This design comes from an exercise in tuning for small area and a short achievable clock period on the open sky130 flow, not from production work.
The RTL was checked by simulation tests, not by an equivalence proof against the original design.
Some runs may be left out. An edit can pass the tests and still lose a function that they never use.
Power is estimated from default activity; no workload was simulated.

Fig. 1: run 1, met3 routing
The bar under the picture is 200 um long.
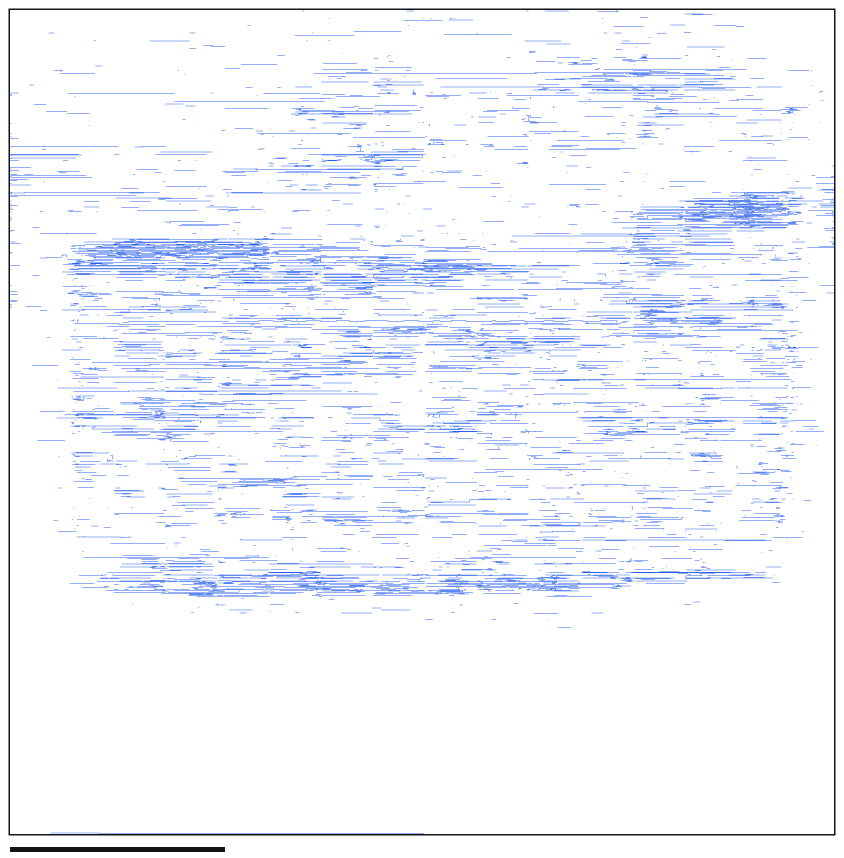
Fig. 2: run 1, cell placement
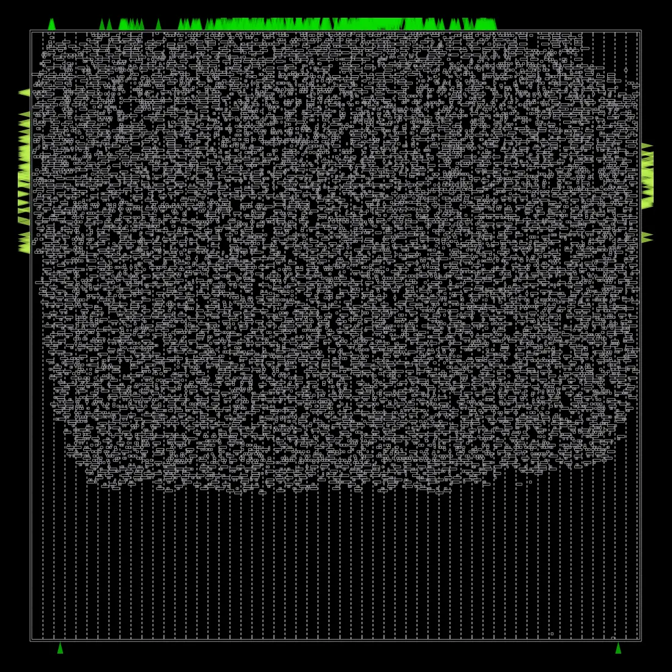
Fig. 3: run 1, hierarchy map of the flops
Other sequential cells in the stronger gray, the rest of the logic in the fainter gray.
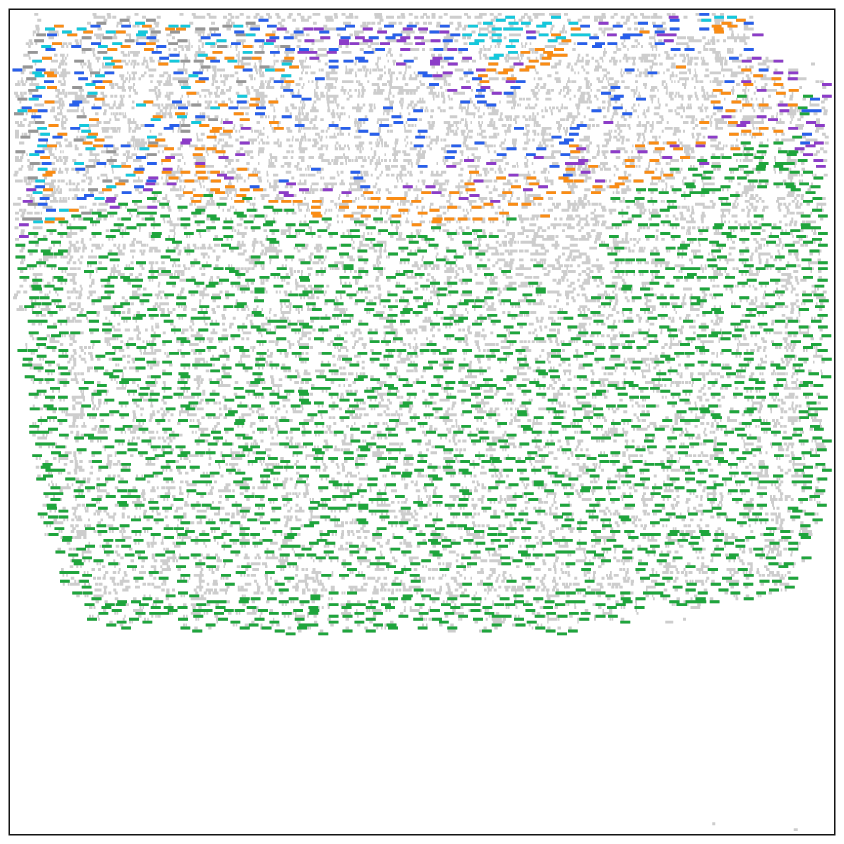
==> design.v <==
module ALU_64_bit (
  input [63:0]a,
  input [63:0]b,
  input [3:0] ALUOp,
  output reg [63:0]  result,
  output zero
);
  always @ (a or b or ALUOp)
    begin
      case (ALUOp)
        4'b0000: result = a & b;    
        4'b0001: result = a | b;    
        4'b0010: result = a + b;    
        4'b0110: result = a - b;    
        4'b1100: result = ~(a | b); 
        default: result = 64'b0;
      endcase
    end
  	assign zero = result ? 1'b0 : 1'b1;  
endmodule
module ALU_Control(
  input [1:0] ALUOp,
  input [3:0] Funct,
  output reg [3:0] Operation
);
  always @(*)
    begin 
      case (ALUOp)
        2'b00 : Operation = 4'b0010;
      	2'b01 : Operation = 4'b0110;
      	2'b10 :
          begin 
          	case (Funct)
              4'b0000 : Operation = 4'b0010;
              4'b1000 : Operation = 4'b0110;
              4'b0111 : Operation = 4'b0000;
              4'b0110 : Operation = 4'b0001;
              default : Operation = 4'b0010;
          	endcase
          end
        default: Operation = 4'b0000;
      endcase
    end
endmodule
module Control_Unit(
  input [6:0] Opcode,
  output reg [1:0] ALUOp,
  output reg Branch, MemRead, MemtoReg, MemWrite, ALUSrc, RegWrite
);
  always @ (Opcode)
    begin
      case (Opcode)
        7'b0110011:   
          begin
            ALUSrc = 1'b0;
            MemtoReg = 1'b0;
            RegWrite = 1'b1;
            MemRead = 1'b0;
            MemWrite = 1'b0;
            Branch = 1'b0;
            ALUOp = 2'b10;
          end
        7'b0000011:  
          begin
            ALUSrc = 1'b1;
            MemtoReg = 1'b1;
            RegWrite = 1'b1;
            MemRead = 1'b1;
            MemWrite = 1'b0;
            Branch = 1'b0;
            ALUOp = 2'b00;
          end
        7'b0100011:  
          begin
            ALUSrc = 1'b1;
            MemtoReg = 1'b0;
            RegWrite = 1'b0;
            MemRead = 1'b0;
            MemWrite = 1'b1;
            Branch = 1'b0;
            ALUOp = 2'b00;
          end
        7'b1100011:  
          begin
            ALUSrc = 1'b0;
            MemtoReg = 1'b0;
            RegWrite = 1'b0;
            MemRead = 1'b0;
            MemWrite = 1'b0;
            Branch = 1'b1;
            ALUOp = 2'b01;
          end
        7'b0010011:    
          begin
            ALUSrc = 1'b1;
            MemtoReg = 1'b0;
            RegWrite = 1'b1;
            MemRead = 1'b0;
            MemWrite = 1'b0;
            Branch = 1'b0;
            ALUOp = 2'b00;
          end
        default: 
          begin
            ALUSrc = 1'b0;
            MemtoReg = 1'b0;
            RegWrite = 1'b0;
            MemRead = 1'b0;
            MemWrite = 1'b0;
            Branch = 1'b0;
            ALUOp = 2'b00;
          end
      endcase
    end
endmodule
module Adder(
  input [63:0] a,
  input [63:0] b,
  output reg [63:0] out);
  always @(*)
    begin 
      out = a + b;
    end
endmodule
module Program_Counter(
  input clk, 
  input reset,
  input [63:0] PC_In,
  output reg [63:0] PC_Out
);
  always@(posedge clk or posedge reset)
    begin 
      if (reset)
        begin
          PC_Out <= 0;
        end
      else
        begin
          PC_Out <= PC_In;
        end
    end
endmodule
module IF_ID(
  input clk, reset,
  input [31:0] Instruction,
  input [63:0] PC,
  output reg [31:0] IF_ID_Instruction,
  output reg [63:0] IF_ID_PC
);
  always @(posedge clk or posedge reset)
    begin
      if (reset)
        begin 
          IF_ID_Instruction <= 0;
          IF_ID_PC <= 0;
        end
      else
        begin 
          IF_ID_Instruction <= Instruction;
          IF_ID_PC <= PC;
        end
    end
endmodule
module ID_EX(
  input clk, reset,
  input [3:0] IF_ID_Instruction,
  input [4:0] rs1,
  input [4:0] rs2,
  input [4:0] rd,
  input [63:0] imm_data,
  input [63:0] ReadData1,
  input [63:0] ReadData2,
  input [63:0] PC,
  input [1:0] ALUOp,
  input Branch, MemRead, MemtoReg, MemWrite, ALUSrc, RegWrite,
  output reg [3:0] ID_EX_Instruction,
  output reg [4:0] ID_EX_rs1,
  output reg [4:0] ID_EX_rs2,
  output reg [4:0] ID_EX_rd,
  output reg [63:0] ID_EX_imm_data,
  output reg [63:0] ID_EX_ReadData1,
  output reg [63:0] ID_EX_ReadData2,
  output reg [63:0] ID_EX_PC,
  output reg [1:0] ID_EX__ALUOp,
  output reg ID_EX__ALUSrc,
  output reg ID_EX__Branch,
  output reg ID_EX__MemRead,
  output reg ID_EX__MemtoReg,
  output reg ID_EX__MemWrite,
  output reg ID_EX__RegWrite  
);
  always @(posedge clk or posedge reset)
    begin 
      if(reset)
        begin
          ID_EX_Instruction		<= 0;
          ID_EX_rs1 			<= 0;
          ID_EX_rs2				<= 0;
          ID_EX_rd 				<= 0;
          ID_EX_imm_data		<= 0;
          ID_EX_ReadData1		<= 0;
          ID_EX_ReadData2		<= 0;
          ID_EX_PC				<= 0;
          ID_EX__ALUOp			<= 0;
          ID_EX__Branch			<= 0;
          ID_EX__MemRead		<= 0;
          ID_EX__MemtoReg		<= 0;
          ID_EX__MemWrite		<= 0;
          ID_EX__ALUSrc			<= 0;
          ID_EX__RegWrite		<= 0;
        end
      else
        begin 
          ID_EX_Instruction		<= IF_ID_Instruction;
          ID_EX_rs1 			<= rs1;
          ID_EX_rs2				<= rs2;
          ID_EX_rd 				<= rd;
          ID_EX_imm_data		<= imm_data;
          ID_EX_ReadData1		<= ReadData1;
          ID_EX_ReadData2		<= ReadData2;
          ID_EX_PC				<= PC;
          ID_EX__ALUOp			<= ALUOp;
          ID_EX__Branch			<= Branch;
          ID_EX__MemRead		<= MemRead;
          ID_EX__MemtoReg		<= MemtoReg;
          ID_EX__MemWrite		<= MemWrite;
          ID_EX__ALUSrc			<= ALUSrc;
          ID_EX__RegWrite		<= RegWrite;
        end
    end
endmodule
module EX_Mem(
  input clk, reset,
  input ID_EX_Branch, 
  input ID_EX_MemRead,
  input ID_EX_MemtoReg, 
  input ID_EX_MemWrite, 
  input ID_EX_RegWrite,
  input	[63:0] Adder,
  input Zero,
  input	[63:0] ALU_Rslt,
  input [63:0] ForwardB_MUX,
  input [4:0] ID_EX_rd,
  output reg EX_Mem_Branch,
  output reg EX_Mem_MemRead,
  output reg EX_Mem_MemtoReg, 
  output reg EX_Mem_MemWrite,
  output reg EX_Mem_RegWrite,
  output reg[63:0] EX_Mem_Adder,
  output reg EX_Mem_Zero,
  output reg [63:0] EX_Mem_ALU_Rslt,
  output reg [63:0] EX_Mem_ForwardB_MUX,
  output reg [4:0] EX_Mem_rd  
);
  always @ (posedge clk or posedge reset)
    begin
      if (reset)
        begin
          EX_Mem_Branch   <= 0;
          EX_Mem_MemRead	<= 0;
          EX_Mem_MemtoReg 	<= 0;
          EX_Mem_MemWrite	<= 0;
          EX_Mem_RegWrite	<= 0;
          EX_Mem_Adder	<= 0;
          EX_Mem_Zero	<= 0;
          EX_Mem_ALU_Rslt	<= 0;
          EX_Mem_ForwardB_MUX	<= 0;
          EX_Mem_rd	<= 0;
        end
      else
        begin
          EX_Mem_Branch   		<= ID_EX_Branch;
          EX_Mem_MemRead		<= ID_EX_MemRead;
          EX_Mem_MemtoReg 		<= ID_EX_MemtoReg;
          EX_Mem_MemWrite		<= ID_EX_MemWrite;
          EX_Mem_RegWrite		<= ID_EX_RegWrite;
          EX_Mem_Adder			<= Adder;
          EX_Mem_Zero			<= Zero;
          EX_Mem_ALU_Rslt		<= ALU_Rslt;
          EX_Mem_ForwardB_MUX	<= ForwardB_MUX;
          EX_Mem_rd				<= ID_EX_rd;
        end
    end
endmodule
module Mem_WB(
  input clk, reset,
  input EX_Mem_MemtoReg,
  input EX_Mem_RegWrite,
  input [63:0] Read_Data, 
  input [63:0] EX_Mem_ALU_Rslt,
  input [4:0] EX_Mem_rd,
  output reg Mem_WB_MemtoReg,
  output reg Mem_WB_RegWrite,
  output reg [63:0] Mem_WB_Read_Data,
  output reg [63:0] Mem_WB_ALU_Result,
  output reg [4:0] Mem_WB_rd
);
  always @(posedge clk or posedge reset)
    begin
      if (reset)
        begin
          Mem_WB_MemtoReg <= 1'b0;
          Mem_WB_RegWrite <= 1'b0;
          Mem_WB_Read_Data <= 64'b0;
          Mem_WB_ALU_Result <= 64'b0;
          Mem_WB_rd <= 5'b0;
        end
      else
        begin
          Mem_WB_MemtoReg <= EX_Mem_MemtoReg;
          Mem_WB_RegWrite <= EX_Mem_RegWrite;
          Mem_WB_Read_Data <= Read_Data;
          Mem_WB_ALU_Result <= EX_Mem_ALU_Rslt;
          Mem_WB_rd <= EX_Mem_rd;
        end
    end
endmodule
module Forwarding_Unit(
  input [4:0] ID_EX_rs1,
  input [4:0] ID_EX_rs2,
  input [4:0] EX_Mem_rd,
  input EX_Mem_RegWrite,
  input [4:0] Mem_WB_rd,
  input Mem_WB_RegWrite,
  output reg [1:0] Forward_A,
  output reg [1:0] Forward_B  
);
  always @(*)
    begin 
      if(EX_Mem_rd == ID_EX_rs1 & EX_Mem_RegWrite ==1 & EX_Mem_rd != 0 )
        begin 
          Forward_A = 2'b10;
        end 
      else if (Mem_WB_rd == ID_EX_rs1 & Mem_WB_RegWrite == 1 & Mem_WB_rd != 0 &
               !(EX_Mem_RegWrite == 1 & EX_Mem_rd != 0 && EX_Mem_rd == ID_EX_rs1)
              )
        begin 
          Forward_A = 2'b01;
        end
      else
        begin 
          Forward_A = 2'b00;
        end
      if(EX_Mem_rd == ID_EX_rs2 & EX_Mem_RegWrite ==1 & EX_Mem_rd != 0 )
        begin 
          Forward_B = 2'b10;
        end 
      else if (Mem_WB_rd == ID_EX_rs2 & Mem_WB_RegWrite == 1 & Mem_WB_rd != 0 &
               !(EX_Mem_RegWrite == 1 && EX_Mem_rd != 0 && EX_Mem_rd == ID_EX_rs2)
              )
        begin 
          Forward_B = 2'b01;
        end
      else
        begin 
          Forward_B = 2'b00;
        end
    end
endmodule
module ImmGen(
  input [31:0] instruction,
  output reg [63:0] imm_data
);
  wire [6:5] field;
  assign field = instruction[6:5];
    always @ (*)
    begin
      case (field)
        2'b00: imm_data[11:0] = {instruction[31:20]};  
        2'b01:imm_data[11:0] = {instruction[31:25], instruction[11:7] };    
        2'b11: imm_data[11:0] = {instruction[31], instruction[7], instruction[30:25], instruction[11:8]};  
        default: imm_data[11:0] = 12'b0;
      endcase
     imm_data = { {52  {imm_data[11]}}, imm_data[11:0] } ;
    end  
endmodule
module mux(
  output [63:0] data_out,
  input S,
  input [63:0] A,
  input [63:0] B
);
  assign data_out = S ? B : A;
endmodule
module mux_3by1(
  output reg [63:0] data_out,
  input [1:0] S,
  input [63:0] A,
  input [63:0] B,
  input [63:0] C
);
  always @(*)
    begin
      case (S)
        2'b00: data_out = A; 
        2'b01: data_out = B;
        2'b10: data_out = C;
        default: data_out = A;
  endcase
    end
endmodule
module Parser(
  input [31:0] instruction,
  output [6:0] opcode,
  output [4:0] rd,
  output [2:0] funct3,
  output [4:0] rs1,
  output [4:0] rs2,
  output [6:0] funct7 
);
  assign opcode = instruction[6:0];
  assign rd = instruction[11:7];
  assign funct3 = instruction[14:12];
  assign rs1  = instruction[19:15];
  assign rs2  = instruction[24:20];
  assign funct7  = instruction[31:25];
endmodule
module registerFile(
  input [4:0] rs1,
  input [4:0] rs2,
  input [4:0] rd, 
  input clk,
  input reset,
  input regWrite,
  input [63:0] writeData,
  output reg [63:0] readData1,
  output reg [63:0] readData2
);
  reg [63:0] registers [31:1];
  integer x;
  always @ (*)
    begin
      if (reset == 1)
        begin
          readData1 = 64'b0;
          readData2 = 64'b0;
        end
      else
        begin
          if (rs1 == 0)
            readData1 = 64'b0;
          else if (regWrite && rd == rs1)
            readData1 = writeData;
          else
            readData1 = registers[rs1];
          if (rs2 == 0)
            readData2 = 64'b0;
          else if (regWrite && rd == rs2)
            readData2 = writeData;
          else
            readData2 = registers[rs2];
        end
    end
  always @ (posedge clk or posedge reset)
    begin
      if (reset)
        begin
          for (x = 1; x < 32; x = x + 1)
            registers[x] <= {59'b0, x[4:0]};
        end
      else if (regWrite && rd != 0)
        begin
          registers[rd] <= writeData;
        end
    end
endmodule
module PIPELINE_Processor(
  input clk,
  input reset,
  output [63:0] imem_addr,
  input  [31:0] imem_rdata,
  output [63:0] dmem_addr,
  output [63:0] dmem_wdata,
  output dmem_we,
  output dmem_re,
  input  [63:0] dmem_rdata,
  output wb_en,
  output [4:0] wb_rd,
  output [63:0] wb_data
);
  wire [63:0] mux1_out, mux2_out, mux3_out;
  wire [63:0] pc_out, add1_out, add2_out;
  wire [31:0] inst;
  wire [6:0] OPCODE, FUNCT7;
  wire [4:0] RD, RS1, RS2;
  wire [2:0] FUNCT3;
  wire [63:0] Read_Data_1, Read_Data_2, Imm_Data, ALU_Result, ReadData;
  wire [1:0] ALU_Op;
  wire [3:0] oper;
  wire branch, Mem_Read, Mem_to_Reg, Mem_Write, ALU_Src, Reg_Write, ZERO;
  wire [31:0] IF_ID_inst;
  wire [63:0] IF_ID_pc;
  wire [3:0] ID_EX_inst;
  wire [4:0] ID_EX_RS1, ID_EX_RS2, ID_EX_RD;
  wire [63:0] ID_EX_IMM, ID_EX_READ1, ID_EX_READ2, ID_EX_pc;
  wire [1:0] ID_EX_Op;
  wire ID_EX_Src, ID_EX_br, ID_EX_MemRd, ID_EX_MemtoRg, ID_EX_MemWr, ID_EX_RgWr;
  wire [4:0] EX_Mem_RD, Mem_WB_RD;
  wire Mem_WB_RgWr, Mem_WB_MemtoRg;
  wire [1:0] Fwd_A, Fwd_B;
  wire [63:0] MuxA_Out, MuxB_Out;
  wire [63:0] EX_Mem_ALU_Result, EX_Mem_Add, EX_Mem_FwdB;
  wire EX_Mem_br, EX_Mem_MemRd, EX_Mem_RgWr, EX_Mem_MemtoRg, EX_Mem_MemWr, EX_Mem_ZERO;
  wire [63:0] Mem_WB_ALU_Rslt, Mem_WB_RdDATA;
  Program_Counter pc(.clk(clk), .reset(reset), .PC_In(mux1_out), .PC_Out(pc_out));
  Adder add1(.a(pc_out), .b(64'd4), .out(add1_out));
  mux a(.data_out(mux1_out), .S(EX_Mem_br & EX_Mem_ZERO), .A(add1_out), .B(EX_Mem_Add));
  assign imem_addr = pc_out;
  assign inst = imem_rdata;
  IF_ID IF_ID1(.clk(clk), .reset(reset), .Instruction(inst), .PC(pc_out),
               .IF_ID_Instruction(IF_ID_inst), .IF_ID_PC(IF_ID_pc));
  Parser par(.instruction(IF_ID_inst), .opcode(OPCODE), .rd(RD), .funct3(FUNCT3),
             .rs1(RS1), .rs2(RS2), .funct7(FUNCT7));
  Control_Unit cu(.Opcode(OPCODE), .ALUOp(ALU_Op), .Branch(branch), .MemRead(Mem_Read),
                  .MemtoReg(Mem_to_Reg), .MemWrite(Mem_Write), .ALUSrc(ALU_Src),
                  .RegWrite(Reg_Write));
  registerFile rf(.rs1(RS1), .rs2(RS2), .rd(Mem_WB_RD), .clk(clk), .reset(reset),
                  .regWrite(Mem_WB_RgWr), .writeData(mux3_out),
                  .readData1(Read_Data_1), .readData2(Read_Data_2));
  ImmGen ig(.instruction(IF_ID_inst), .imm_data(Imm_Data));
  ID_EX ID_EX1(.clk(clk), .reset(reset),
               .IF_ID_Instruction({IF_ID_inst[30], IF_ID_inst[14:12]}),
               .rs1(RS1), .rs2(RS2), .rd(RD), .imm_data(Imm_Data),
               .ReadData1(Read_Data_1), .ReadData2(Read_Data_2), .PC(IF_ID_pc),
               .ALUOp(ALU_Op), .Branch(branch), .MemRead(Mem_Read), .MemtoReg(Mem_to_Reg),
               .MemWrite(Mem_Write), .ALUSrc(ALU_Src), .RegWrite(Reg_Write),
               .ID_EX_Instruction(ID_EX_inst), .ID_EX_rs1(ID_EX_RS1), .ID_EX_rs2(ID_EX_RS2),
               .ID_EX_rd(ID_EX_RD), .ID_EX_imm_data(ID_EX_IMM),
               .ID_EX_ReadData1(ID_EX_READ1), .ID_EX_ReadData2(ID_EX_READ2),
               .ID_EX_PC(ID_EX_pc), .ID_EX__ALUOp(ID_EX_Op), .ID_EX__ALUSrc(ID_EX_Src),
               .ID_EX__Branch(ID_EX_br), .ID_EX__MemRead(ID_EX_MemRd),
               .ID_EX__MemtoReg(ID_EX_MemtoRg), .ID_EX__MemWrite(ID_EX_MemWr),
               .ID_EX__RegWrite(ID_EX_RgWr));
  Adder add2(.a(ID_EX_pc), .b(ID_EX_IMM << 1), .out(add2_out));
  Forwarding_Unit FU(.ID_EX_rs1(ID_EX_RS1), .ID_EX_rs2(ID_EX_RS2), .EX_Mem_rd(EX_Mem_RD),
                     .EX_Mem_RegWrite(EX_Mem_RgWr), .Mem_WB_rd(Mem_WB_RD),
                     .Mem_WB_RegWrite(Mem_WB_RgWr), .Forward_A(Fwd_A), .Forward_B(Fwd_B));
  mux_3by1 muxA(.data_out(MuxA_Out), .S(Fwd_A), .A(ID_EX_READ1), .B(mux3_out),
                .C(EX_Mem_ALU_Result));
  mux_3by1 muxB(.data_out(MuxB_Out), .S(Fwd_B), .A(ID_EX_READ2), .B(mux3_out),
                .C(EX_Mem_ALU_Result));
  mux b(.data_out(mux2_out), .S(ID_EX_Src), .A(MuxB_Out), .B(ID_EX_IMM));
  ALU_Control alu_c(.ALUOp(ID_EX_Op), .Funct(ID_EX_inst), .Operation(oper));
  ALU_64_bit alu(.a(MuxA_Out), .b(mux2_out), .ALUOp(oper), .result(ALU_Result), .zero(ZERO));
  EX_Mem EX_Mem1(.clk(clk), .reset(reset),
                 .ID_EX_Branch(ID_EX_br), .ID_EX_MemRead(ID_EX_MemRd),
                 .ID_EX_MemtoReg(ID_EX_MemtoRg), .ID_EX_MemWrite(ID_EX_MemWr),
                 .ID_EX_RegWrite(ID_EX_RgWr), .Adder(add2_out), .Zero(ZERO),
                 .ALU_Rslt(ALU_Result), .ForwardB_MUX(MuxB_Out), .ID_EX_rd(ID_EX_RD),
                 .EX_Mem_Branch(EX_Mem_br), .EX_Mem_MemRead(EX_Mem_MemRd),
                 .EX_Mem_MemtoReg(EX_Mem_MemtoRg), .EX_Mem_MemWrite(EX_Mem_MemWr),
                 .EX_Mem_RegWrite(EX_Mem_RgWr), .EX_Mem_Adder(EX_Mem_Add),
                 .EX_Mem_Zero(EX_Mem_ZERO), .EX_Mem_ALU_Rslt(EX_Mem_ALU_Result),
                 .EX_Mem_ForwardB_MUX(EX_Mem_FwdB), .EX_Mem_rd(EX_Mem_RD));
  assign dmem_addr  = EX_Mem_ALU_Result;
  assign dmem_wdata = EX_Mem_FwdB;
  assign dmem_we    = EX_Mem_MemWr;
  assign dmem_re    = EX_Mem_MemRd;
  assign ReadData   = dmem_rdata;
  Mem_WB MemWB1(.clk(clk), .reset(reset), .EX_Mem_MemtoReg(EX_Mem_MemtoRg),
                .EX_Mem_RegWrite(EX_Mem_RgWr), .Read_Data(ReadData),
                .EX_Mem_ALU_Rslt(EX_Mem_ALU_Result), .EX_Mem_rd(EX_Mem_RD),
                .Mem_WB_MemtoReg(Mem_WB_MemtoRg), .Mem_WB_RegWrite(Mem_WB_RgWr),
                .Mem_WB_Read_Data(Mem_WB_RdDATA), .Mem_WB_ALU_Result(Mem_WB_ALU_Rslt),
                .Mem_WB_rd(Mem_WB_RD));
  mux c(.data_out(mux3_out), .S(Mem_WB_MemtoRg), .A(Mem_WB_ALU_Rslt), .B(Mem_WB_RdDATA));
  assign wb_en   = Mem_WB_RgWr;
  assign wb_rd   = Mem_WB_RD;
  assign wb_data = mux3_out;
endmodule
==> run.sh <==
#!/bin/bash
# synth_recipe.tcl (not shown) runs the flow's synth.tcl, then flattens the netlist and writes it again
# the make line also repeats each setting of config.mk as NAME=value (left out here)
make -C /OpenROAD-flow-scripts/flow DESIGN_CONFIG=/design/flow/config.mk WORK_HOME=/design/flow/orfs CLKGATE_MAP_FILE= SYNTH_SCRIPT=/design/flow/synth_recipe.tcl finish
==> config.mk <==
export PLATFORM = sky130hd
export DESIGN_NAME = PIPELINE_Processor
export DESIGN_NICKNAME = PIPELINE_Processor
export VERILOG_FILES = /design/flow/design.v
export SDC_FILE = /design/flow/constraint.sdc
export NUM_CORES = 4
export LEC_CHECK = 0
export CAP_MARGIN = 20
export CORE_MARGIN = 2
export CORE_UTILIZATION = 22
export PLACE_DENSITY = 0.35
export SLEW_MARGIN = 20
==> constraint.sdc <==
create_clock -name core_clock -period 10.0 [get_ports {clk}]
set_input_delay 2.0000 -clock core_clock [delete_from_list [all_inputs] [get_ports {clk}]]
set_output_delay 2.0000 -clock core_clock [all_outputs]
set_load 0.01 [all_outputs]
==> run_results.csv, run 1 <==
group,metric,value,unit
synthesis,syn-num-nets,13980,
synthesis,netlist.area_leader.share,0.5138,
clock_network,insertion_delay,1.02,ns
clock_network,numCtsBuffers,321,
power_and_ir_drop,leakagePower,64.83,nW
cells_and_area,area_delta_synth_final,19.97,%
clock_network,h-tree-depth,5,
global_routing,grt_max_degree,149,
synthesis,synthesis.area,0.1281,mm2
global_routing,grt_pass1_wl,1105000,um
floorplanning,dieHeight,767.1,um
synthesis,synth.area.top_cells,"dfrtp_1 51%, a21oi_1 6.5%, a22oi_1 6.0%",
timing,clock.fmax,107.1,MHz
cells_and_area,drive_above_1_share,0.09422,
synthesis,yosys_warnings,14,
cells_and_area,final_area,0.1537,mm2
min_path,min_path_type,"register to register",
placed_design,dpl.hpwl,490800,um
floorplanning,die_area,0.5884,mm2
synthesis,synth_top_family_by_area,"compound AO/OA/AOI/OAI gates",
global_routing,first_global_vias,117200,
setup_path,required,10.88,ns
power_and_ir_drop,power,28.81,mW
timing,rsz0062_at_grt,"no",
detailed_routing,wl_per_cell,38.07,um
cells_and_area,fill_cells,62280,
synthesis,yosysSeqAreaShare,0.5302,
global_routing,antenna_found_initial,61,
detailed_routing,wirelength,824500,um
setup_path,slowest_stage,"a2111oi_2",
synthesis,synth_top_cell_by_area,"dfrtp_1",
global_routing,gr-total-overflow,0,
setup_path,worst_setup_path_end_kind,"register",
timing,report.final.slew_viol_count,0,
placed_design,postPlaceCellArea,0.1428,mm2
clock_network,cts_sinks,2710,
synthesis,synth_compound_area_frac,0.2507,
timing,hold_violations,0,
synthesis,synth_cells,13750,
setup_path,critical-path-max-stage-delay,0.71,ns
power_and_ir_drop,vdd_drop_max,0.0001276,V
setup_path,critPathKind,"register to register",
detailed_routing,drc,0,
timing,tightestPinTransition,1.303,ns
status,status,"finished clean",
clock_network,ctsHoldBuffers,0,
synthesis,ys_ff_latch,2710,
timing,finalCritPeriodShare,0.9341,
cells_and_area,fin_cells,21660,
clock_network,path_clk_slew,0.07,ns
run,drv_cap,0,
setup_path,path_buf_inv,0,
synthesis,synth_fa_ha_area_frac,0.01401,
placed_design,dp_slack,0.8034,ns
timing,whs,0.3340,ns
timing,slew_headroom,0.1248,
detailed_routing,first_pass_iters,9,
synthesis,syn_avg_cell_area,9.318,um2
synthesis,synth-async-reset-ratio,1.000,
clock_network,cts_resized,0,
floorplanning,start_util,0.2205,
setup_path,crit_top_cell,"a21oi_1",
synthesis,synth.mux.area_fraction,0.007189,
floorplanning,die_w,767.1,um
cells_and_area,fin_nets,13860,
timing,final-setup-viol-count,0,
clock_network,cts_tree,"yes",
placed_design,io_buffers,361,
power_and_ir_drop,power_density,187.5,mW/mm2
synthesis,yosys.area_share.xor_xnor,0.01764,
timing,finalCriticalPeriod,9.341,ns
timing,worst_slack,0.6586,ns
detailed_routing,avgViaCountPerCell,5.645,
setup_path,startpoint_type,"register",
detailed_routing,antenna_left,0,
synthesis,synth-edff-count,0,
setup_path,path_max_fanout,14,
synthesis,yosysUniqueCellTypes,91,
synthesis,yosys_most_used_dff,"dfrtp_1",
setup_path,critPathArrivalTime,10.22,ns
clock_network,clockBufferDepth,4,
setup_path,reg2reg_slack,0.66,ns
detailed_routing,drtIter0Drc,17940,
placed_design,place_inst,21060,
global_routing,track_usage,0.2700,
timing,skew,0.04314,ns
clock_network,root_buffer,"clkbuf_16",
timing,tns,0,ns
clock_network,post_cts_buffers,0,
setup_path,path_delay_family,"compound AO/OA/AOI/OAI gates",
placed_design,gp_congestion,0.9143,
floorplanning,io_pins,362,
synthesis,synthSimpleGateAreaFrac,0.1391,
detailed_routing,via_count,122300,
About Fig. 1:
- longest straight run: 302 um
- share of all routed wire: 7.8%
- nets with wire on the layer: 1553

About Fig. 2:
FP Rows: 280
core area: 0.5809 mm2
Finished Core Util: 0.2646
Tap Count: 7755
Seq area share: 0.4420

About Fig. 3:
- IF_ID1: cyan (flops 96; where a horizontal strip, top)
- EX_Mem1: blue (flops 202; where a horizontal strip, top)
- MemWB1: purple (flops 135; where a horizontal strip, top)
- ID_EX1: orange (flops 229; where a horizontal strip, top)
- rf: green (flops 1984)
- not colored: 64

## run 1: layer usage
| layer | routed length [um] | global-route usage |
|---|---|---|
| met2 | 354600 | 0.4062 |
| met3 | 64180 | 0.04787 |
| met4 | 46810 | 0.1281 |
| met1 | 358800 | 0.3747 |
| met5 | 222 | 0 |
## run 1: final cells by class
| class | count | area (um2) | area share |
|---|---|---|---|
| tap | 7755 | 9703 | 0.06314 |
| multi-input combinational | 9645 | 56680 | 0.3688 |
| clock inverter | 119 | 1483 | 0.009648 |
| timing repair buffer | 820 | 7995 | 0.05202 |
| inverter | 129 | 488.0 | 0.003175 |
| clock buffer | 460 | 9364 | 0.06093 |
| sequential | 2710 | 67920 | 0.4420 |
| antenna | 21 | 52.55 | 0.0003419 |
## run 1: synth_stat cells (all sizes together) (22+ instances only)
cell type  instances
o21a              35
dfrtp           2630
dfstp             80
nor3             271
a21oi           1662
o21ai           1158
a221oi           336
a222oi           129
o211ai            30
clkbuf          1174
o31ai             43
xor2             108
a22o             324
nor2b             24
nand4            368
nand2           1212
xnor2            150
buf               89
a21o              65
ha               133
or3               22
a31oi             46
nand2b            44
mux2i             83
a22oi           1025
nor4              77
and3              45
inv              129
nand3            223
nor2            1744
## run 1: cells in the final DEF, fill, tap and decap left out, types with 80 or more instances in the layout
master           count
a22o_1             324
nor3_1             246
clkbuf_16          328
dfstp_2             80
a222oi_1           129
inv_1              127
a221oi_1           336
xnor2_1            150
ha_1               133
nand4_1            368
buf_4              383
dfrtp_1           2627
xor2_1             108
nand2_1           1202
clkdlybuf4s50_1    361
o21ai_0           1140
a21oi_1           1661
nand3_1            222
a22oi_1           1025
nor2_1            1670
## run 1: kinds of logic (layout without fill, tap and decap cells)
logic type | after synthesis | count (layout)
flops | 2710 | 2710
xor+xnor | 258 | 258
fa+ha+maj | 144 | 144
compound gates | 5045 | 5045
other cells | 0 | 21
buf+inv | 1392 | 1528
simple gates | 4107 | 4107
mux | 91 | 91
## run 1: worst reg2reg max path: stages, from the launching register on
cell	delay (ns)
dfrtp_1	0.70
nor4_1	0.21
o21a_1	0.28
nor3_4	0.63
a21oi_1	0.16
a2111oi_0	0.65
o31ai_1	0.15
nor3_1	0.51
a21boi_1	0.44
and3_1	0.48
a21oi_1	0.14
xor2_1	0.17
ha_1	0.44
a21o_1	0.28
a31o_2	0.26
or4_1	0.53
a2111oi_2	0.71
o31ai_2	0.37
a31o_2	0.37
nand4_1	0.12
nand2_1	0.13
a221o_1	0.36
a21oi_1	0.37
mux2i_1	0.24
o22ai_1	0.14
nor4_4	0.33
nor4_2	0.08
## run 1: sequential cells by signal, indices dropped and copies added, names as in the netlist, 5 cells and up
name                         cells
ID_EX1.ID_EX_ReadData1          64
pc.PC_Out                       64
ID_EX1.ID_EX_imm_data           12
MemWB1.Mem_WB_rd                 5
EX_Mem1.EX_Mem_ForwardB_MUX     64
MemWB1.Mem_WB_ALU_Result        64
EX_Mem1.EX_Mem_ALU_Rslt         64
rf.registers                  1984
EX_Mem1.EX_Mem_Adder            64
ID_EX1.ID_EX_ReadData2          64
ID_EX1.ID_EX_rd                  5
ID_EX1.ID_EX_rs1                 5
MemWB1.Mem_WB_Read_Data         64
EX_Mem1.EX_Mem_rd                5
ID_EX1.ID_EX_PC                 64
IF_ID1.IF_ID_Instruction        32
ID_EX1.ID_EX_rs2                 5
IF_ID1.IF_ID_PC                 64
## run 1: report_power, final
group          internal [mW]  leakage [nW]  switching [mW]  total [mW]
clock                   7.23          5.34            5.37        12.6
combinational           1.08          22.8            3.03        4.11
sequential              11.4          36.7           0.668        12.1
total                   19.7          64.8            9.07        28.8
## run 1: path summary, 6_finish.rpt
path                                      from                          end  cells past startpoint
setup reg to reg           MemWB1.Mem_WB_rd[3]          EX_Mem1.EX_Mem_Zero                     26
max in group asynchronous                reset  MemWB1.Mem_WB_Read_Data[10]                      6
hold / removal             IF_ID1.IF_ID_PC[46]          ID_EX1.ID_EX_PC[46]                      0
hold reg to reg            IF_ID1.IF_ID_PC[46]          ID_EX1.ID_EX_PC[46]                      0
setup / recovery           MemWB1.Mem_WB_rd[3]          EX_Mem1.EX_Mem_Zero                     26
min in group asynchronous                reset          rf.registers[22][9]                      3
Fig. 4: run 1, clock wires, drivers and flops
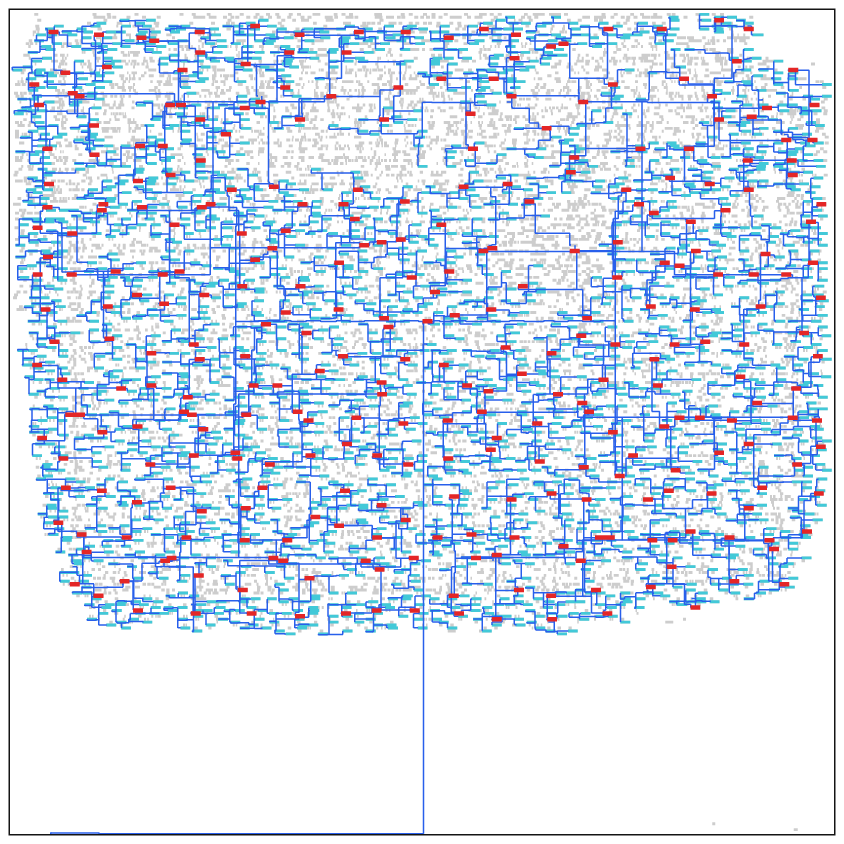

## Run 2: files that changed since run 1, shown whole
==> design.v <==
module PIPELINE_Processor(
  input clk,
  input reset,
  output [63:0] imem_addr,
  input  [31:0] imem_rdata,
  output [63:0] dmem_addr,
  output [63:0] dmem_wdata,
  output dmem_we,
  output dmem_re,
  input  [63:0] dmem_rdata,
  output wb_en,
  output [4:0] wb_rd,
  output [63:0] wb_data
);
  reg  [63:1] pc;
  reg         ifid_r, ifid_ld, ifid_sd, ifid_br, ifid_ai;    
  reg  [31:7] ifid_ins;
  reg  [63:1] ifid_pc;
  reg         idex_rw, idex_mr, idex_mw, idex_br;
  reg         idex_sub, idex_and, idex_or, idex_imm;
  reg         idex_fa, idex_fb;                           
  reg  [4:0]  idex_rd;
  reg  [11:0] idex_immv;
  reg  [63:0] idex_a, idex_b;
  reg  [63:1] idex_tgt;
  reg         exm_rw, exm_mr, exm_mw, exm_tk;
  reg  [4:0]  exm_rd;
  reg  [63:0] exm_alu, exm_wd;
  reg  [63:1] exm_tgt;
  reg         mwb_rw;
  reg  [4:0]  mwb_rd;
  reg  [63:0] mwb_d;
  wire [63:0] rf [1:31];
  reg  [31:1] rv;
  wire [6:0] op = imem_rdata[6:0];
  wire [63:1] pc_inc = pc + 63'd2;
  wire [63:1] pc_nx  = exm_tk ? exm_tgt : pc_inc;
  always @(posedge clk or posedge reset)
    if (reset) begin
      pc <= 63'd0;
      ifid_r <= 1'b0; ifid_ld <= 1'b0; ifid_sd <= 1'b0; ifid_br <= 1'b0; ifid_ai <= 1'b0;
    end else begin
      pc <= pc_nx;
      ifid_r  <= (op == 7'b0110011);
      ifid_ld <= (op == 7'b0000011);
      ifid_sd <= (op == 7'b0100011);
      ifid_br <= (op == 7'b1100011);
      ifid_ai <= (op == 7'b0010011);
    end
  always @(posedge clk) begin
    ifid_ins <= imem_rdata[31:7];
    ifid_pc  <= pc;
  end
  assign imem_addr = {pc, 1'b0};
  wire [4:0] rd  = ifid_ins[11:7];
  wire [4:0] rs1 = ifid_ins[19:15];
  wire [4:0] rs2 = ifid_ins[24:20];
  wire [3:0] fn  = {ifid_ins[30], ifid_ins[14:12]};
  wire [11:0] immI = ifid_ins[31:20];
  wire [11:0] immS = {ifid_ins[31:25], ifid_ins[11:7]};
  wire [12:1] immB = {ifid_ins[31], ifid_ins[7], ifid_ins[30:25], ifid_ins[11:8]};
  wire [63:1] tgt  = ifid_pc + {{51{immB[12]}}, immB};
  wire [63:0] mem_val = exm_mr ? dmem_rdata : exm_alu;
  reg [63:0] rf1, rf2;
  reg        v1, v2;
  integer i;
  always @(*) begin
    rf1 = 64'd0; rf2 = 64'd0; v1 = 1'b0; v2 = 1'b0;
    for (i = 1; i < 32; i = i + 1) begin
      if (rs1 == i && rv[i]) begin rf1 = rf1 | rf[i]; v1 = 1'b1; end
      if (rs2 == i && rv[i]) begin rf2 = rf2 | rf[i]; v2 = 1'b1; end
    end
  end
  wire [63:0] reg1 = v1 ? rf1 : {59'd0, rs1};
  wire [63:0] reg2 = v2 ? rf2 : {59'd0, rs2};
  wire exm_fw = exm_rw & (exm_rd != 5'd0);
  wire mwb_fw = mwb_rw & (mwb_rd != 5'd0);
  wire idex_fw = idex_rw & (idex_rd != 5'd0);
  wire [63:0] opa = (exm_fw && exm_rd == rs1) ? mem_val :
                    (mwb_fw && mwb_rd == rs1) ? mwb_d : reg1;
  wire [63:0] opb = (exm_fw && exm_rd == rs2) ? mem_val :
                    (mwb_fw && mwb_rd == rs2) ? mwb_d : reg2;
  always @(posedge clk or posedge reset)
    if (reset) begin
      idex_rw <= 1'b0; idex_mr <= 1'b0; idex_mw <= 1'b0; idex_br <= 1'b0;
    end else begin
      idex_rw <= ifid_r | ifid_ld | ifid_ai;
      idex_mr <= ifid_ld;
      idex_mw <= ifid_sd;
      idex_br <= ifid_br;
    end
  always @(posedge clk) begin
    idex_sub  <= ifid_r & (fn == 4'b1000);
    idex_and  <= ifid_r & (fn == 4'b0111);
    idex_or   <= ifid_r & (fn == 4'b0110);
    idex_imm  <= ifid_ld | ifid_sd | ifid_ai;
    idex_fa   <= idex_fw && idex_rd == rs1;
    idex_fb   <= idex_fw && idex_rd == rs2;
    idex_rd   <= rd;
    idex_immv <= ifid_sd ? immS : immI;
    idex_a    <= opa;
    idex_b    <= opb;
    idex_tgt  <= tgt;
  end
  wire [63:0] a  = idex_fa ? exm_alu : idex_a;
  wire [63:0] bf = idex_fb ? exm_alu : idex_b;
  wire [63:0] b  = idex_imm ? {{52{idex_immv[11]}}, idex_immv} : bf;
  wire [63:0] bx = b ^ {64{idex_sub}};
  wire [64:0] sum = {a, 1'b1} + {bx, idex_sub};
  wire [63:0] res = idex_and ? (a & b) : idex_or ? (a | b) : sum[64:1];
  wire        eq  = (a == bf);
  always @(posedge clk or posedge reset)
    if (reset) begin
      exm_rw <= 1'b0; exm_mr <= 1'b0; exm_mw <= 1'b0; exm_tk <= 1'b0;
    end else begin
      exm_rw <= idex_rw;
      exm_mr <= idex_mr;
      exm_mw <= idex_mw;
      exm_tk <= idex_br & eq;
    end
  always @(posedge clk) begin
    exm_rd  <= idex_rd;
    exm_alu <= res;
    exm_wd  <= bf;
    exm_tgt <= idex_tgt;
  end
  assign dmem_addr  = exm_alu;
  assign dmem_wdata = exm_wd;
  assign dmem_we    = exm_mw;
  assign dmem_re    = exm_mr;
  always @(posedge clk or posedge reset)
    if (reset) mwb_rw <= 1'b0;
    else       mwb_rw <= exm_rw;
  always @(posedge clk) begin
    mwb_rd <= exm_rd;
    mwb_d  <= mem_val;
  end
  assign wb_en   = mwb_rw;
  assign wb_rd   = mwb_rd;
  assign wb_data = mwb_d;
  genvar g;
  generate
    for (g = 1; g < 32; g = g + 1) begin : regs
      reg [63:0] x;
      always @(posedge clk)
        if (mwb_rw && mwb_rd == g) x <= mwb_d;
      assign rf[g] = x;
    end
  endgenerate
  always @(posedge clk or posedge reset)
    if (reset) rv <= 31'd0;
    else if (mwb_rw && mwb_rd != 5'd0) rv[mwb_rd] <= 1'b1;
endmodule
Fig. 5: run 2, clock wires, drivers and flops
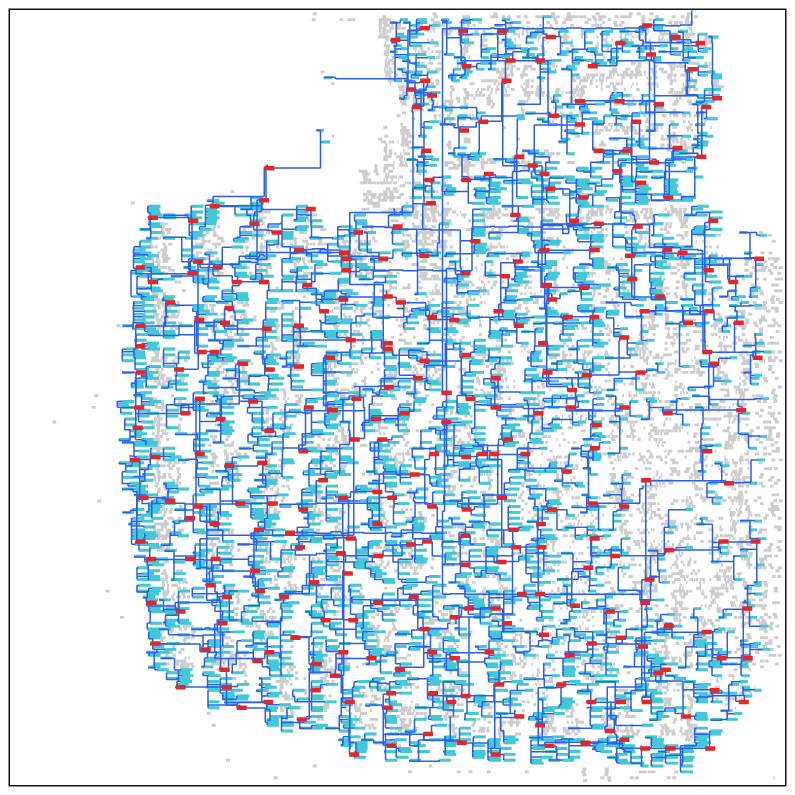
- clock wires: blue (length 40.5 mm)
- cells driving clock nets: red (count 312)
- flip-flops: cyan (count 2659)
- routed clock nets: 313
- flops lie: all over the die

==> run 2 against run 1 <==
Against the previous run:
- clock skew rose by 0.094 ns
- die area fell by 11%
- combinational power fell by 73%
- non-clock buffer count fell by 191
- sequential cell count fell by 51
- power fell by 11%
- first-iteration DRC count rose by 4.2%
- sequential power barely moved
- critical path depth fell by 14
- still clean
- utilization rose by 0.25 points
- clock-buffer cell count fell by 96
==> run_results.csv, run 2 <==
group,metric,value,unit
cells_and_area,final_cell_mix,"1984 x edfxtp_1, 690 x a22oi_1, 572 x a221oi_1",
timing,finalCritPeriodShare,0.5668,
clock_network,post_cts_buffers,0,
setup_path,critPathArrivalTime,6.48,ns
floorplanning,io_pins,362,
timing,tns,0,ns
cells_and_area,largest-register,"regs.x",
global_routing,antenna_found_initial,51,
cells_and_area,largest_register_ffs,1984,
min_path,whs_path_depth,0,
synthesis,synthesis.area,0.1137,mm2
setup_path,reg2reg_depth,12,
synthesis,yosysUniqueCellTypes,101,
floorplanning,die_area,0.5226,mm2
placed_design,place_inst,15500,
cells_and_area,multi_input_comb_area,0.03776,mm2
clock_network,numCtsBuffers,312,
clock_network,path_clk_slew,0.06,ns
synthesis,netlist.area_leader.share,0.5239,
synthesis,syn-num-nets,8824,
floorplanning,row_count,264,
power_and_ir_drop,swShare,0.2391,
timing,slew_headroom,0.08683,
clock_network,h-tree-depth,5,
floorplanning,die_w,722.9,um
timing,finalCriticalPeriod,5.668,ns
power_and_ir_drop,p_comb_frac,0.044,
min_path,min_path_type,"register to register",
detailed_routing,drc,0,
run,drv_cap,0,
status,status,"finished clean",
synthesis,synth_top_cell_by_area,"edfxtp_1",
clock_network,cts_resized,0,
cells_and_area,fin_nets,9136,
clock_network,cts_sinks,2659,
timing,hold_violations,0,
global_routing,track_usage,0.2574,
power_and_ir_drop,power.switching,6.150,mW
setup_path,critPathLaunch,"ifid_ins[21]",
detailed_routing,avgViaCountPerCell,5.974,
floorplanning,dieHeight,722.9,um
power_and_ir_drop,p_int,19.57,mW
synthesis,synth-edff-count,1984,
detailed_routing,via_count,96180,
timing,clock.fmax,176.4,MHz
synthesis,synth_most_common_cell,"edfxtp_1",
cells_and_area,final_common_cell,"edfxtp_1",
setup_path,startpoint_type,"register",
clock_network,cts_tree,"yes",
clock_network,clockBufferDepth,4,
cells_and_area,drive_above_1_share,0.1131,
timing,rsz0062_at_grt,"no",
global_routing,gr-total-overflow,0,
cells_and_area,fin_cells,16100,
global_routing,first_global_vias,91180,
floorplanning,fp.coreArea,0.5160,mm2
min_path,min-delay-start,"idex_tgt[51]",
timing,report.final.slew_viol_count,0,
clock_network,insertion_delay,1.07,ns
global_routing,grt_pass1_wl,906100,um
global_routing,grt_max_degree,82,
detailed_routing,antenna_left,0,
power_and_ir_drop,p_seq_frac,0.478,
synthesis,ys_ff_latch,2659,
setup_path,critPathKind,"register to register",
synthesis,syn_avg_cell_area,13.24,um2
detailed_routing,first_pass_iters,12,
synthesis,yosys_warnings,1,
cells_and_area,utilization,0.2670,
placed_design,gp_congestion,0.9249,
cells_and_area,area_delta_synth_final,21.16,%
placed_design,dpl.hpwl,399800,um
placed_design,io_buffers,360,
synthesis,synth_cells,8587,
cells_and_area,fill_cells,52960,
timing,tightestPinTransition,1.370,ns
synthesis,synth_commonest_cells,"1984 x edfxtp_1, 690 x a22oi_1, 572 x a221oi_1, 567 x dfxtp_1, 554 x a22o_1",
detailed_routing,wl_per_cell,43.73,um
power_and_ir_drop,leakagePower,47.10,nW
power_and_ir_drop,power_density,186.6,mW/mm2
detailed_routing,wirelength,704000,um
floorplanning,start_util,0.2204,
timing,skew,0.1369,ns
setup_path,worst_setup_path_end_kind,"register",
cells_and_area,regArea,0.07367,mm2
synthesis,synth.area.top_cells,"edfxtp_1 52%, dfxtp_1 10%, a22oi_1 4.6%",
setup_path,required,10.81,ns
timing,final-setup-viol-count,0,
synthesis,synth-async-reset-ratio,0.04062,
power_and_ir_drop,vdd_drop_max,0.0001464,V
detailed_routing,drtIter0Drc,18700,
clock_network,ctsHoldBuffers,0,
setup_path,path_max_fanout,32,
power_and_ir_drop,p_clk_frac,0.478,
clock_network,root_buffer,"clkbuf_16",
synthesis,yosysSeqAreaShare,0.6475,
synthesis,yosys_most_used_dff,"edfxtp_1",
setup_path,r2r-start,"ifid_ins[21]",
Fig. 6: run 2, met3 routing
The bar under the picture is 200 um long.
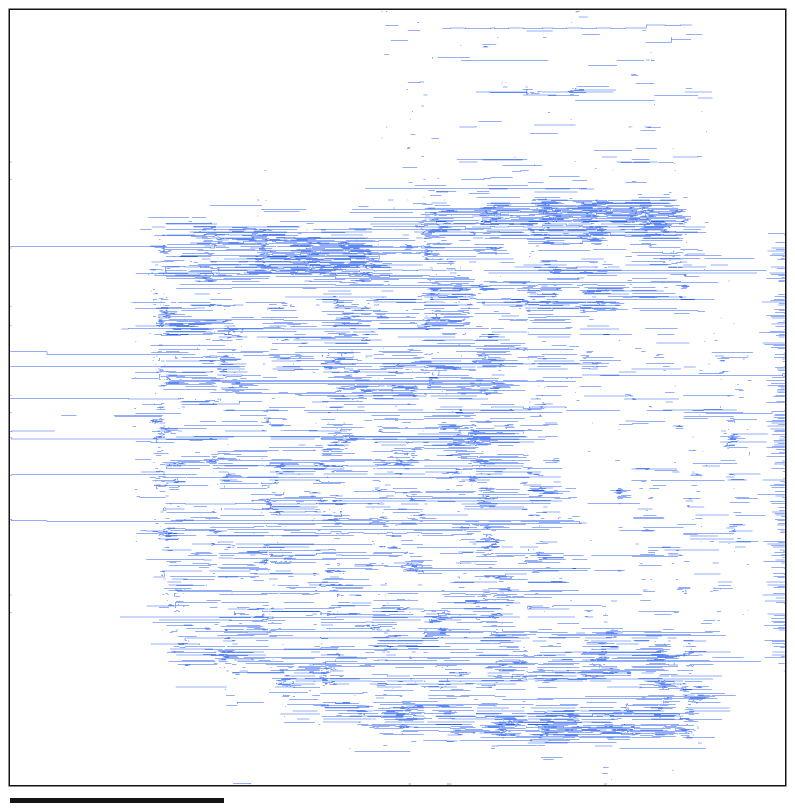
- share of all routed wire: 12%
- nets with wire on the layer: 1626
- wire length on this layer: 84.0 mm
- main direction: horizontal
- longest straight run: 389 um

run 2: path summary, 6_finish.rpt:
check | slack, ns | to
setup / recovery | 4.33 | idex_b[1]
hold / removal | 0.29 | exm_tgt[51]
setup reg to reg | 4.33 | idex_b[1]
hold reg to reg | 0.29 | exm_tgt[51]
max in group asynchronous | 7.20 | exm_tk
min in group asynchronous | 1.45 | pc[38]
run 2: power by group through the flow:
stage	sequential, mW	clock, mW	combinational [mW]
finish	12.3	12.3	1.12
CTS	12.3	12.5	1.11
global placement	12.5	0	1.10
floorplan	12.5	0	0.421
detailed placement	12.5	0	1.10
global route	12.3	12.8	1.19
run 2: metrics by stage:
| stage | setup WS [ns] | hold WS (ns) | total power [mW] | area, um2 |
|---|---|---|---|---|
| after global placement | 4.382 | 0.3102 | 13.63 | 126800 |
| after global routing | 4.128 | 0.2861 | 26.34 | 137700 |
| after detailed placement | 4.417 | 0.3121 | 13.63 | 126900 |
| final | 4.332 | 0.2919 | 25.72 | 137800 |
| after CTS | 4.395 | 0.2725 | 25.86 | 137600 |
| after floorplan | 5.154 | 0.3096 | 12.92 | 113700 |
run 2: cell families after synthesis:
group / after synthesis / synth area share
AOI/OAI and AO/OA: 2932 / 0.1977
DFF: 2659 / 0.6475
and+or+nand+nor: 1526 / 0.06792
buffers and inverters: 807 / 0.02791
xor gates and xnor gates: 311 / 0.02395
muxes: 212 / 0.01963
adders and majority gates: 139 / 0.01536
other: 1 / 0.00003298
run 2: area by class of cell:
cell class	instances	share of cell area
antenna	28	0.0005085
clock buffer	364	0.05898
clock inverter	205	0.01895
inverter	176	0.004831
multi-input combinational	5121	0.2741
sequential	2659	0.5347
tap	6916	0.06281
timing repair buffer	629	0.04518
run 2: layer usage:
layer  track usage  up-vias  routed length [um]
li1              -    35720                   -
met1        0.3498    50340              289400
met2        0.3762     8325              294600
met3       0.07632     1782               84040
met4        0.1145       10               35880
met5             0        -                  54
run 2: worst max-delay path: stages (launching register included):
cell	delay (ns)
dfxtp_1	1.03
nand2_1	0.19
nor2_1	0.31
and3_4	1.06
buf_4	0.61
nor4_1	0.10
nand4_1	0.17
nor2_1	0.29
a2111oi_0	0.89
buf_4	0.26
nand2_1	0.08
o211ai_1	0.12
o21ai_0	0.20
Fig. 7: run 2, zoomed window
The bar under the picture is 5 um long. Window x 532 to 552, y 171 to 191 um. Cells in gray, sequential cells in the stronger gray; small squares are vias.
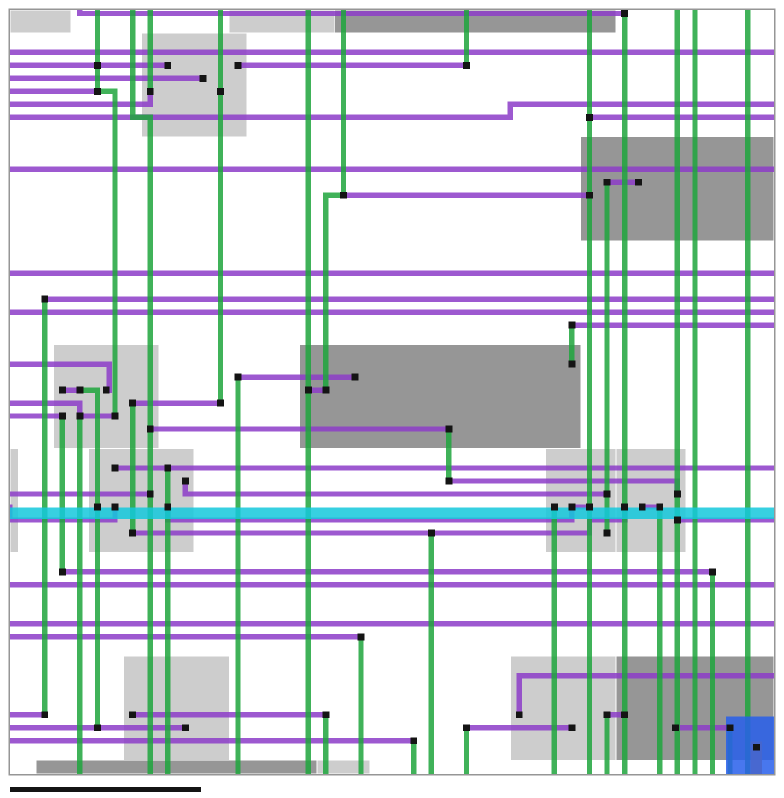

==> run 3, diff against run 2 <==
--- a/config.mk
+++ b/config.mk
@@ -7,6 +7,7 @@
 export LEC_CHECK = 0
 export CAP_MARGIN = 20
 export CORE_MARGIN = 2
-export CORE_UTILIZATION = 22
-export PLACE_DENSITY = 0.35
+export CORE_UTILIZATION = 50
+export PLACE_DENSITY = 0.6
+export SETUP_SLACK_MARGIN = 5
 export SLEW_MARGIN = 20
Fig. 8: run 3, zoomed window
The bar under the picture is 5 um long. Window x 351 to 371, y 110 to 130 um. Cells in gray, sequential cells in the stronger gray; small squares are vias.
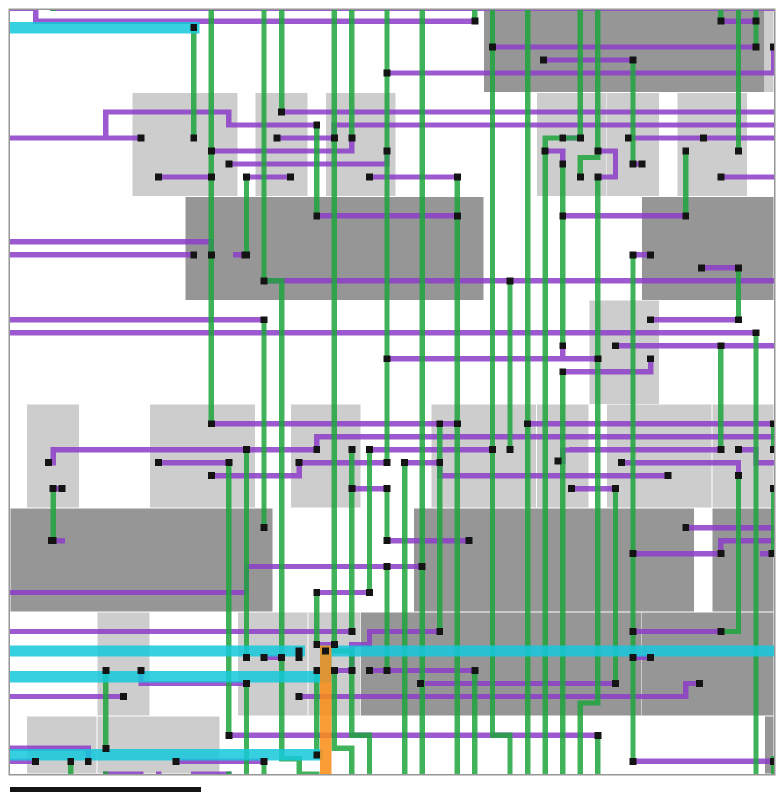
- met4: orange
- met1: purple
- met3: cyan
- met2: green
- most frequent: o21ai_0 (7), inv_1 (4), dfxtp_1 (4)
- cells with their middle in the window: 24
- sequential cells in the window: 5
- netlist names of flops here include: mwb_d (4), idex_b (1)

==> run 3 against run 2 <==
Against the previous run:
- register-to-register slack improved by 0.31 ns
- sequential share of layout area increased by 2.4 points
- fmax increased by 5.8%
- synthesized cell count unchanged
- via count increased by 1.8%
- worst setup slack improved by 0.31 ns
- cell count decreased by 24%
- worst hold slack improved by 0.0085 ns
- largest cell class unchanged
- non-clock buffer count increased by 36
- power decreased by 4.7%
- combinational power about the same
- critical endpoint is now idex_b[4]
- still clean
- critical path type unchanged
==> run_results.csv, run 3 <==
group,metric,value,unit
global_routing,gr-total-overflow,0,
cells_and_area,fin_nets,9155,
detailed_routing,antenna_left,0,
timing,whs,0.3004,ns
power_and_ir_drop,p_seq_frac,0.499,
cells_and_area,utilization,0.5809,
floorplanning,fp.coreArea,0.2268,mm2
power_and_ir_drop,power.switching,5.496,mW
detailed_routing,drc,0,
synthesis,syn-num-nets,8824,
synthesis,yosys_warnings,1,
detailed_routing,drtIter0Drc,25520,
setup_path,path_delay_family,"simple AND/OR/NAND/NOR gates",
power_and_ir_drop,power,24.51,mW
setup_path,path_max_fanout,35,
power_and_ir_drop,leakagePower,46.75,nW
synthesis,syn_avg_cell_area,13.24,um2
timing,rsz0062_at_grt,"no",
timing,clock.fmax,186.7,MHz
setup_path,required,10.80,ns
synthesis,synth-edff-count,1984,
run,drv_cap,0,
detailed_routing,via_count,97890,
synthesis,synthesis.area,0.1137,mm2
synthesis,synth_most_common_cell,"edfxtp_1",
power_and_ir_drop,swShare,0.2242,
placed_design,gp_congestion,1.014,
power_and_ir_drop,vdd_drop_max,0.0001598,V
detailed_routing,avgViaCountPerCell,8.043,
timing,slew_headroom,0.08913,
synthesis,yosys_most_used_dff,"edfxtp_1",
timing,final-setup-viol-count,0,
synthesis,synth_top_cell_by_area,"edfxtp_1",
synthesis,yosysUniqueCellTypes,101,
cells_and_area,area_delta_synth_final,15.88,%
floorplanning,dieHeight,480.9,um
global_routing,track_usage,0.4846,
timing,hold_violations,0,
synthesis,ys_ff_latch,2659,
cells_and_area,final_cell_mix,"1984 x edfxtp_1, 690 x a22oi_1, 571 x a221oi_1",
synthesis,synth_commonest_cells,"1984 x edfxtp_1, 690 x a22oi_1, 572 x a221oi_1, 567 x dfxtp_1, 554 x a22o_1",
placed_design,dp_slack,4.712,ns
global_routing,grt_pass1_wl,767400,um
clock_network,path_clk_slew,0.06,ns
cells_and_area,largest-register,"regs.x",
setup_path,critPathArrivalTime,6.16,ns
clock_network,cts_tree,"yes",
status,status,"finished clean",
cells_and_area,fill_cells,18130,
cells_and_area,largest_register_ffs,1984,
timing,tightestPinTransition,1.356,ns
setup_path,slowest_stage,"a2111oi_1",
global_routing,antenna_found_initial,40,
synthesis,synth_cells,8587,
global_routing,first_global_vias,90000,
synthesis,yosysSeqAreaShare,0.6475,
cells_and_area,final_common_cell,"edfxtp_1",
setup_path,critical-path-max-stage-delay,1.10,ns
power_and_ir_drop,p_int,19.02,mW
clock_network,insertion_delay,0.99,ns
cells_and_area,drive_above_1_share,0.1107,
cells_and_area,multi_input_comb_area,0.03766,mm2
timing,worst_slack,4.645,ns
min_path,whs_path_depth,0,
setup_path,crit_cells,11,
detailed_routing,first_pass_iters,13,
floorplanning,start_util,0.5013,
setup_path,crit_chain,"buf_4 > nor2b_1 > and3_4 > buf_4 > nor4_1 > nand4_1 > nor2_1 > a2111oi_1 > nand2_1 > o211ai_1 > o21ai_0",
floorplanning,die_w,480.9,um
timing,finalCritPeriodShare,0.5355,
clock_network,numCtsBuffers,295,
floorplanning,row_count,175,
setup_path,startpoint_type,"register",
setup_path,path_buf_inv,2,
timing,finalCriticalPeriod,5.355,ns
timing,skew,0.06503,ns
Fig. 9: run 3, clock wires, drivers and flops
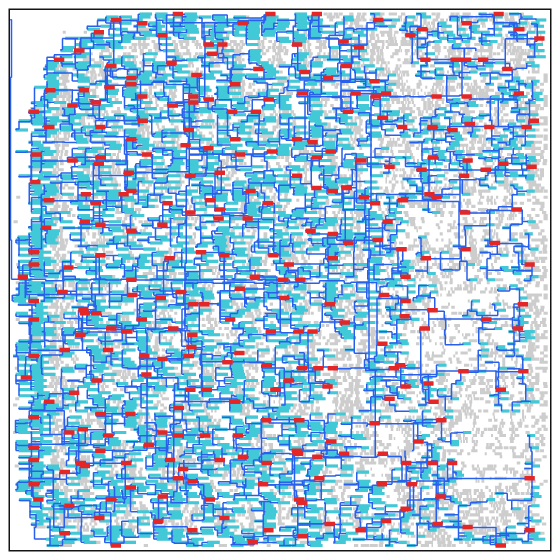
- clock wires: blue (length 32.3 mm)
- flip-flops: cyan (count 2659)
- cells driving clock nets: red (count 295)
- flops lie: all over the die

-- run 3: changes by cell type in the layout (fill, tap and decap cells not counted), sizes merged, moves of 3 or more --
cell	delta
buf	+36
clkbuf	+13
inv	-13
bufinv	-14
clkinv	-41
diode	-3
-- run 3: per-layer routing --
metal / GRT usage / part of all wire / vias to the layer above
met5: 0.005385 / 0.00069 / -
met4: 0.2865 / 0.081 / 30
met3: 0.2394 / 0.19 / 3068
met2: 0.6571 / 0.39 / 11590
met1: 0.6203 / 0.34 / 47510
li1: - / - / 35690
-- run 3: repair_timing --
item	4_1_cts	5_1_grt
endpoints found under the setup margin	23	15
pin swaps	0	0
hold buffers	0	0
cloned	0	0
buffers inserted	1	13
gates resized for setup	6	10
-- run 3: final timing paths --
check                             start     endpoint  slack, ns
max                        ifid_ins[20]    idex_b[4]       4.64
min                        idex_tgt[23]  exm_tgt[23]       0.30
max reg2reg                ifid_ins[20]    idex_b[4]       4.64
min reg2reg                idex_tgt[23]  exm_tgt[23]       0.30
max in group asynchronous         reset       rv[30]       7.12
min in group asynchronous         reset       pc[30]       1.57
-- run 3: cell type report --
type | instances | share of cell area
sequential | 2659 | 0.5590
inverter | 176 | 0.005051
tap | 3009 | 0.02857
multi-input combinational | 5121 | 0.2858
antenna | 25 | 0.0004748
timing repair buffer | 665 | 0.04752
clock inverter | 138 | 0.01240
clock buffer | 377 | 0.06115
-- run 3: logic make-up after synthesis --
family	synth area share
multiplexers	0.01963
AND/OR/NAND/NOR	0.06792
other	0.00003298
AO/OA/AOI/OAI	0.1977
flip-flops	0.6475
buffers and inverters	0.02791
adder cells (fa/ha/maj)	0.01536
XOR/XNOR	0.02395
-- run 3: metrics by stage --
step           area, um2  instances
6_report          131800      12170
5_1_grt           131700      12150
4_1_cts           131500      12130
3_5_place_dp      121700      11610
3_3_place_gp      121700      11610
2_1_floorplan     113700       8587
-- run 3: power by group through the flow --
stage / combinational (mW) / clock (mW) / sequential, mW
after floorplan: 0.421 / 0 / 12.5
after global routing: 1.15 / 11.6 / 12.2
after detailed placement: 1.06 / 0 / 12.5
after CTS: 1.07 / 11.1 / 12.2
after global placement: 1.05 / 0 / 12.5
final: 1.11 / 11.2 / 12.2
Fig. 10: run 3, cell placement
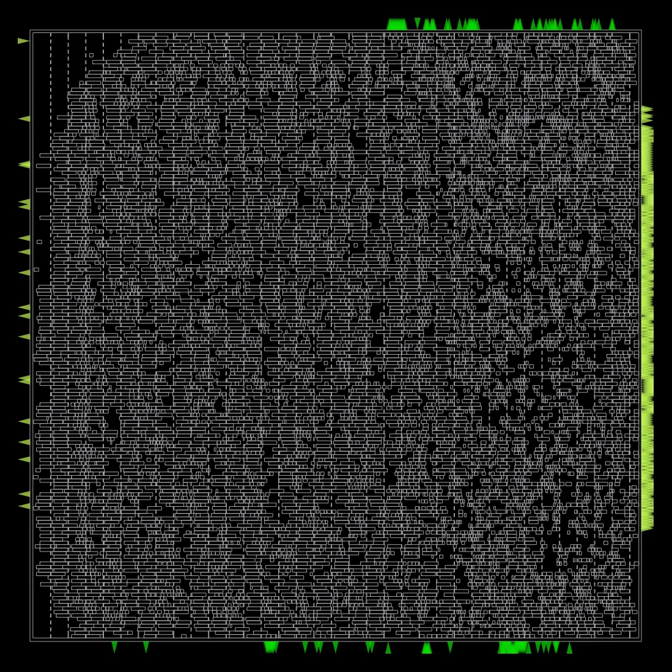

==> run 4, diff against run 3 <==
--- a/design.v
+++ b/design.v
@@ -18,7 +18,6 @@
   reg  [63:1] ifid_pc;
   reg         idex_rw, idex_mr, idex_mw, idex_br;
   reg         idex_sub, idex_and, idex_or, idex_imm;
-  reg         idex_fa, idex_fb;                           
   reg  [4:0]  idex_rd;
   reg  [11:0] idex_immv;
   reg  [63:0] idex_a, idex_b;
@@ -74,12 +73,12 @@
   wire [63:0] reg1 = v1 ? rf1 : {59'd0, rs1};
   wire [63:0] reg2 = v2 ? rf2 : {59'd0, rs2};
   wire exm_fw = exm_rw & (exm_rd != 5'd0);
-  wire mwb_fw = mwb_rw & (mwb_rd != 5'd0);
   wire idex_fw = idex_rw & (idex_rd != 5'd0);
-  wire [63:0] opa = (exm_fw && exm_rd == rs1) ? mem_val :
-                    (mwb_fw && mwb_rd == rs1) ? mwb_d : reg1;
-  wire [63:0] opb = (exm_fw && exm_rd == rs2) ? mem_val :
-                    (mwb_fw && mwb_rd == rs2) ? mwb_d : reg2;
+  wire [63:0] res;
+  wire [63:0] opa = (idex_fw && idex_rd == rs1) ? res :
+                    (exm_fw && exm_rd == rs1) ? mem_val : reg1;
+  wire [63:0] opb = (idex_fw && idex_rd == rs2) ? res :
+                    (exm_fw && exm_rd == rs2) ? mem_val : reg2;
   always @(posedge clk or posedge reset)
     if (reset) begin
       idex_rw <= 1'b0; idex_mr <= 1'b0; idex_mw <= 1'b0; idex_br <= 1'b0;
@@ -94,20 +93,19 @@
     idex_and  <= ifid_r & (fn == 4'b0111);
     idex_or   <= ifid_r & (fn == 4'b0110);
     idex_imm  <= ifid_ld | ifid_sd | ifid_ai;
-    idex_fa   <= idex_fw && idex_rd == rs1;
-    idex_fb   <= idex_fw && idex_rd == rs2;
     idex_rd   <= rd;
     idex_immv <= ifid_sd ? immS : immI;
     idex_a    <= opa;
     idex_b    <= opb;
     idex_tgt  <= tgt;
   end
-  wire [63:0] a  = idex_fa ? exm_alu : idex_a;
-  wire [63:0] bf = idex_fb ? exm_alu : idex_b;
+  wire [63:0] a  = idex_a;
+  wire [63:0] bf = idex_b;
   wire [63:0] b  = idex_imm ? {{52{idex_immv[11]}}, idex_immv} : bf;
   wire [63:0] bx = b ^ {64{idex_sub}};
   wire [64:0] sum = {a, 1'b1} + {bx, idex_sub};
-  wire [63:0] res = idex_and ? (a & b) : idex_or ? (a | b) : sum[64:1];
+  wire [63:0] lg  = idex_and ? (a & b) : (a | b);
+  assign      res = (idex_and | idex_or) ? lg : sum[64:1];
   wire        eq  = (a == bf);
   always @(posedge clk or posedge reset)
     if (reset) begin
@@ -143,11 +141,11 @@
     for (g = 1; g < 32; g = g + 1) begin : regs
       reg [63:0] x;
       always @(posedge clk)
-        if (mwb_rw && mwb_rd == g) x <= mwb_d;
+        if (exm_rw && exm_rd == g) x <= mem_val;
       assign rf[g] = x;
     end
   endgenerate
   always @(posedge clk or posedge reset)
     if (reset) rv <= 31'd0;
-    else if (mwb_rw && mwb_rd != 5'd0) rv[mwb_rd] <= 1'b1;
+    else if (exm_fw) rv[exm_rd] <= 1'b1;
 endmodule
==> flow/run.sh (new file) <==
#!/bin/bash
set -euo pipefail
export SETUP_SLACK_MARGIN=6.2
export BUFFER_PORTS_ARGS="-buffer_cell sky130_fd_sc_hd__buf_2"
bash standard.sh > standard_flow.log 2>&1
==> standard.sh (new file) <==
#!/bin/bash
# synth_recipe.tcl (not shown) runs the flow's synth.tcl, then flattens the netlist and writes it again
# the make line also repeats each setting of config.mk as NAME=value (left out here)
make -C /OpenROAD-flow-scripts/flow DESIGN_CONFIG=/design/flow/config.mk WORK_HOME=/design/flow/orfs CLKGATE_MAP_FILE= SYNTH_SCRIPT=/design/flow/synth_recipe.tcl "${@:-finish}"
--- a/config.mk
+++ b/config.mk
@@ -7,7 +7,8 @@
 export LEC_CHECK = 0
 export CAP_MARGIN = 20
 export CORE_MARGIN = 2
-export CORE_UTILIZATION = 50
-export PLACE_DENSITY = 0.6
-export SETUP_SLACK_MARGIN = 5
+export CORE_UTILIZATION = 45
+export CTS_CLUSTER_DIAMETER = 60
+export CTS_CLUSTER_SIZE = 30
+export PLACE_DENSITY = 0.55
 export SLEW_MARGIN = 20
removed: run.sh
Fig. 11: run 4, cell placement
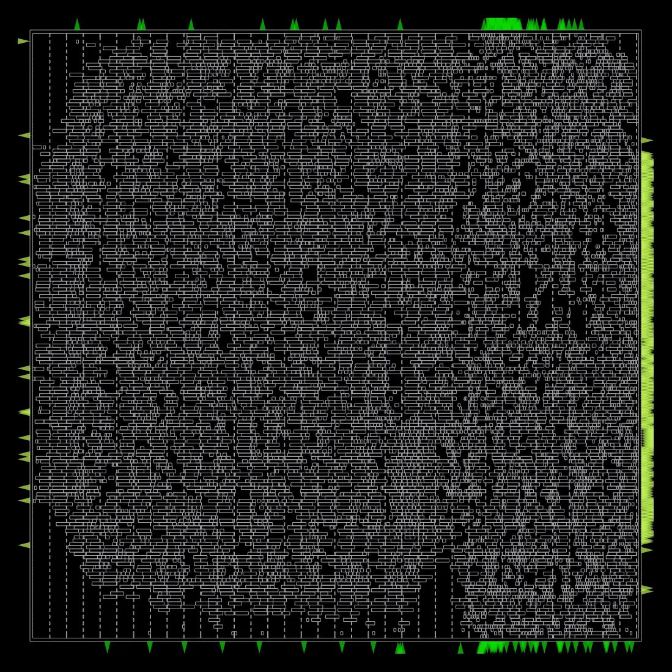
FP Rows: 183
seq_cells: 2657
final non-filler cell total: 12310

Fig. 12: run 4, met3 routing
The bar under the picture is 200 um long.
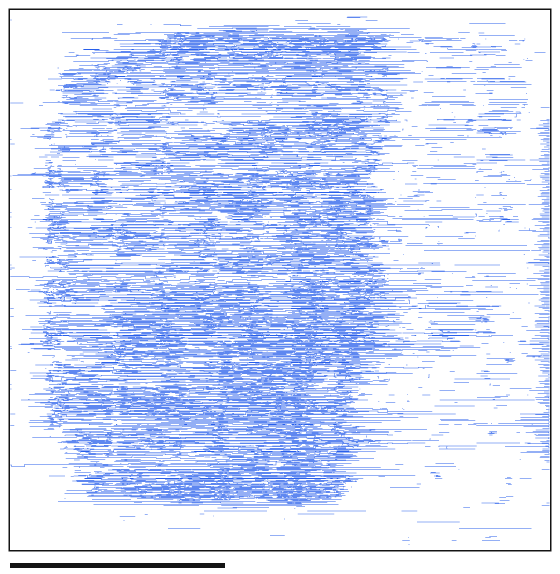
- share of all routed wire: 18%
- nets with wire on the layer: 1976
- wire length on this layer: 115 mm

==> run 4 against run 3 <==
Against the previous run:
- clock power decreased by 21%
- sequential cell count decreased by 2
- global-route usage decreased by 0.83 points
- power decreased by 9.8%
- clock skew increased by 0.012 ns
- first-iteration DRC count decreased by 3.8%
- worst setup slack improved by 1.2 ns
- cell count increased by 1.2%
- synthesized area decreased by 1.3%
- register-to-register slack improved by 1.2 ns
- routed wire length increased by 7.9%
- largest power group unchanged
==> run_results.csv, run 4 <==
group,metric,value,unit
setup_path,path_max_fanout,29,
synthesis,yosys_warnings,1,
synthesis,synth-edff-count,1984,
floorplanning,io_pins,362,
cells_and_area,drive_above_1_share,0.1937,
setup_path,crit_chain,"nor2_4 > and3_4 > buf_8 > buf_8 > a221oi_1 > nand4_1 > or3_1 > o21ai_0 > o21ai_0",
clock_network,insertion_delay,0.96,ns
synthesis,synth_top_cell_by_area,"edfxtp_1",
timing,tightestPinTransition,1.374,ns
timing,report.final.slew_viol_count,0,
cells_and_area,final_cell_mix,"1984 x edfxtp_1, 741 x a221oi_1, 726 x a22o_1",
timing,hold_violations,0,
clock_network,h-tree-depth,4,
global_routing,grt_max_degree,73,
timing,finalCritPeriodShare,0.4110,
synthesis,yosysSeqAreaShare,0.6560,
synthesis,synth.area.top_cells,"edfxtp_1 53%, dfxtp_1 10%, a221oi_1 5.9%",
setup_path,critPathKind,"register to register",
floorplanning,fp.coreArea,0.2482,mm2
cells_and_area,area_delta_synth_final,16.94,%
setup_path,reg2reg_slack,5.89,ns
power_and_ir_drop,leakagePower,46.74,nW
run,drv_cap,0,
min_path,min-delay-start,"idex_tgt[32]",
setup_path,path_buf_inv,2,
cells_and_area,fin_nets,8957,
synthesis,netlist.area_leader.share,0.5311,
setup_path,required,10.80,ns
global_routing,gr-total-overflow,0,
setup_path,critPathLaunch,"ifid_ins[18]",
floorplanning,die_area,0.2533,mm2
setup_path,worst_setup_path_end_kind,"register",
timing,clock.fmax,243.3,MHz
placed_design,dp_slack,4.337,ns
synthesis,synth_cells,8311,
setup_path,critical-path-max-stage-delay,0.60,ns
floorplanning,start_util,0.4520,
cells_and_area,final_common_cell,"edfxtp_1",
floorplanning,die_w,503.3,um
timing,slew_headroom,0.07881,
global_routing,first_global_vias,88260,
timing,skew,0.07671,ns
setup_path,path_delay_family,"simple AND/OR/NAND/NOR gates",
global_routing,track_usage,0.4764,
placed_design,gp_congestion,0.9438,
power_and_ir_drop,vdd_drop_max,0.0002138,V
synthesis,synthesis.area,0.1122,mm2
clock_network,ctsHoldBuffers,0,
timing,whs,0.3216,ns
setup_path,slowest_stage,"and3_4",
synthesis,yosys_most_used_dff,"edfxtp_1",
clock_network,path_clk_slew,0.09,ns
detailed_routing,antenna_left,0,
synthesis,synth_commonest_cells,"1984 x edfxtp_1, 759 x a221oi_1, 726 x a22o_1, 565 x dfxtp_1, 395 x clkbuf_1",
detailed_routing,via_count,98690,
placed_design,io_buffers,360,
clock_network,cts_tree,"yes",
detailed_routing,avgViaCountPerCell,8.014,
global_routing,antenna_found_initial,91,
synthesis,syn-num-nets,8548,
synthesis,syn_avg_cell_area,13.50,um2
setup_path,startpoint_type,"register",
detailed_routing,wirelength,625100,um
synthesis,synth-async-reset-ratio,0.04065,
power_and_ir_drop,power,22.12,mW
synthesis,ys_ff_latch,2657,
synthesis,synth_most_common_cell,"edfxtp_1",
power_and_ir_drop,power_density,168.6,mW/mm2
clock_network,root_buffer,"clkbuf_16",
synthesis,yosysUniqueCellTypes,89,
cells_and_area,regArea,0.07365,mm2
detailed_routing,drc,0,
timing,tns,0,ns
timing,final-setup-viol-count,0,
detailed_routing,wl_per_cell,50.76,um
setup_path,critPathArrivalTime,4.91,ns
floorplanning,dieHeight,503.3,um
cells_and_area,largest-register,"regs.x",
cells_and_area,multi_input_comb_area,0.03885,mm2
status,status,"finished clean",
min_path,min_path_type,"register to register",
cells_and_area,fill_cells,20780,
detailed_routing,drtIter0Drc,24540,
clock_network,cts_sinks,2657,
timing,worst_slack,5.890,ns
cells_and_area,largest_register_ffs,1984,
placed_design,dpl.hpwl,331900,um
detailed_routing,first_pass_iters,13,
timing,finalCriticalPeriod,4.110,ns
setup_path,r2r-start,"ifid_ins[18]",
timing,rsz0062_at_grt,"yes",
clock_network,numCtsBuffers,185,
clock_network,clockBufferDepth,3,
global_routing,grt_pass1_wl,809200,um
placed_design,place_inst,11610,
## run 4: final timing paths
| kind | cells past startpoint | to |
|---|---|---|
| max | 9 | idex_a[31] |
| max in group asynchronous | 4 | exm_tk |
| min | 0 | exm_tgt[32] |
| min reg2reg | 0 | exm_tgt[32] |
| min in group asynchronous | 3 | pc[32] |
| max reg2reg | 9 | idex_a[31] |
## run 4: worst reg2reg max path, cell delays in order, from the launching register on
cell,delay (ns)
dfxtp_2,0.44
nor2_4,0.51
and3_4,0.60
buf_8,0.44
buf_8,0.49
a221oi_1,0.32
nand4_1,0.15
or3_1,0.38
o21ai_0,0.39
o21ai_0,0.29
## run 4: per-stage QoR
| step | util | cell area (um2) |
|---|---|---|
| 2_1_floorplan | - | 112300 |
| 3_3_place_gp | 0.4782 | 118700 |
| 3_5_place_dp | 0.4785 | 118800 |
| 4_1_cts | 0.5197 | 129000 |
| 5_1_grt | 0.5278 | 131000 |
| 6_report | 0.5285 | 131200 |
## run 4: cell type report
class	instances	share of cell area
Antenna cell	99	0.001888
Clock buffer	202	0.03714
Clock inverter	150	0.01680
Inverter	111	0.003224
Multi-Input combinational cell	4929	0.2961
Sequential cell	2657	0.5614
Tap cell	3330	0.03176
Timing Repair Buffer	836	0.05161
## run 4: power breakdown
part | total (mW) | internal [mW] | leakage, nW | switching (mW)
Combinational | 1.05 | 0.314 | 18.3 | 0.739
Clock | 8.89 | 4.10 | 3.37 | 4.80
Sequential | 12.2 | 12.0 | 25.1 | 0.159
Total | 22.1 | 16.4 | 46.7 | 5.70
## run 4: what timing repair did
action,in CTS,in global routing
cloned,32,4
setup buffers,146,70
resized for setup,321,254
pin swaps,86,90
endpoints found under the setup margin,410,267
## run 4: cell families (layout without fill, tap and decap cells)
family / after synthesis / count (layout) / share of synthesized area
flops: 2657 / 2657 / 0.6560
xor+xnor: 300 / 300 / 0.02342
other cells: 1 / 100 / 0.00003343
simple gates: 1422 / 1442 / 0.06509
buf+inv: 745 / 1299 / 0.02572
compound gates: 2951 / 2951 / 0.2050
fa+ha+maj: 140 / 140 / 0.01566
mux: 95 / 95 / 0.009056
## run 4: routing by layer
| metal | vias to the layer above | GRT usage | part of all wire |
|---|---|---|---|
| li1 | 35310 | - | - |
| met1 | 48370 | 0.5831 | 0.34 |
| met2 | 11590 | 0.6321 | 0.38 |
| met3 | 3353 | 0.2599 | 0.18 |
| met4 | 66 | 0.3247 | 0.092 |
| met5 | - | 0.04625 | 0.0037 |
Fig. 13: run 4, zoomed window
The bar under the picture is 5 um long. Window x 367 to 387, y 116 to 136 um. Cells in gray, sequential cells in the stronger gray; small squares are vias.
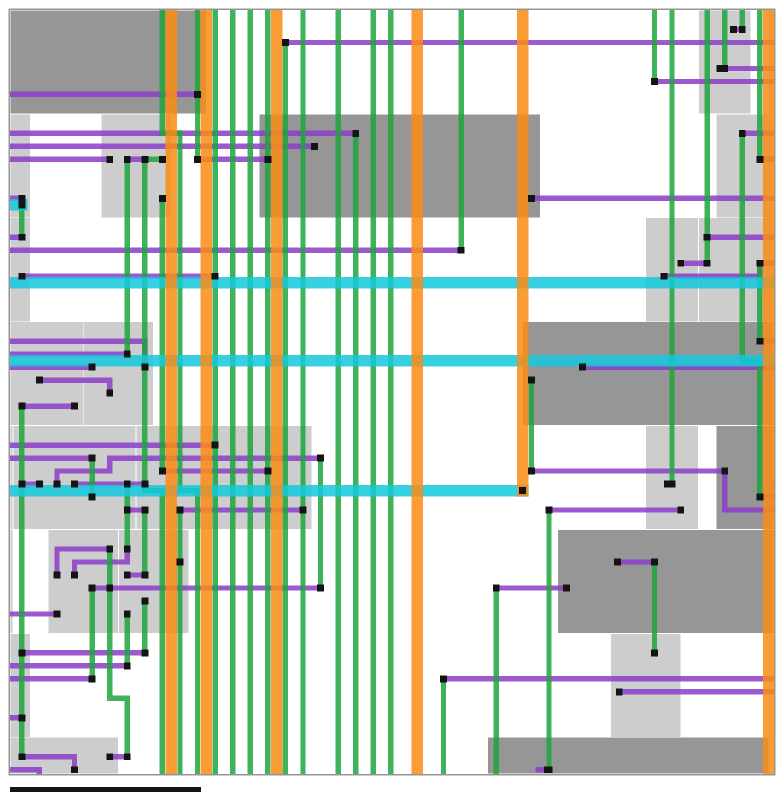

==> run 5, diff against run 4 <==
--- a/design.v
+++ b/design.v
@@ -15,6 +15,7 @@
   reg  [63:1] pc;
   reg         ifid_r, ifid_ld, ifid_sd, ifid_br, ifid_ai;    
   reg  [31:7] ifid_ins;
+  reg  [31:1] ifid_s1, ifid_s2;                             
   reg  [63:1] ifid_pc;
   reg         idex_rw, idex_mr, idex_mw, idex_br;
   reg         idex_sub, idex_and, idex_or, idex_imm;
@@ -32,6 +33,10 @@
   wire [63:0] rf [1:31];
   reg  [31:1] rv;
   wire [6:0] op = imem_rdata[6:0];
+  function [31:1] dec5(input [4:0] r);
+    integer j;
+    for (j = 1; j < 32; j = j + 1) dec5[j] = (r == j);
+  endfunction
   wire [63:1] pc_inc = pc + 63'd2;
   wire [63:1] pc_nx  = exm_tk ? exm_tgt : pc_inc;
   always @(posedge clk or posedge reset)
@@ -48,6 +53,8 @@
     end
   always @(posedge clk) begin
     ifid_ins <= imem_rdata[31:7];
+    ifid_s1  <= dec5(imem_rdata[19:15]);
+    ifid_s2  <= dec5(imem_rdata[24:20]);
     ifid_pc  <= pc;
   end
   assign imem_addr = {pc, 1'b0};
@@ -66,8 +73,10 @@
   always @(*) begin
     rf1 = 64'd0; rf2 = 64'd0; v1 = 1'b0; v2 = 1'b0;
     for (i = 1; i < 32; i = i + 1) begin
-      if (rs1 == i && rv[i]) begin rf1 = rf1 | rf[i]; v1 = 1'b1; end
-      if (rs2 == i && rv[i]) begin rf2 = rf2 | rf[i]; v2 = 1'b1; end
+      if (ifid_s1[i]) rf1 = rf1 | rf[i];
+      if (ifid_s2[i]) rf2 = rf2 | rf[i];
+      v1 = v1 | (ifid_s1[i] & rv[i]);
+      v2 = v2 | (ifid_s2[i] & rv[i]);
     end
   end
   wire [63:0] reg1 = v1 ? rf1 : {59'd0, rs1};
==> flow/run.sh (replaced) <==
#!/bin/bash
set -euo pipefail
export SETUP_SLACK_MARGIN=6.3
export BUFFER_PORTS_ARGS="-buffer_cell sky130_fd_sc_hd__buf_2"
bash standard.sh > standard_flow.log 2>&1
--- a/config.mk
+++ b/config.mk
@@ -7,8 +7,8 @@
 export LEC_CHECK = 0
 export CAP_MARGIN = 20
 export CORE_MARGIN = 2
-export CORE_UTILIZATION = 45
+export CORE_UTILIZATION = 35
 export CTS_CLUSTER_DIAMETER = 60
 export CTS_CLUSTER_SIZE = 30
-export PLACE_DENSITY = 0.55
+export PLACE_DENSITY = 0.5
 export SLEW_MARGIN = 20
Fig. 14: run 5, zoomed window
The bar under the picture is 5 um long. Window x 420 to 440, y 133 to 153 um. Cells in gray, sequential cells in the stronger gray; small squares are vias.
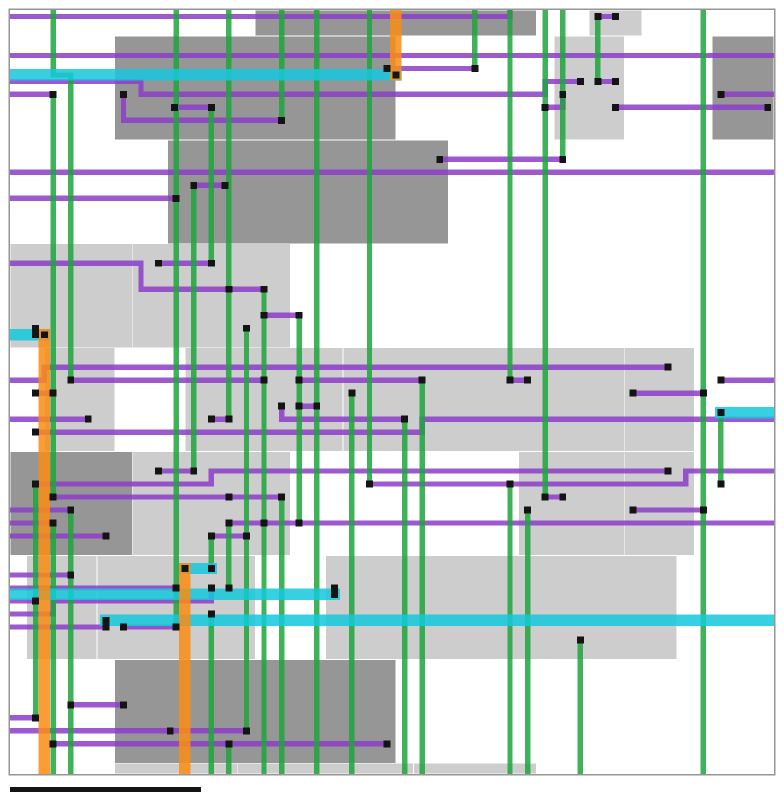
- met2: green
- met4: orange
- met1: purple
- met3: cyan
- netlist names of flops here include: idex_immv (2), idex_rd (1)
- most frequent: mux2_2 (4), buf_2 (4), dfxtp_1 (3)
- sequential cells in the window: 3
- cells with their middle in the window: 15

Fig. 15: run 5, cell placement
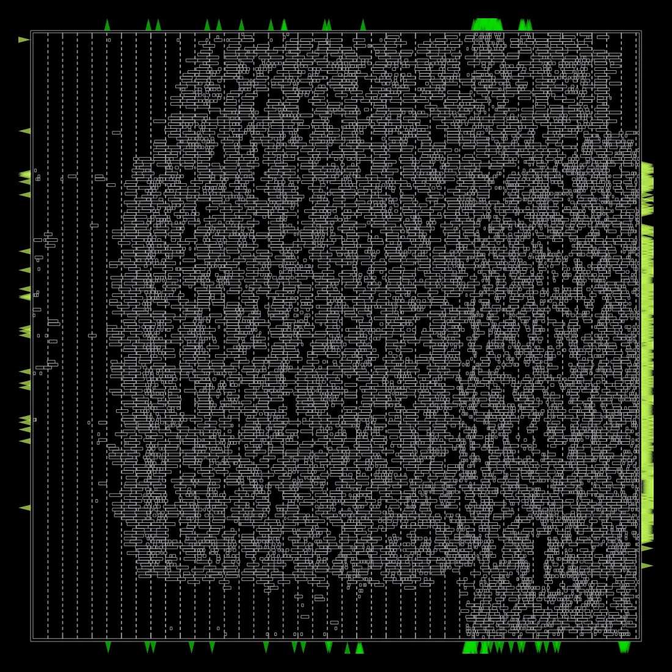
Finished Core Util: 0.4133
Tap Count: 4325
final non-filler cell total: 13500
FP Rows: 209

==> run 5 against run 4 <==
Against the previous run:
- fmax is 0.66% higher
- worst hold slack lost 0.018 ns
- combinational power rose by 61%
- worst setup slack better by 0.027 ns
- power is 10% higher
- register-to-register slack better by 0.03 ns
- critical path type unchanged
- largest power group unchanged
- highest routed layer unchanged
==> run_results.csv, run 5 <==
group,metric,value,unit
status,status,"finished clean",
power_and_ir_drop,power_density,182.4,mW/mm2
placed_design,place_inst,12860,
setup_path,path_buf_inv,2,
floorplanning,die_w,573.4,um
floorplanning,die_area,0.3287,mm2
clock_network,clockBufferDepth,4,
cells_and_area,fill_cells,29840,
power_and_ir_drop,leakagePower,46.20,nW
power_and_ir_drop,power.switching,6.681,mW
synthesis,synth.area.top_cells,"edfxtp_1 53%, dfxtp_1 11%, a22oi_1 5.9%",
power_and_ir_drop,swShare,0.2741,
setup_path,crit_top_cell,"buf_4",
global_routing,top_usage_layer,"met2",
timing,finalCritPeriodShare,0.4083,
cells_and_area,largest_register_ffs,1984,
global_routing,grt_pass1_wl,812000,um
setup_path,worst_setup_path_end_kind,"register",
clock_network,numCtsBuffers,229,
synthesis,synth_top_cell_by_area,"edfxtp_1",
global_routing,first_global_vias,89240,
detailed_routing,via_count,96730,
timing,final-setup-viol-count,0,
setup_path,startpoint_type,"register",
synthesis,synth_cells,8582,
cells_and_area,drive_above_1_share,0.1886,
setup_path,critPathArrivalTime,5.00,ns
clock_network,cts_sinks,2719,
cells_and_area,final_common_cell,"edfxtp_1",
timing,report.final.slew_viol_count,0,
power_and_ir_drop,p_seq_frac,0.512,
run,drv_cap,0,
global_routing,grtUsageMet3,0.1567,
timing,clock.fmax,244.9,MHz
detailed_routing,drtIter0Drc,21440,
synthesis,synthesis.area,0.1135,mm2
synthesis,syn_avg_cell_area,13.22,um2
setup_path,reg2reg_depth,9,
synthesis,ys_ff_latch,2719,
synthesis,syn-num-nets,8819,
synthesis,yosys_most_used_dff,"edfxtp_1",
setup_path,slowest_stage,"dfxtp_4",
min_path,hold-path-endpoint,"exm_tgt[5]",
setup_path,crit_chain,"buf_4 > buf_4 > a22o_1 > a221oi_1 > nand4_1 > o211ai_1 > o21ai_1 > nor2_1 > a21oi_1",
detailed_routing,antenna_left,0,
placed_design,dpl.hpwl,354900,um
clock_network,cts_tree,"yes",
placed_design,gp_congestion,0.9908,
cells_and_area,fin_nets,9177,
min_path,whs_path_depth,0,
setup_path,crit_cells,9,
placed_design,io_buffers,360,
global_routing,met1_usage,0.4514,
global_routing,gr-total-overflow,0,
timing,tns,0,ns
timing,hold_violations,0,
synthesis,yosys_warnings,1,
setup_path,r2r-start,"ifid_s2[4]",
min_path,min_path_type,"register to register",
power_and_ir_drop,p_comb_frac,0.069,
timing,finalCriticalPeriod,4.083,ns
clock_network,ctsHoldBuffers,0,
global_routing,antenna_found_initial,81,
timing,slew_headroom,0.1032,
global_routing,grt_max_degree,84,
setup_path,path_delay_family,"buffers and inverters",
global_routing,track_usage,0.3605,
synthesis,synth-async-reset-ratio,0.03972,
detailed_routing,wirelength,621600,um
timing,whs,0.3031,ns
setup_path,critical-path-max-stage-delay,0.93,ns
setup_path,path_max_fanout,25,
timing,skew,0.08415,ns
clock_network,insertion_delay,1.03,ns
detailed_routing,drc,0,
synthesis,yosysUniqueCellTypes,85,
clock_network,root_buffer,"clkbuf_16",
floorplanning,io_pins,362,
setup_path,reg2reg_to,"idex_b[36]",
power_and_ir_drop,p_int,17.70,mW
power_and_ir_drop,p_clk_frac,0.418,
detailed_routing,avgViaCountPerCell,7.165,
synthesis,yosysSeqAreaShare,0.6595,
timing,tightestPinTransition,1.336,ns
floorplanning,fp.coreArea,0.3235,mm2
synthesis,synth_commonest_cells,"1984 x edfxtp_1, 891 x a22oi_1, 627 x dfxtp_1, 512 x a221oi_1, 466 x a22o_1",
synthesis,synth-edff-count,1984,
timing,rsz0062_at_grt,"yes",
power_and_ir_drop,vdd_drop_max,0.0001681,V
detailed_routing,wl_per_cell,46.05,um
floorplanning,dieHeight,573.4,um
clock_network,path_clk_slew,0.08,ns
cells_and_area,final_cell_mix,"1984 x edfxtp_1, 891 x a22oi_1, 520 x dfxtp_1",
floorplanning,start_util,0.3508,
clock_network,h-tree-depth,4,
synthesis,synth_most_common_cell,"edfxtp_1",
synthesis,netlist.area_leader.share,0.5251,
detailed_routing,first_pass_iters,11,
cells_and_area,largest-register,"regs.x",
setup_path,reg2reg_slack,5.92,ns
cells_and_area,area_delta_synth_final,17.82,%
setup_path,required,10.92,ns
min_path,min-delay-start,"idex_tgt[5]",
global_routing,grt_use_met2,0.5110,
setup_path,critPathKind,"register to register",
## run 5: cell count changes after synthesis, sizes merged, moves of 47 or more
cell | before | now
a22oi | 348 | 891
a22o | 726 | 466
nand3 | 144 | 391
a221oi | 761 | 515
nor2 | 202 | 356
nand4 | 311 | 166
or4 | 9 | 96
a31oi | 24 | 94
and3 | 90 | 28
dfxtp | 565 | 627
nor3 | 124 | 64
or3 | 59 | 12
## run 5: worst max path at each step
stage | start | to | slack (ns)
after floorplan | exm_rd[2] | regs[22].x[0] | 5.84
after global placement | idex_imm | idex_b[63] | 4.30
after detailed placement | idex_imm | idex_b[49] | 4.24
after CTS | idex_imm | idex_b[60] | 6.06
after global routing | idex_imm | idex_a[63] | 5.96
final | ifid_s2[4] | idex_b[36] | 5.92
## run 5: cell families after synthesis
logic type	after synthesis	share of synthesized area
compound gates	3001	0.1998
simple gates	1520	0.06595
fa+ha+maj	142	0.01566
xor+xnor	315	0.02432
buf+inv	792	0.02637
mux	92	0.008348
other cells	1	0.00003305
flops	2719	0.6595
## run 5: area by class of cell
type / count / area (um2) / area share
flip-flops and latches: 2719 / 75160 / 0.5623
multi-input cells: 5075 / 38100 / 0.2850
clock buffers: 243 / 5887 / 0.04404
repair buffers: 761 / 5779 / 0.04323
well taps: 4325 / 5411 / 0.04048
clock inverters: 187 / 2638 / 0.01973
inverters: 152 / 598.1 / 0.004474
diodes: 35 / 87.58 / 0.0006552
repair inverters: 2 / 16.27 / 0.0001217
## run 5: through the flow
stage                     total power [mW]  instance area, um2  worst slack (ns)
after floorplan                      13.34              113700             5.845
after global placement               14.21              121000             4.300
after detailed placement             14.22              121000             4.235
after CTS                            24.25              132000             6.055
after global routing                 24.86              133600             5.960
final                                24.38              133700             5.917
## run 5: worst register-to-register path, delay by kind of cell (launching register included)
family / cells / cell delay, ns
compound gates: 5 / 1.40
buf+inv: 2 / 1.42
simple gates: 2 / 0.31
flops: 1 / 0.93
## run 5: power groups by stage
stage / clock network [mW] / logic [mW] / registers [mW]
after floorplan: 0 / 0.719 / 12.6
final: 10.2 / 1.69 / 12.5
after global placement: 0 / 1.47 / 12.7
after CTS: 10.2 / 1.54 / 12.5
after detailed placement: 0 / 1.48 / 12.7
after global routing: 10.6 / 1.72 / 12.5
## run 5: layer usage
metal | vias up | share of wire
li1 | 35620 | -
met3 | 2697 | 0.16
met1 | 48350 | 0.35
met5 | - | 0.0013
met4 | 60 | 0.076
met2 | 9996 | 0.41
## run 5: timing repair
action                                  in CTS  in global routing
setup buffers                              100                 60
endpoints found under the setup margin     712                304
gates cloned                                 7                  2
resized for setup                          354                181
pin swaps                                   89                 92
Fig. 16: run 5, clock wires, drivers and flops
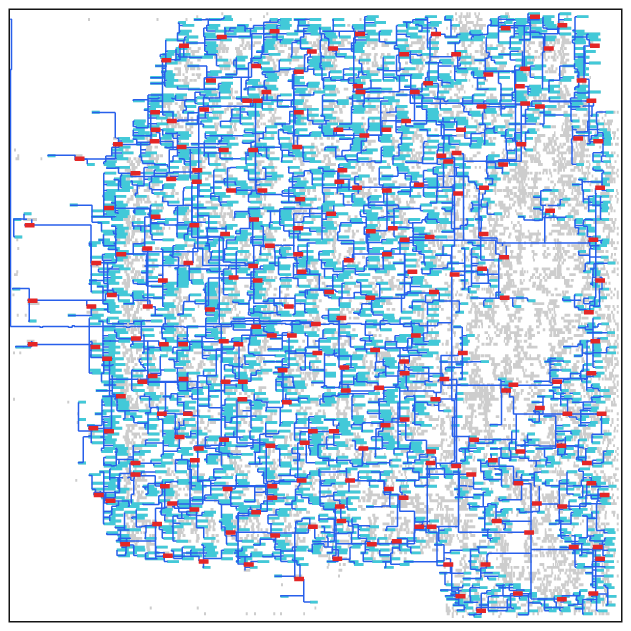

==> run 6, diff against run 5 <==
--- a/design.v
+++ b/design.v
@@ -15,13 +15,11 @@
   reg  [63:1] pc;
   reg         ifid_r, ifid_ld, ifid_sd, ifid_br, ifid_ai;    
   reg  [31:7] ifid_ins;
-  reg  [31:1] ifid_s1, ifid_s2;                             
   reg  [63:1] ifid_pc;
   reg         idex_rw, idex_mr, idex_mw, idex_br;
-  reg         idex_sub, idex_and, idex_or, idex_imm;
+  reg         idex_add, idex_sub, idex_and, idex_or;       
   reg  [4:0]  idex_rd;
-  reg  [11:0] idex_immv;
-  reg  [63:0] idex_a, idex_b;
+  reg  [63:0] idex_a, idex_b, idex_sd;
   reg  [63:1] idex_tgt;
   reg         exm_rw, exm_mr, exm_mw, exm_tk;
   reg  [4:0]  exm_rd;
@@ -33,10 +31,6 @@
   wire [63:0] rf [1:31];
   reg  [31:1] rv;
   wire [6:0] op = imem_rdata[6:0];
-  function [31:1] dec5(input [4:0] r);
-    integer j;
-    for (j = 1; j < 32; j = j + 1) dec5[j] = (r == j);
-  endfunction
   wire [63:1] pc_inc = pc + 63'd2;
   wire [63:1] pc_nx  = exm_tk ? exm_tgt : pc_inc;
   always @(posedge clk or posedge reset)
@@ -53,8 +47,6 @@
     end
   always @(posedge clk) begin
     ifid_ins <= imem_rdata[31:7];
-    ifid_s1  <= dec5(imem_rdata[19:15]);
-    ifid_s2  <= dec5(imem_rdata[24:20]);
     ifid_pc  <= pc;
   end
   assign imem_addr = {pc, 1'b0};
@@ -64,6 +56,7 @@
   wire [3:0] fn  = {ifid_ins[30], ifid_ins[14:12]};
   wire [11:0] immI = ifid_ins[31:20];
   wire [11:0] immS = {ifid_ins[31:25], ifid_ins[11:7]};
+  wire [11:0] immX = ifid_sd ? immS : immI;
   wire [12:1] immB = {ifid_ins[31], ifid_ins[7], ifid_ins[30:25], ifid_ins[11:8]};
   wire [63:1] tgt  = ifid_pc + {{51{immB[12]}}, immB};
   wire [63:0] mem_val = exm_mr ? dmem_rdata : exm_alu;
@@ -73,10 +66,8 @@
   always @(*) begin
     rf1 = 64'd0; rf2 = 64'd0; v1 = 1'b0; v2 = 1'b0;
     for (i = 1; i < 32; i = i + 1) begin
-      if (ifid_s1[i]) rf1 = rf1 | rf[i];
-      if (ifid_s2[i]) rf2 = rf2 | rf[i];
-      v1 = v1 | (ifid_s1[i] & rv[i]);
-      v2 = v2 | (ifid_s2[i] & rv[i]);
+      if (rs1 == i && rv[i]) begin rf1 = rf1 | rf[i]; v1 = 1'b1; end
+      if (rs2 == i && rv[i]) begin rf2 = rf2 | rf[i]; v2 = 1'b1; end
     end
   end
   wire [63:0] reg1 = v1 ? rf1 : {59'd0, rs1};
@@ -98,24 +89,23 @@
       idex_br <= ifid_br;
     end
   always @(posedge clk) begin
+    idex_add  <= ~(ifid_r & (fn == 4'b1000 || fn == 4'b0111 || fn == 4'b0110));
     idex_sub  <= ifid_r & (fn == 4'b1000);
     idex_and  <= ifid_r & (fn == 4'b0111);
     idex_or   <= ifid_r & (fn == 4'b0110);
-    idex_imm  <= ifid_ld | ifid_sd | ifid_ai;
     idex_rd   <= rd;
-    idex_immv <= ifid_sd ? immS : immI;
     idex_a    <= opa;
-    idex_b    <= opb;
+    idex_b    <= (ifid_ld | ifid_sd | ifid_ai) ? {{52{immX[11]}}, immX} :
+                 opb ^ {64{ifid_r & (fn == 4'b1000)}};
+    idex_sd   <= opb;
     idex_tgt  <= tgt;
   end
-  wire [63:0] a  = idex_a;
-  wire [63:0] bf = idex_b;
-  wire [63:0] b  = idex_imm ? {{52{idex_immv[11]}}, idex_immv} : bf;
-  wire [63:0] bx = b ^ {64{idex_sub}};
-  wire [64:0] sum = {a, 1'b1} + {bx, idex_sub};
-  wire [63:0] lg  = idex_and ? (a & b) : (a | b);
-  assign      res = (idex_and | idex_or) ? lg : sum[64:1];
-  wire        eq  = (a == bf);
+  wire [63:0] a   = idex_a;
+  wire [63:0] b   = idex_b;
+  wire [64:0] sum = {a, 1'b1} + {b, idex_sub};       
+  assign      res = ({64{idex_add | idex_sub}} & sum[64:1]) |
+                    ({64{idex_and}} & (a & b)) | ({64{idex_or}} & (a | b));
+  wire        eq  = (a == b);
   always @(posedge clk or posedge reset)
     if (reset) begin
       exm_rw <= 1'b0; exm_mr <= 1'b0; exm_mw <= 1'b0; exm_tk <= 1'b0;
@@ -128,7 +118,7 @@
   always @(posedge clk) begin
     exm_rd  <= idex_rd;
     exm_alu <= res;
-    exm_wd  <= bf;
+    exm_wd  <= idex_sd;
     exm_tgt <= idex_tgt;
   end
   assign dmem_addr  = exm_alu;
==> flow/run.sh (replaced) <==
#!/bin/bash
set -euo pipefail
export SETUP_SLACK_MARGIN=6.5
export BUFFER_PORTS_ARGS="-buffer_cell sky130_fd_sc_hd__buf_2"
export CTS_ARGS="-sink_clustering_enable -repair_clock_nets -sink_clustering_size 30 -sink_clustering_max_diameter 60 -dont_use_dummy_load"
bash standard.sh > standard_flow.log 2>&1
Fig. 17: run 6, clock wires, drivers and flops
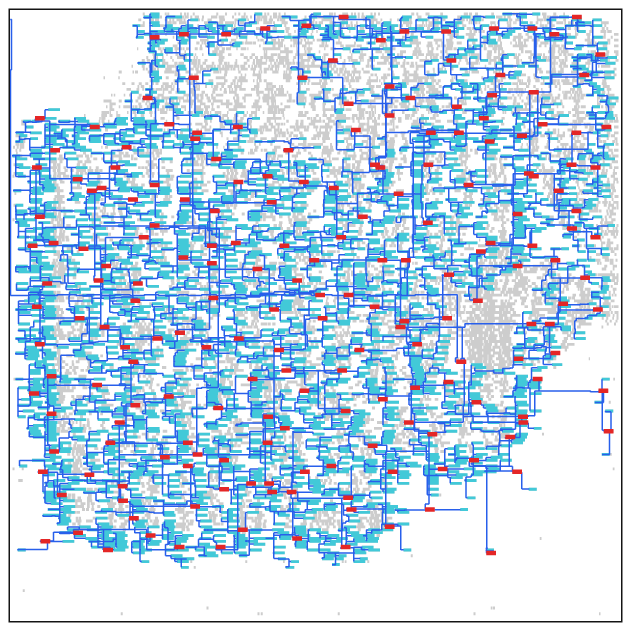
- clock wires: blue (length 32.7 mm)
- cells driving clock nets: red (count 204)
- flip-flops: cyan (count 2709)
- routed clock nets: 205
- flops lie: all over the die

==> run 6 against run 5 <==
Against the previous run:
- still clean
- synthesized cell count decreased by 1.0%
- clock skew increased by 0.013 ns
- via count rose by 6.1%
- clock power is 26% lower
- sequential share of layout area down 1.7 points
- cell area is 2.7% higher
- die area hardly changed
- clock-buffer cell count fell by 39
- critical path depth down 1
- first-iteration DRC count up 18%
- largest cell class unchanged
==> run_results.csv, run 6 <==
group,metric,value,unit
timing,rsz0062_at_grt,"yes",
setup_path,path_delay_family,"simple AND/OR/NAND/NOR gates",
setup_path,slowest_stage,"and3_4",
clock_network,h-tree-depth,4,
clock_network,cts_sinks,2709,
detailed_routing,wirelength,676000,um
setup_path,required,10.76,ns
global_routing,track_usage,0.3866,
synthesis,synth_commonest_cells,"1984 x edfxtp_1, 666 x a22oi_1, 617 x dfxtp_1, 573 x a221oi_1, 563 x a22o_1",
cells_and_area,fin_nets,9545,
global_routing,grt_pass1_wl,859200,um
placed_design,dpl.hpwl,352600,um
global_routing,antenna_found_initial,118,
timing,tightestPinTransition,1.318,ns
setup_path,worst_setup_path_end_kind,"register",
global_routing,met1_usage,0.4847,
synthesis,syn-num-nets,8796,
cells_and_area,drive_above_1_share,0.2353,
setup_path,critPathKind,"register to register",
timing,tns,0,ns
detailed_routing,via_count,102600,
detailed_routing,drtIter0Drc,25410,
timing,finalCriticalPeriod,4.120,ns
global_routing,grtUsageMet3,0.1963,
global_routing,gr-total-overflow,0,
timing,clock.fmax,242.7,MHz
cells_and_area,final_common_cell,"edfxtp_1",
synthesis,yosys_most_used_dff,"edfxtp_1",
min_path,min_path_type,"register to register",
global_routing,grt_max_degree,70,
clock_network,insertion_delay,1.00,ns
timing,whs,0.3111,ns
synthesis,netlist.area_leader.share,0.5246,
setup_path,reg2reg_depth,8,
synthesis,yosysSeqAreaShare,0.6571,
floorplanning,die_w,573.6,um
floorplanning,die_area,0.3291,mm2
clock_network,cts_tree,"yes",
synthesis,synth_top_cell_by_area,"edfxtp_1",
floorplanning,row_count,209,
clock_network,ctsHoldBuffers,0,
cells_and_area,largest_register_ffs,1984,
detailed_routing,wl_per_cell,49.39,um
power_and_ir_drop,leakagePower,49.03,nW
setup_path,critical-path-max-stage-delay,0.89,ns
min_path,min-delay-start,"idex_tgt[15]",
synthesis,yosysUniqueCellTypes,91,
min_path,hold-path-endpoint,"exm_tgt[15]",
global_routing,grt_use_met2,0.5083,
power_and_ir_drop,vdd_drop_max,0.0001331,V
synthesis,ys_ff_latch,2709,
placed_design,gp_congestion,0.9697,
cells_and_area,fill_cells,29560,
timing,slew_headroom,0.1211,
timing,report.final.slew_viol_count,0,
floorplanning,io_pins,362,
global_routing,top_usage_layer,"met2",
timing,final-setup-viol-count,0,
setup_path,startpoint_type,"register",
detailed_routing,drc,0,
cells_and_area,largest-register,"regs.x",
clock_network,root_buffer,"clkbuf_16",
run,drv_cap,0,
clock_network,path_clk_slew,0.08,ns
timing,hold_violations,0,
synthesis,synth_cells,8493,
synthesis,synth-async-reset-ratio,0.03987,
setup_path,reg2reg_slack,5.88,ns
cells_and_area,final_cell_mix,"1984 x edfxtp_1, 663 x a22oi_1, 563 x a22o_1",
placed_design,io_buffers,360,
detailed_routing,avgViaCountPerCell,7.496,
synthesis,synth_most_common_cell,"edfxtp_1",
timing,finalCritPeriodShare,0.4120,
floorplanning,dieHeight,573.6,um
synthesis,synth-edff-count,1984,
synthesis,synthesis.area,0.1136,mm2
min_path,whs_path_depth,0,
cells_and_area,area_delta_synth_final,20.87,%
floorplanning,start_util,0.3511,
status,status,"finished clean",
timing,skew,0.09725,ns
clock_network,numCtsBuffers,204,
setup_path,path_max_fanout,26,
synthesis,synth.area.top_cells,"edfxtp_1 52%, dfxtp_1 11%, a221oi_1 4.4%",
setup_path,reg2reg_to,"idex_a[2]",
synthesis,syn_avg_cell_area,13.37,um2
power_and_ir_drop,power_density,154.4,mW/mm2
global_routing,first_global_vias,90660,
detailed_routing,first_pass_iters,14,
synthesis,yosys_warnings,1,
detailed_routing,antenna_left,0,
clock_network,clockBufferDepth,4,
setup_path,path_buf_inv,1,
setup_path,critPathArrivalTime,4.88,ns
setup_path,r2r-start,"ifid_ins[18]",
setup_path,crit_chain,"nor2b_4 > and3_4 > buf_6 > a221oi_1 > nand4_1 > or4_1 > a31oi_1 > a21oi_1",
Fig. 18: run 6, cell placement
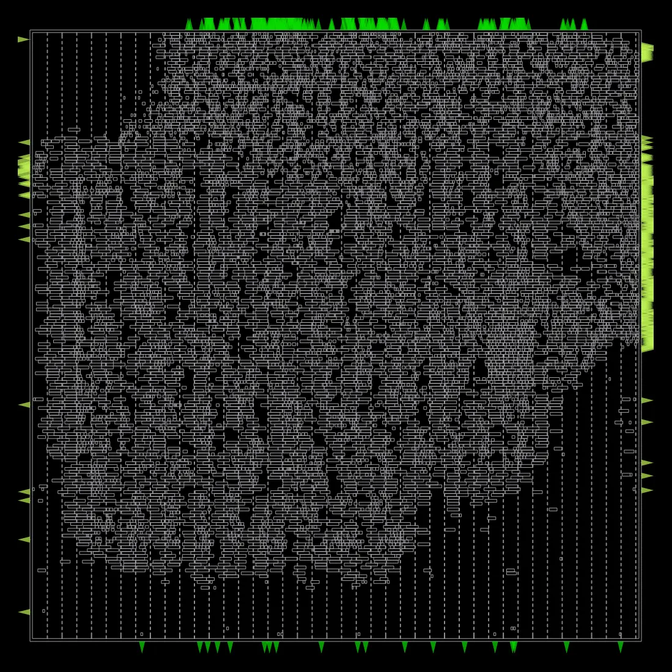
core area: 0.3235 mm2
final non-filler cell total: 13690

## run 6: kinds of logic after synthesis
| logic type | Yosys count | share of synthesized area |
|---|---|---|
| muxes | 94 | 0.009177 |
| AOI/OAI and AO/OA | 2881 | 0.1950 |
| DFF | 2709 | 0.6571 |
| adders and majority gates | 205 | 0.02272 |
| other | 1 | 0.00003302 |
| xor gates and xnor gates | 262 | 0.02020 |
| buffers and inverters | 852 | 0.02954 |
| and+or+nand+nor | 1489 | 0.06623 |
## run 6: routing by layer
| metal | vias up | routed length [um] |
|---|---|---|
| met5 | - | 1790 |
| met4 | 77 | 63950 |
| met3 | 3501 | 119400 |
| met2 | 12380 | 254100 |
| met1 | 50700 | 236800 |
| li1 | 35940 | - |
## run 6: area by class of cell
cell class / instances / area [um2] / share of cell area
inverters: 221 / 858.3 / 0.006253
diodes: 122 / 305.3 / 0.002224
multi-input cells: 4961 / 39680 / 0.2891
clock buffers: 204 / 5105 / 0.03719
repair buffers: 1145 / 11040 / 0.08045
flip-flops and latches: 2709 / 74870 / 0.5454
well taps: 4325 / 5411 / 0.03942
## run 6: repair_timing
| action | in CTS | in global routing |
|---|---|---|
| gates resized for setup | 798 | 431 |
| cloned | 49 | 16 |
| pin swaps | 154 | 227 |
| setup endpoints to repair | 909 | 305 |
| buffers inserted | 329 | 182 |
## run 6: worst max path at each step
| stage | slack [ns] | cells after the start | to | start |
|---|---|---|---|---|
| after global placement | 4.57 | 13 | idex_b[0] | ifid_ins[20] |
| final | 5.88 | 8 | idex_a[2] | ifid_ins[18] |
| after detailed placement | 4.58 | 14 | idex_b[4] | ifid_ins[20] |
| after CTS | 6.31 | 2 | dmem_re | exm_mr |
| after floorplan | 5.87 | 4 | regs[21].x[0] | exm_rd[2] |
| after global routing | 6.15 | 14 | idex_b[1] | ifid_ins[24] |
## run 6: report_power, final
group	internal (mW)	switching (mW)	total [mW]	leakage, nW
combinational	0.387	0.848	1.24	21.4
clock	3.58	4.01	7.59	2.51
sequential	12.2	0.129	12.4	25.2
total	16.2	4.98	21.2	49.0
## run 6: through the flow
step	area (um2)	worst slack [ns]	total power, mW	std cells	util
6_report	137300	5.880	21.20	13690	0.4244
3_5_place_dp	121100	4.579	13.55	12780	0.3745
4_1_cts	133300	6.308	21.02	13370	0.4120
3_3_place_gp	121000	4.570	13.55	12780	0.3741
2_1_floorplan	113700	5.872	13.04	8493	-
5_1_grt	137000	6.147	21.58	13590	0.4236
Fig. 19: run 6, met3 routing
The bar under the picture is 200 um long.
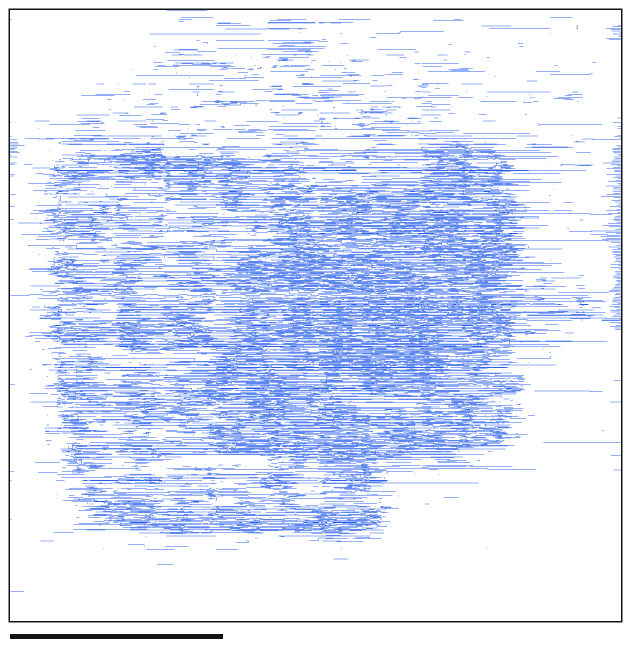

==> run 7, diff against run 6 <==
--- a/design.v
+++ b/design.v
@@ -15,6 +15,7 @@
   reg  [63:1] pc;
   reg         ifid_r, ifid_ld, ifid_sd, ifid_br, ifid_ai;    
   reg  [31:7] ifid_ins;
+  reg  [31:1] ifid_s1, ifid_s2;                             
   reg  [63:1] ifid_pc;
   reg         idex_rw, idex_mr, idex_mw, idex_br;
   reg         idex_add, idex_sub, idex_and, idex_or;       
@@ -31,6 +32,10 @@
   wire [63:0] rf [1:31];
   reg  [31:1] rv;
   wire [6:0] op = imem_rdata[6:0];
+  function [31:1] dec5(input [4:0] r);
+    integer j;
+    for (j = 1; j < 32; j = j + 1) dec5[j] = (r == j);
+  endfunction
   wire [63:1] pc_inc = pc + 63'd2;
   wire [63:1] pc_nx  = exm_tk ? exm_tgt : pc_inc;
   always @(posedge clk or posedge reset)
@@ -47,6 +52,8 @@
     end
   always @(posedge clk) begin
     ifid_ins <= imem_rdata[31:7];
+    ifid_s1  <= dec5(imem_rdata[19:15]);
+    ifid_s2  <= dec5(imem_rdata[24:20]);
     ifid_pc  <= pc;
   end
   assign imem_addr = {pc, 1'b0};
@@ -60,18 +67,19 @@
   wire [12:1] immB = {ifid_ins[31], ifid_ins[7], ifid_ins[30:25], ifid_ins[11:8]};
   wire [63:1] tgt  = ifid_pc + {{51{immB[12]}}, immB};
   wire [63:0] mem_val = exm_mr ? dmem_rdata : exm_alu;
-  reg [63:0] rf1, rf2;
-  reg        v1, v2;
+  wire [31:1] e1 = ifid_s1 & rv;
+  wire [31:1] e2 = ifid_s2 & rv;
+  reg  [63:0] rf1, rf2;
   integer i;
   always @(*) begin
-    rf1 = 64'd0; rf2 = 64'd0; v1 = 1'b0; v2 = 1'b0;
+    rf1 = 64'd0; rf2 = 64'd0;
     for (i = 1; i < 32; i = i + 1) begin
-      if (rs1 == i && rv[i]) begin rf1 = rf1 | rf[i]; v1 = 1'b1; end
-      if (rs2 == i && rv[i]) begin rf2 = rf2 | rf[i]; v2 = 1'b1; end
+      rf1 = rf1 | ({64{e1[i]}} & rf[i]);
+      rf2 = rf2 | ({64{e2[i]}} & rf[i]);
     end
   end
-  wire [63:0] reg1 = v1 ? rf1 : {59'd0, rs1};
-  wire [63:0] reg2 = v2 ? rf2 : {59'd0, rs2};
+  wire [63:0] reg1 = rf1 | {59'd0, rs1 & {5{~|e1}}};
+  wire [63:0] reg2 = rf2 | {59'd0, rs2 & {5{~|e2}}};
   wire exm_fw = exm_rw & (exm_rd != 5'd0);
   wire idex_fw = idex_rw & (idex_rd != 5'd0);
   wire [63:0] res;
==> flow/run.sh (replaced) <==
#!/bin/bash
set -euo pipefail
export SETUP_SLACK_MARGIN=6.3
export BUFFER_PORTS_ARGS="-buffer_cell sky130_fd_sc_hd__buf_2"
export CTS_ARGS="-sink_clustering_enable -repair_clock_nets -sink_clustering_size 30 -sink_clustering_max_diameter 60 -dont_use_dummy_load"
bash standard.sh > standard_flow.log 2>&1
Fig. 20: run 7, met3 routing
The bar under the picture is 200 um long.
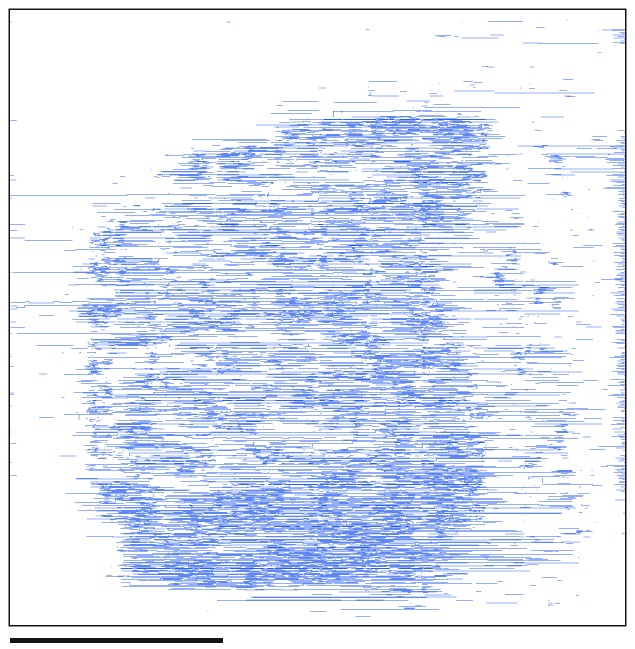
- main direction: horizontal
- nets with wire on the layer: 1904

Fig. 21: run 7, cell placement
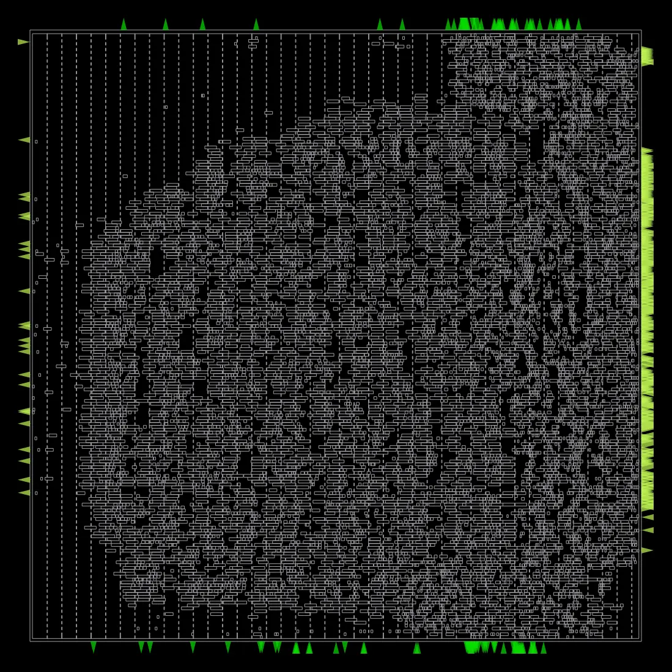
Seq area share: 0.5776
Finished Core Util: 0.4019

==> run 7 against run 6 <==
Against the previous run:
- still clean on timing, DRC and antenna
- first-iteration DRC count down 13%
- synthesized area up 1.3%
- utilization down 2.2 points
- cell count down 3.0%
- sequential power about the same
- global-route usage down 2.8 points
- power up 2.5%
- clock skew up 0.066 ns
- non-clock buffer count down 401
- via count down 5.5%
==> run_results.csv, run 7 <==
group,metric,value,unit
floorplanning,dieHeight,577.4,um
cells_and_area,multi_input_comb_area,0.03786,mm2
global_routing,antenna_found_initial,60,
synthesis,synthesis.area,0.1151,mm2
power_and_ir_drop,p_int,16.76,mW
detailed_routing,wirelength,630900,um
power_and_ir_drop,swShare,0.2281,
global_routing,top_usage_layer,"met2",
floorplanning,die_area,0.3334,mm2
min_path,min_path_type,"register to register",
timing,rsz0062_at_grt,"yes",
timing,tns,0,ns
synthesis,syn-num-nets,8836,
detailed_routing,drc,0,
timing,report.final.slew_viol_count,0,
floorplanning,fp.coreArea,0.3271,mm2
power_and_ir_drop,p_clk_frac,0.374,
cells_and_area,drive_above_1_share,0.1579,
global_routing,track_usage,0.3581,
floorplanning,die_w,577.4,um
global_routing,grt_pass1_wl,810300,um
global_routing,first_global_vias,88760,
setup_path,reg2reg_slack,6.08,ns
cells_and_area,largest_register_ffs,1984,
synthesis,yosys_warnings,1,
setup_path,required,10.77,ns
timing,finalCritPeriodShare,0.3922,
timing,clock.fmax,255.0,MHz
detailed_routing,antenna_left,0,
floorplanning,start_util,0.3518,
clock_network,path_clk_slew,0.09,ns
placed_design,dpl.hpwl,351600,um
floorplanning,row_count,210,
power_and_ir_drop,p_seq_frac,0.581,
detailed_routing,avgViaCountPerCell,7.307,
clock_network,cts_sinks,2771,
timing,slew_headroom,0.1450,
synthesis,netlist.area_leader.share,0.5176,
synthesis,syn_avg_cell_area,13.49,um2
run,drv_cap,0,
global_routing,grt_max_degree,105,
cells_and_area,final_cell_mix,"1984 x edfxtp_1, 657 x a221oi_1, 657 x a22o_1",
floorplanning,io_pins,362,
synthesis,yosysUniqueCellTypes,89,
setup_path,worst_setup_path_end_kind,"register",
global_routing,gr-total-overflow,0,
synthesis,yosysSeqAreaShare,0.6592,
synthesis,synth_top_cell_by_area,"edfxtp_1",
clock_network,numCtsBuffers,229,
synthesis,synth-edff-count,1984,
timing,finalCriticalPeriod,3.922,ns
cells_and_area,final_common_cell,"edfxtp_1",
timing,hold_violations,0,
global_routing,grt_use_met2,0.4985,
cells_and_area,fin_nets,9192,
placed_design,gp_congestion,0.9738,
timing,final-setup-viol-count,0,
power_and_ir_drop,power_density,165.2,mW/mm2
setup_path,startpoint_type,"register",
timing,tightestPinTransition,1.282,ns
synthesis,synth_cells,8533,
status,status,"finished clean",
power_and_ir_drop,p_comb_frac,0.045,
detailed_routing,drtIter0Drc,22000,
min_path,whs_path_depth,0,
detailed_routing,first_pass_iters,10,
power_and_ir_drop,vdd_drop_max,0.0001425,V
power_and_ir_drop,power,21.72,mW
setup_path,reg2reg_to,"idex_a[1]",
min_path,hold-path-endpoint,"exm_tgt[21]",
setup_path,r2r-start,"ifid_s1[21]",
setup_path,reg2reg_depth,11,
synthesis,synth_most_common_cell,"edfxtp_1",
setup_path,critPathArrivalTime,4.69,ns
synthesis,synth.area.top_cells,"edfxtp_1 52%, dfxtp_1 12%, a221oi_1 5.0%",
clock_network,insertion_delay,1.00,ns
global_routing,met1_usage,0.4520,
run 7: changes by cell type in the layout (fill, tap and decap cells not counted), sizes merged, moves of 49 or more:
cell,previous run,this run
diode,122,40
buf,1115,741
nor2,184,233
a221oi,573,660
nand4,240,292
o22ai,1,67
a22oi,666,481
a22o,563,657
nor3,152,96
o211ai,107,56
and2,21,86
dfxtp,617,679
nand3,265,147
run 7: logic make-up after synthesis:
logic type	synth area share
DFF	0.6592
AOI/OAI and AO/OA	0.1950
buffers and inverters	0.02806
and+or+nand+nor	0.06474
other	0.00003258
adders and majority gates	0.02242
muxes	0.01035
xor gates and xnor gates	0.02017
run 7: layout make-up:
class,count,area share
sequential,2771,0.5776
multi-input combinational,4932,0.2879
clock buffer,229,0.04359
timing repair buffer,744,0.04264
tap,4346,0.04136
inverter,211,0.006091
antenna,40,0.0007613
run 7: per-stage QoR:
stage	hold slack [ns]	setup slack (ns)	cell area (um2)
after floorplan	0.3096	5.775	115200
after global placement	0.3110	4.547	122800
after detailed placement	0.3121	4.596	122900
after CTS	0.2748	6.217	130000
after global routing	0.2727	6.126	131400
final	0.2719	6.078	131500
run 7: worst max-delay path by stage:
stage	start	to	slack, ns	cells past startpoint
floorplan	exm_rd[0]	regs[16].x[0]	5.78	5
detailed placement	exm_rd[0]	idex_b[5]	4.60	12
CTS	idex_a[34]	idex_b[63]	6.22	13
global route	idex_b[31]	idex_b[63]	6.13	13
global placement	exm_rd[0]	idex_b[5]	4.55	12
finish	ifid_s1[21]	idex_a[1]	6.08	11
run 7: power groups by stage:
stage	Sequential [mW]	Combinational [mW]	Clock (mW)
final	12.6	0.980	8.12
after global routing	12.6	1.02	8.52
after CTS	12.6	0.920	8.13
after detailed placement	12.9	0.881	0
after global placement	12.9	0.871	0
after floorplan	12.8	0.440	0
run 7: what timing repair did:
action,in CTS,in global routing
gates resized for setup,189,167
buffers inserted,46,71
setup endpoints to repair,566,155
pin swaps,35,47
endpoints found under the hold margin,0,0
hold buffers,0,0
cloned,8,11
run 7: critical path, cell delays in order (launching register included):
cell       delay, ns
dfxtp_1         0.58
and2_4          0.30
buf_4           0.45
buf_6           0.43
nor4_1          0.11
nand4_1         0.13
nor2_1          0.05
buf_4           0.21
a2111oi_0       0.71
a21oi_1         0.41
nor2_1          0.19
a21oi_1         0.05
run 7: routing by layer:
| layer | up-vias | wire length [um] |
|---|---|---|
| li1 | 35210 | - |
| met1 | 48220 | 223400 |
| met2 | 10670 | 247800 |
| met3 | 2849 | 108800 |
| met4 | 43 | 50120 |
| met5 | - | 795 |
Fig. 22: run 7, zoomed window
The bar under the picture is 5 um long. Window x 423 to 443, y 134 to 154 um. Cells in gray, sequential cells in the stronger gray; small squares are vias.
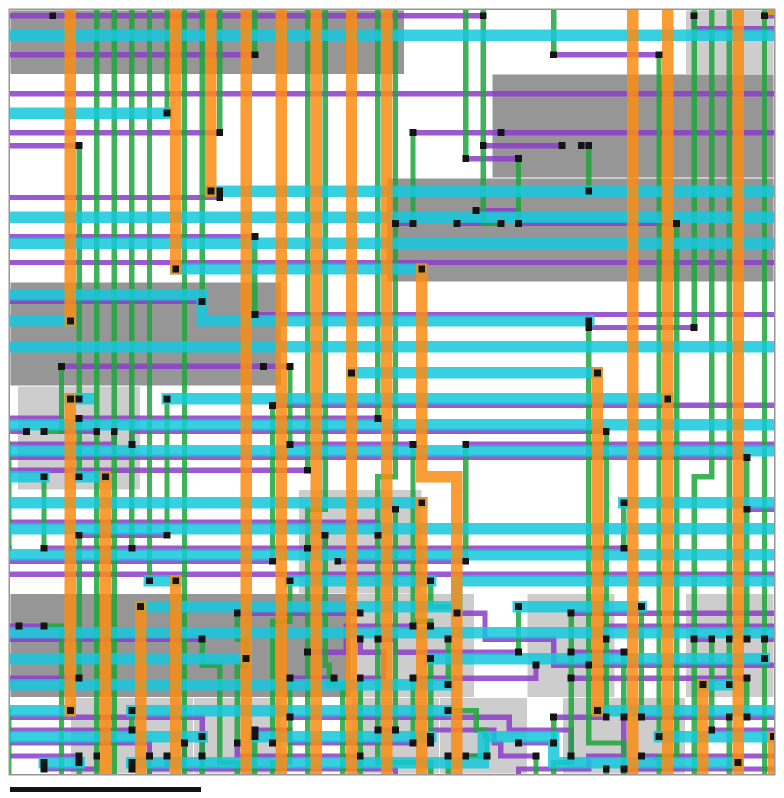

==> run 8, diff against run 7 <==
==> flow/run.sh (replaced) <==
#!/bin/bash
set -euo pipefail
export SETUP_SLACK_MARGIN=6.3
export BUFFER_PORTS_ARGS="-buffer_cell sky130_fd_sc_hd__buf_2"
export CTS_ARGS="-sink_clustering_enable -repair_clock_nets -sink_clustering_size 24 -sink_clustering_max_diameter 50 -dont_use_dummy_load"
bash standard.sh > standard_flow.log 2>&1
--- a/config.mk
+++ b/config.mk
@@ -7,8 +7,8 @@
 export LEC_CHECK = 0
 export CAP_MARGIN = 20
 export CORE_MARGIN = 2
-export CORE_UTILIZATION = 35
-export CTS_CLUSTER_DIAMETER = 60
-export CTS_CLUSTER_SIZE = 30
-export PLACE_DENSITY = 0.5
+export CORE_UTILIZATION = 25
+export CTS_CLUSTER_DIAMETER = 50
+export CTS_CLUSTER_SIZE = 24
+export PLACE_DENSITY = 0.4
 export SLEW_MARGIN = 20
Fig. 23: run 8, zoomed window
The bar under the picture is 5 um long. Window x 502 to 522, y 161 to 181 um. Cells in gray, sequential cells in the stronger gray; small squares are vias.
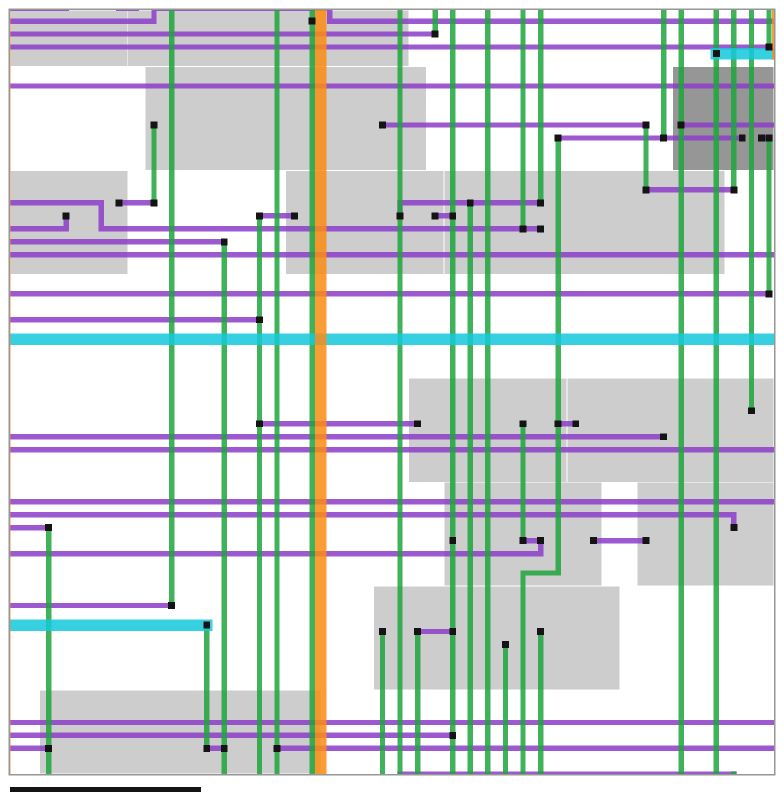
- met4: orange
- met2: green
- met1: purple
- met3: cyan
- most frequent: nor2_4 (5), buf_12 (5), nand3_4 (1)
- sequential cells in the window: 0
- cells with their middle in the window: 11

==> run 8 against run 7 <==
Against the previous run:
- highest routed layer unchanged
- combinational power about the same
- fmax up 0.37%
- synthesized area unchanged
- power grew 16%
- routed wire length rose by 11%
- first-iteration DRC count down 11%
- die area up 40%
- largest cell class unchanged
- sequential share of layout area is 2.9 points lower
- global-route usage fell by 7.1 points
- clock skew is 0.042 ns lower
==> run_results.csv, run 8 <==
group,metric,value,unit
timing,final-setup-viol-count,0,
synthesis,yosysSeqAreaShare,0.6592,
global_routing,track_usage,0.2867,
power_and_ir_drop,pg_comb,1.00,mW
setup_path,startpoint_type,"register",
cells_and_area,largest_register_ffs,1984,
global_routing,met1_usage,0.3546,
cells_and_area,final_common_cell,"edfxtp_1",
timing,hold_violations,0,
cells_and_area,final_cell_mix,"1984 x edfxtp_1, 657 x a22o_1, 657 x a221oi_1",
setup_path,critical-path-max-stage-delay,0.74,ns
timing,tightestPinTransition,1.334,ns
cells_and_area,fin_nets,9395,
synthesis,synth_top_family_by_area,"compound AO/OA/AOI/OAI gates",
synthesis,ys_ff_latch,2771,
cells_and_area,regArea,0.07603,mm2
detailed_routing,wl_per_cell,45.81,um
detailed_routing,first_pass_iters,13,
status,status,"finished clean",
timing,tns,0,ns
floorplanning,fp.coreArea,0.4592,mm2
run,drv_cap,0,
power_and_ir_drop,p_comb_frac,0.040,
cells_and_area,drive_above_1_share,0.1862,
cells_and_area,multi_input_comb_area,0.03817,mm2
Fig. 24: run 8, met3 routing
The bar under the picture is 200 um long.
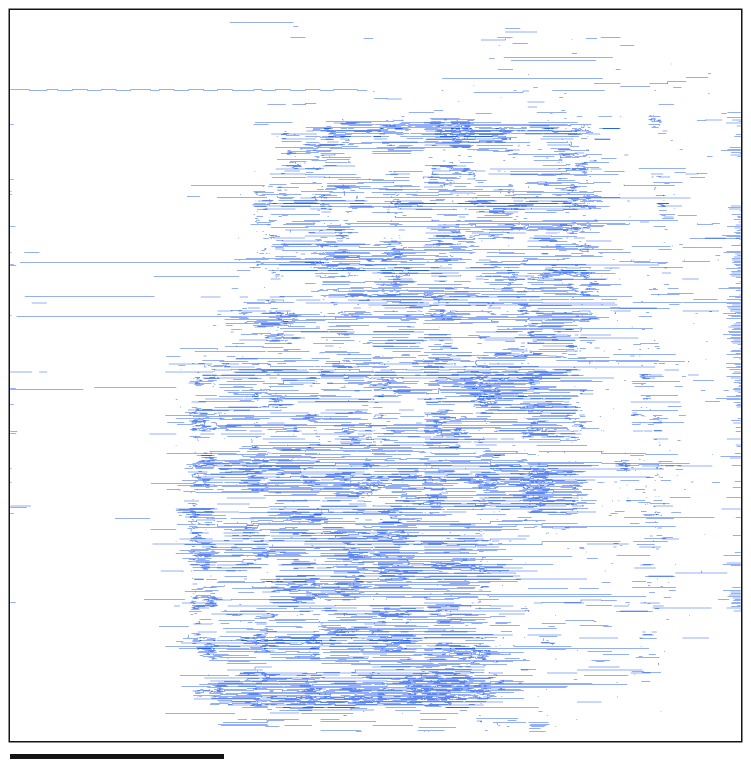
- share of all routed wire: 14%
- main direction: horizontal
- longest straight run: 416 um
- wire length on this layer: 96.7 mm

run 8: cell counts after synthesis:
No cell type changed its count.
run 8: area by class of cell:
class,instances,area share
inverters,211,0.005822
well taps,6149,0.05550
flip-flops and latches,2771,0.5485
repair buffers,797,0.04467
clock buffers,384,0.06932
diodes,43,0.0007763
multi-input cells,4927,0.2754
run 8: timing repair:
item | in CTS | in global routing
gates cloned | 11 | 5
pin swaps | 64 | 68
endpoints found under the setup margin | 628 | 155
buffers inserted | 71 | 75
gates resized for setup | 339 | 155
run 8: stage by stage:
stage | cell area [um2] | utilization | hold slack (ns) | std cells | setup WS [ns]
3_3_place_gp | 125300 | 0.2729 | 0.3104 | 14690 | 4.600
2_1_floorplan | 115200 | - | 0.3096 | 8533 | 5.775
5_1_grt | 138500 | 0.3017 | 0.2977 | 15250 | 6.069
6_report | 138600 | 0.3018 | 0.2937 | 15280 | 6.093
3_5_place_dp | 125400 | 0.2732 | 0.3121 | 14690 | 4.625
4_1_cts | 137100 | 0.2986 | 0.2989 | 15160 | 6.100
run 8: metal layers:
metal	part of all wire	wire [um]
met3	0.14	96670
met4	0.076	53560
met1	0.36	255500
met5	0.0012	839
met2	0.42	293500

Check on run 8: ideal ports give 6.093 ns setup slack; a clkbuf_16 on the clock port and buf_2 on the inputs give 6.093 ns; moving port delays by the midpoint clock arrival (1.096 ns) as well gives 5.670 ns.
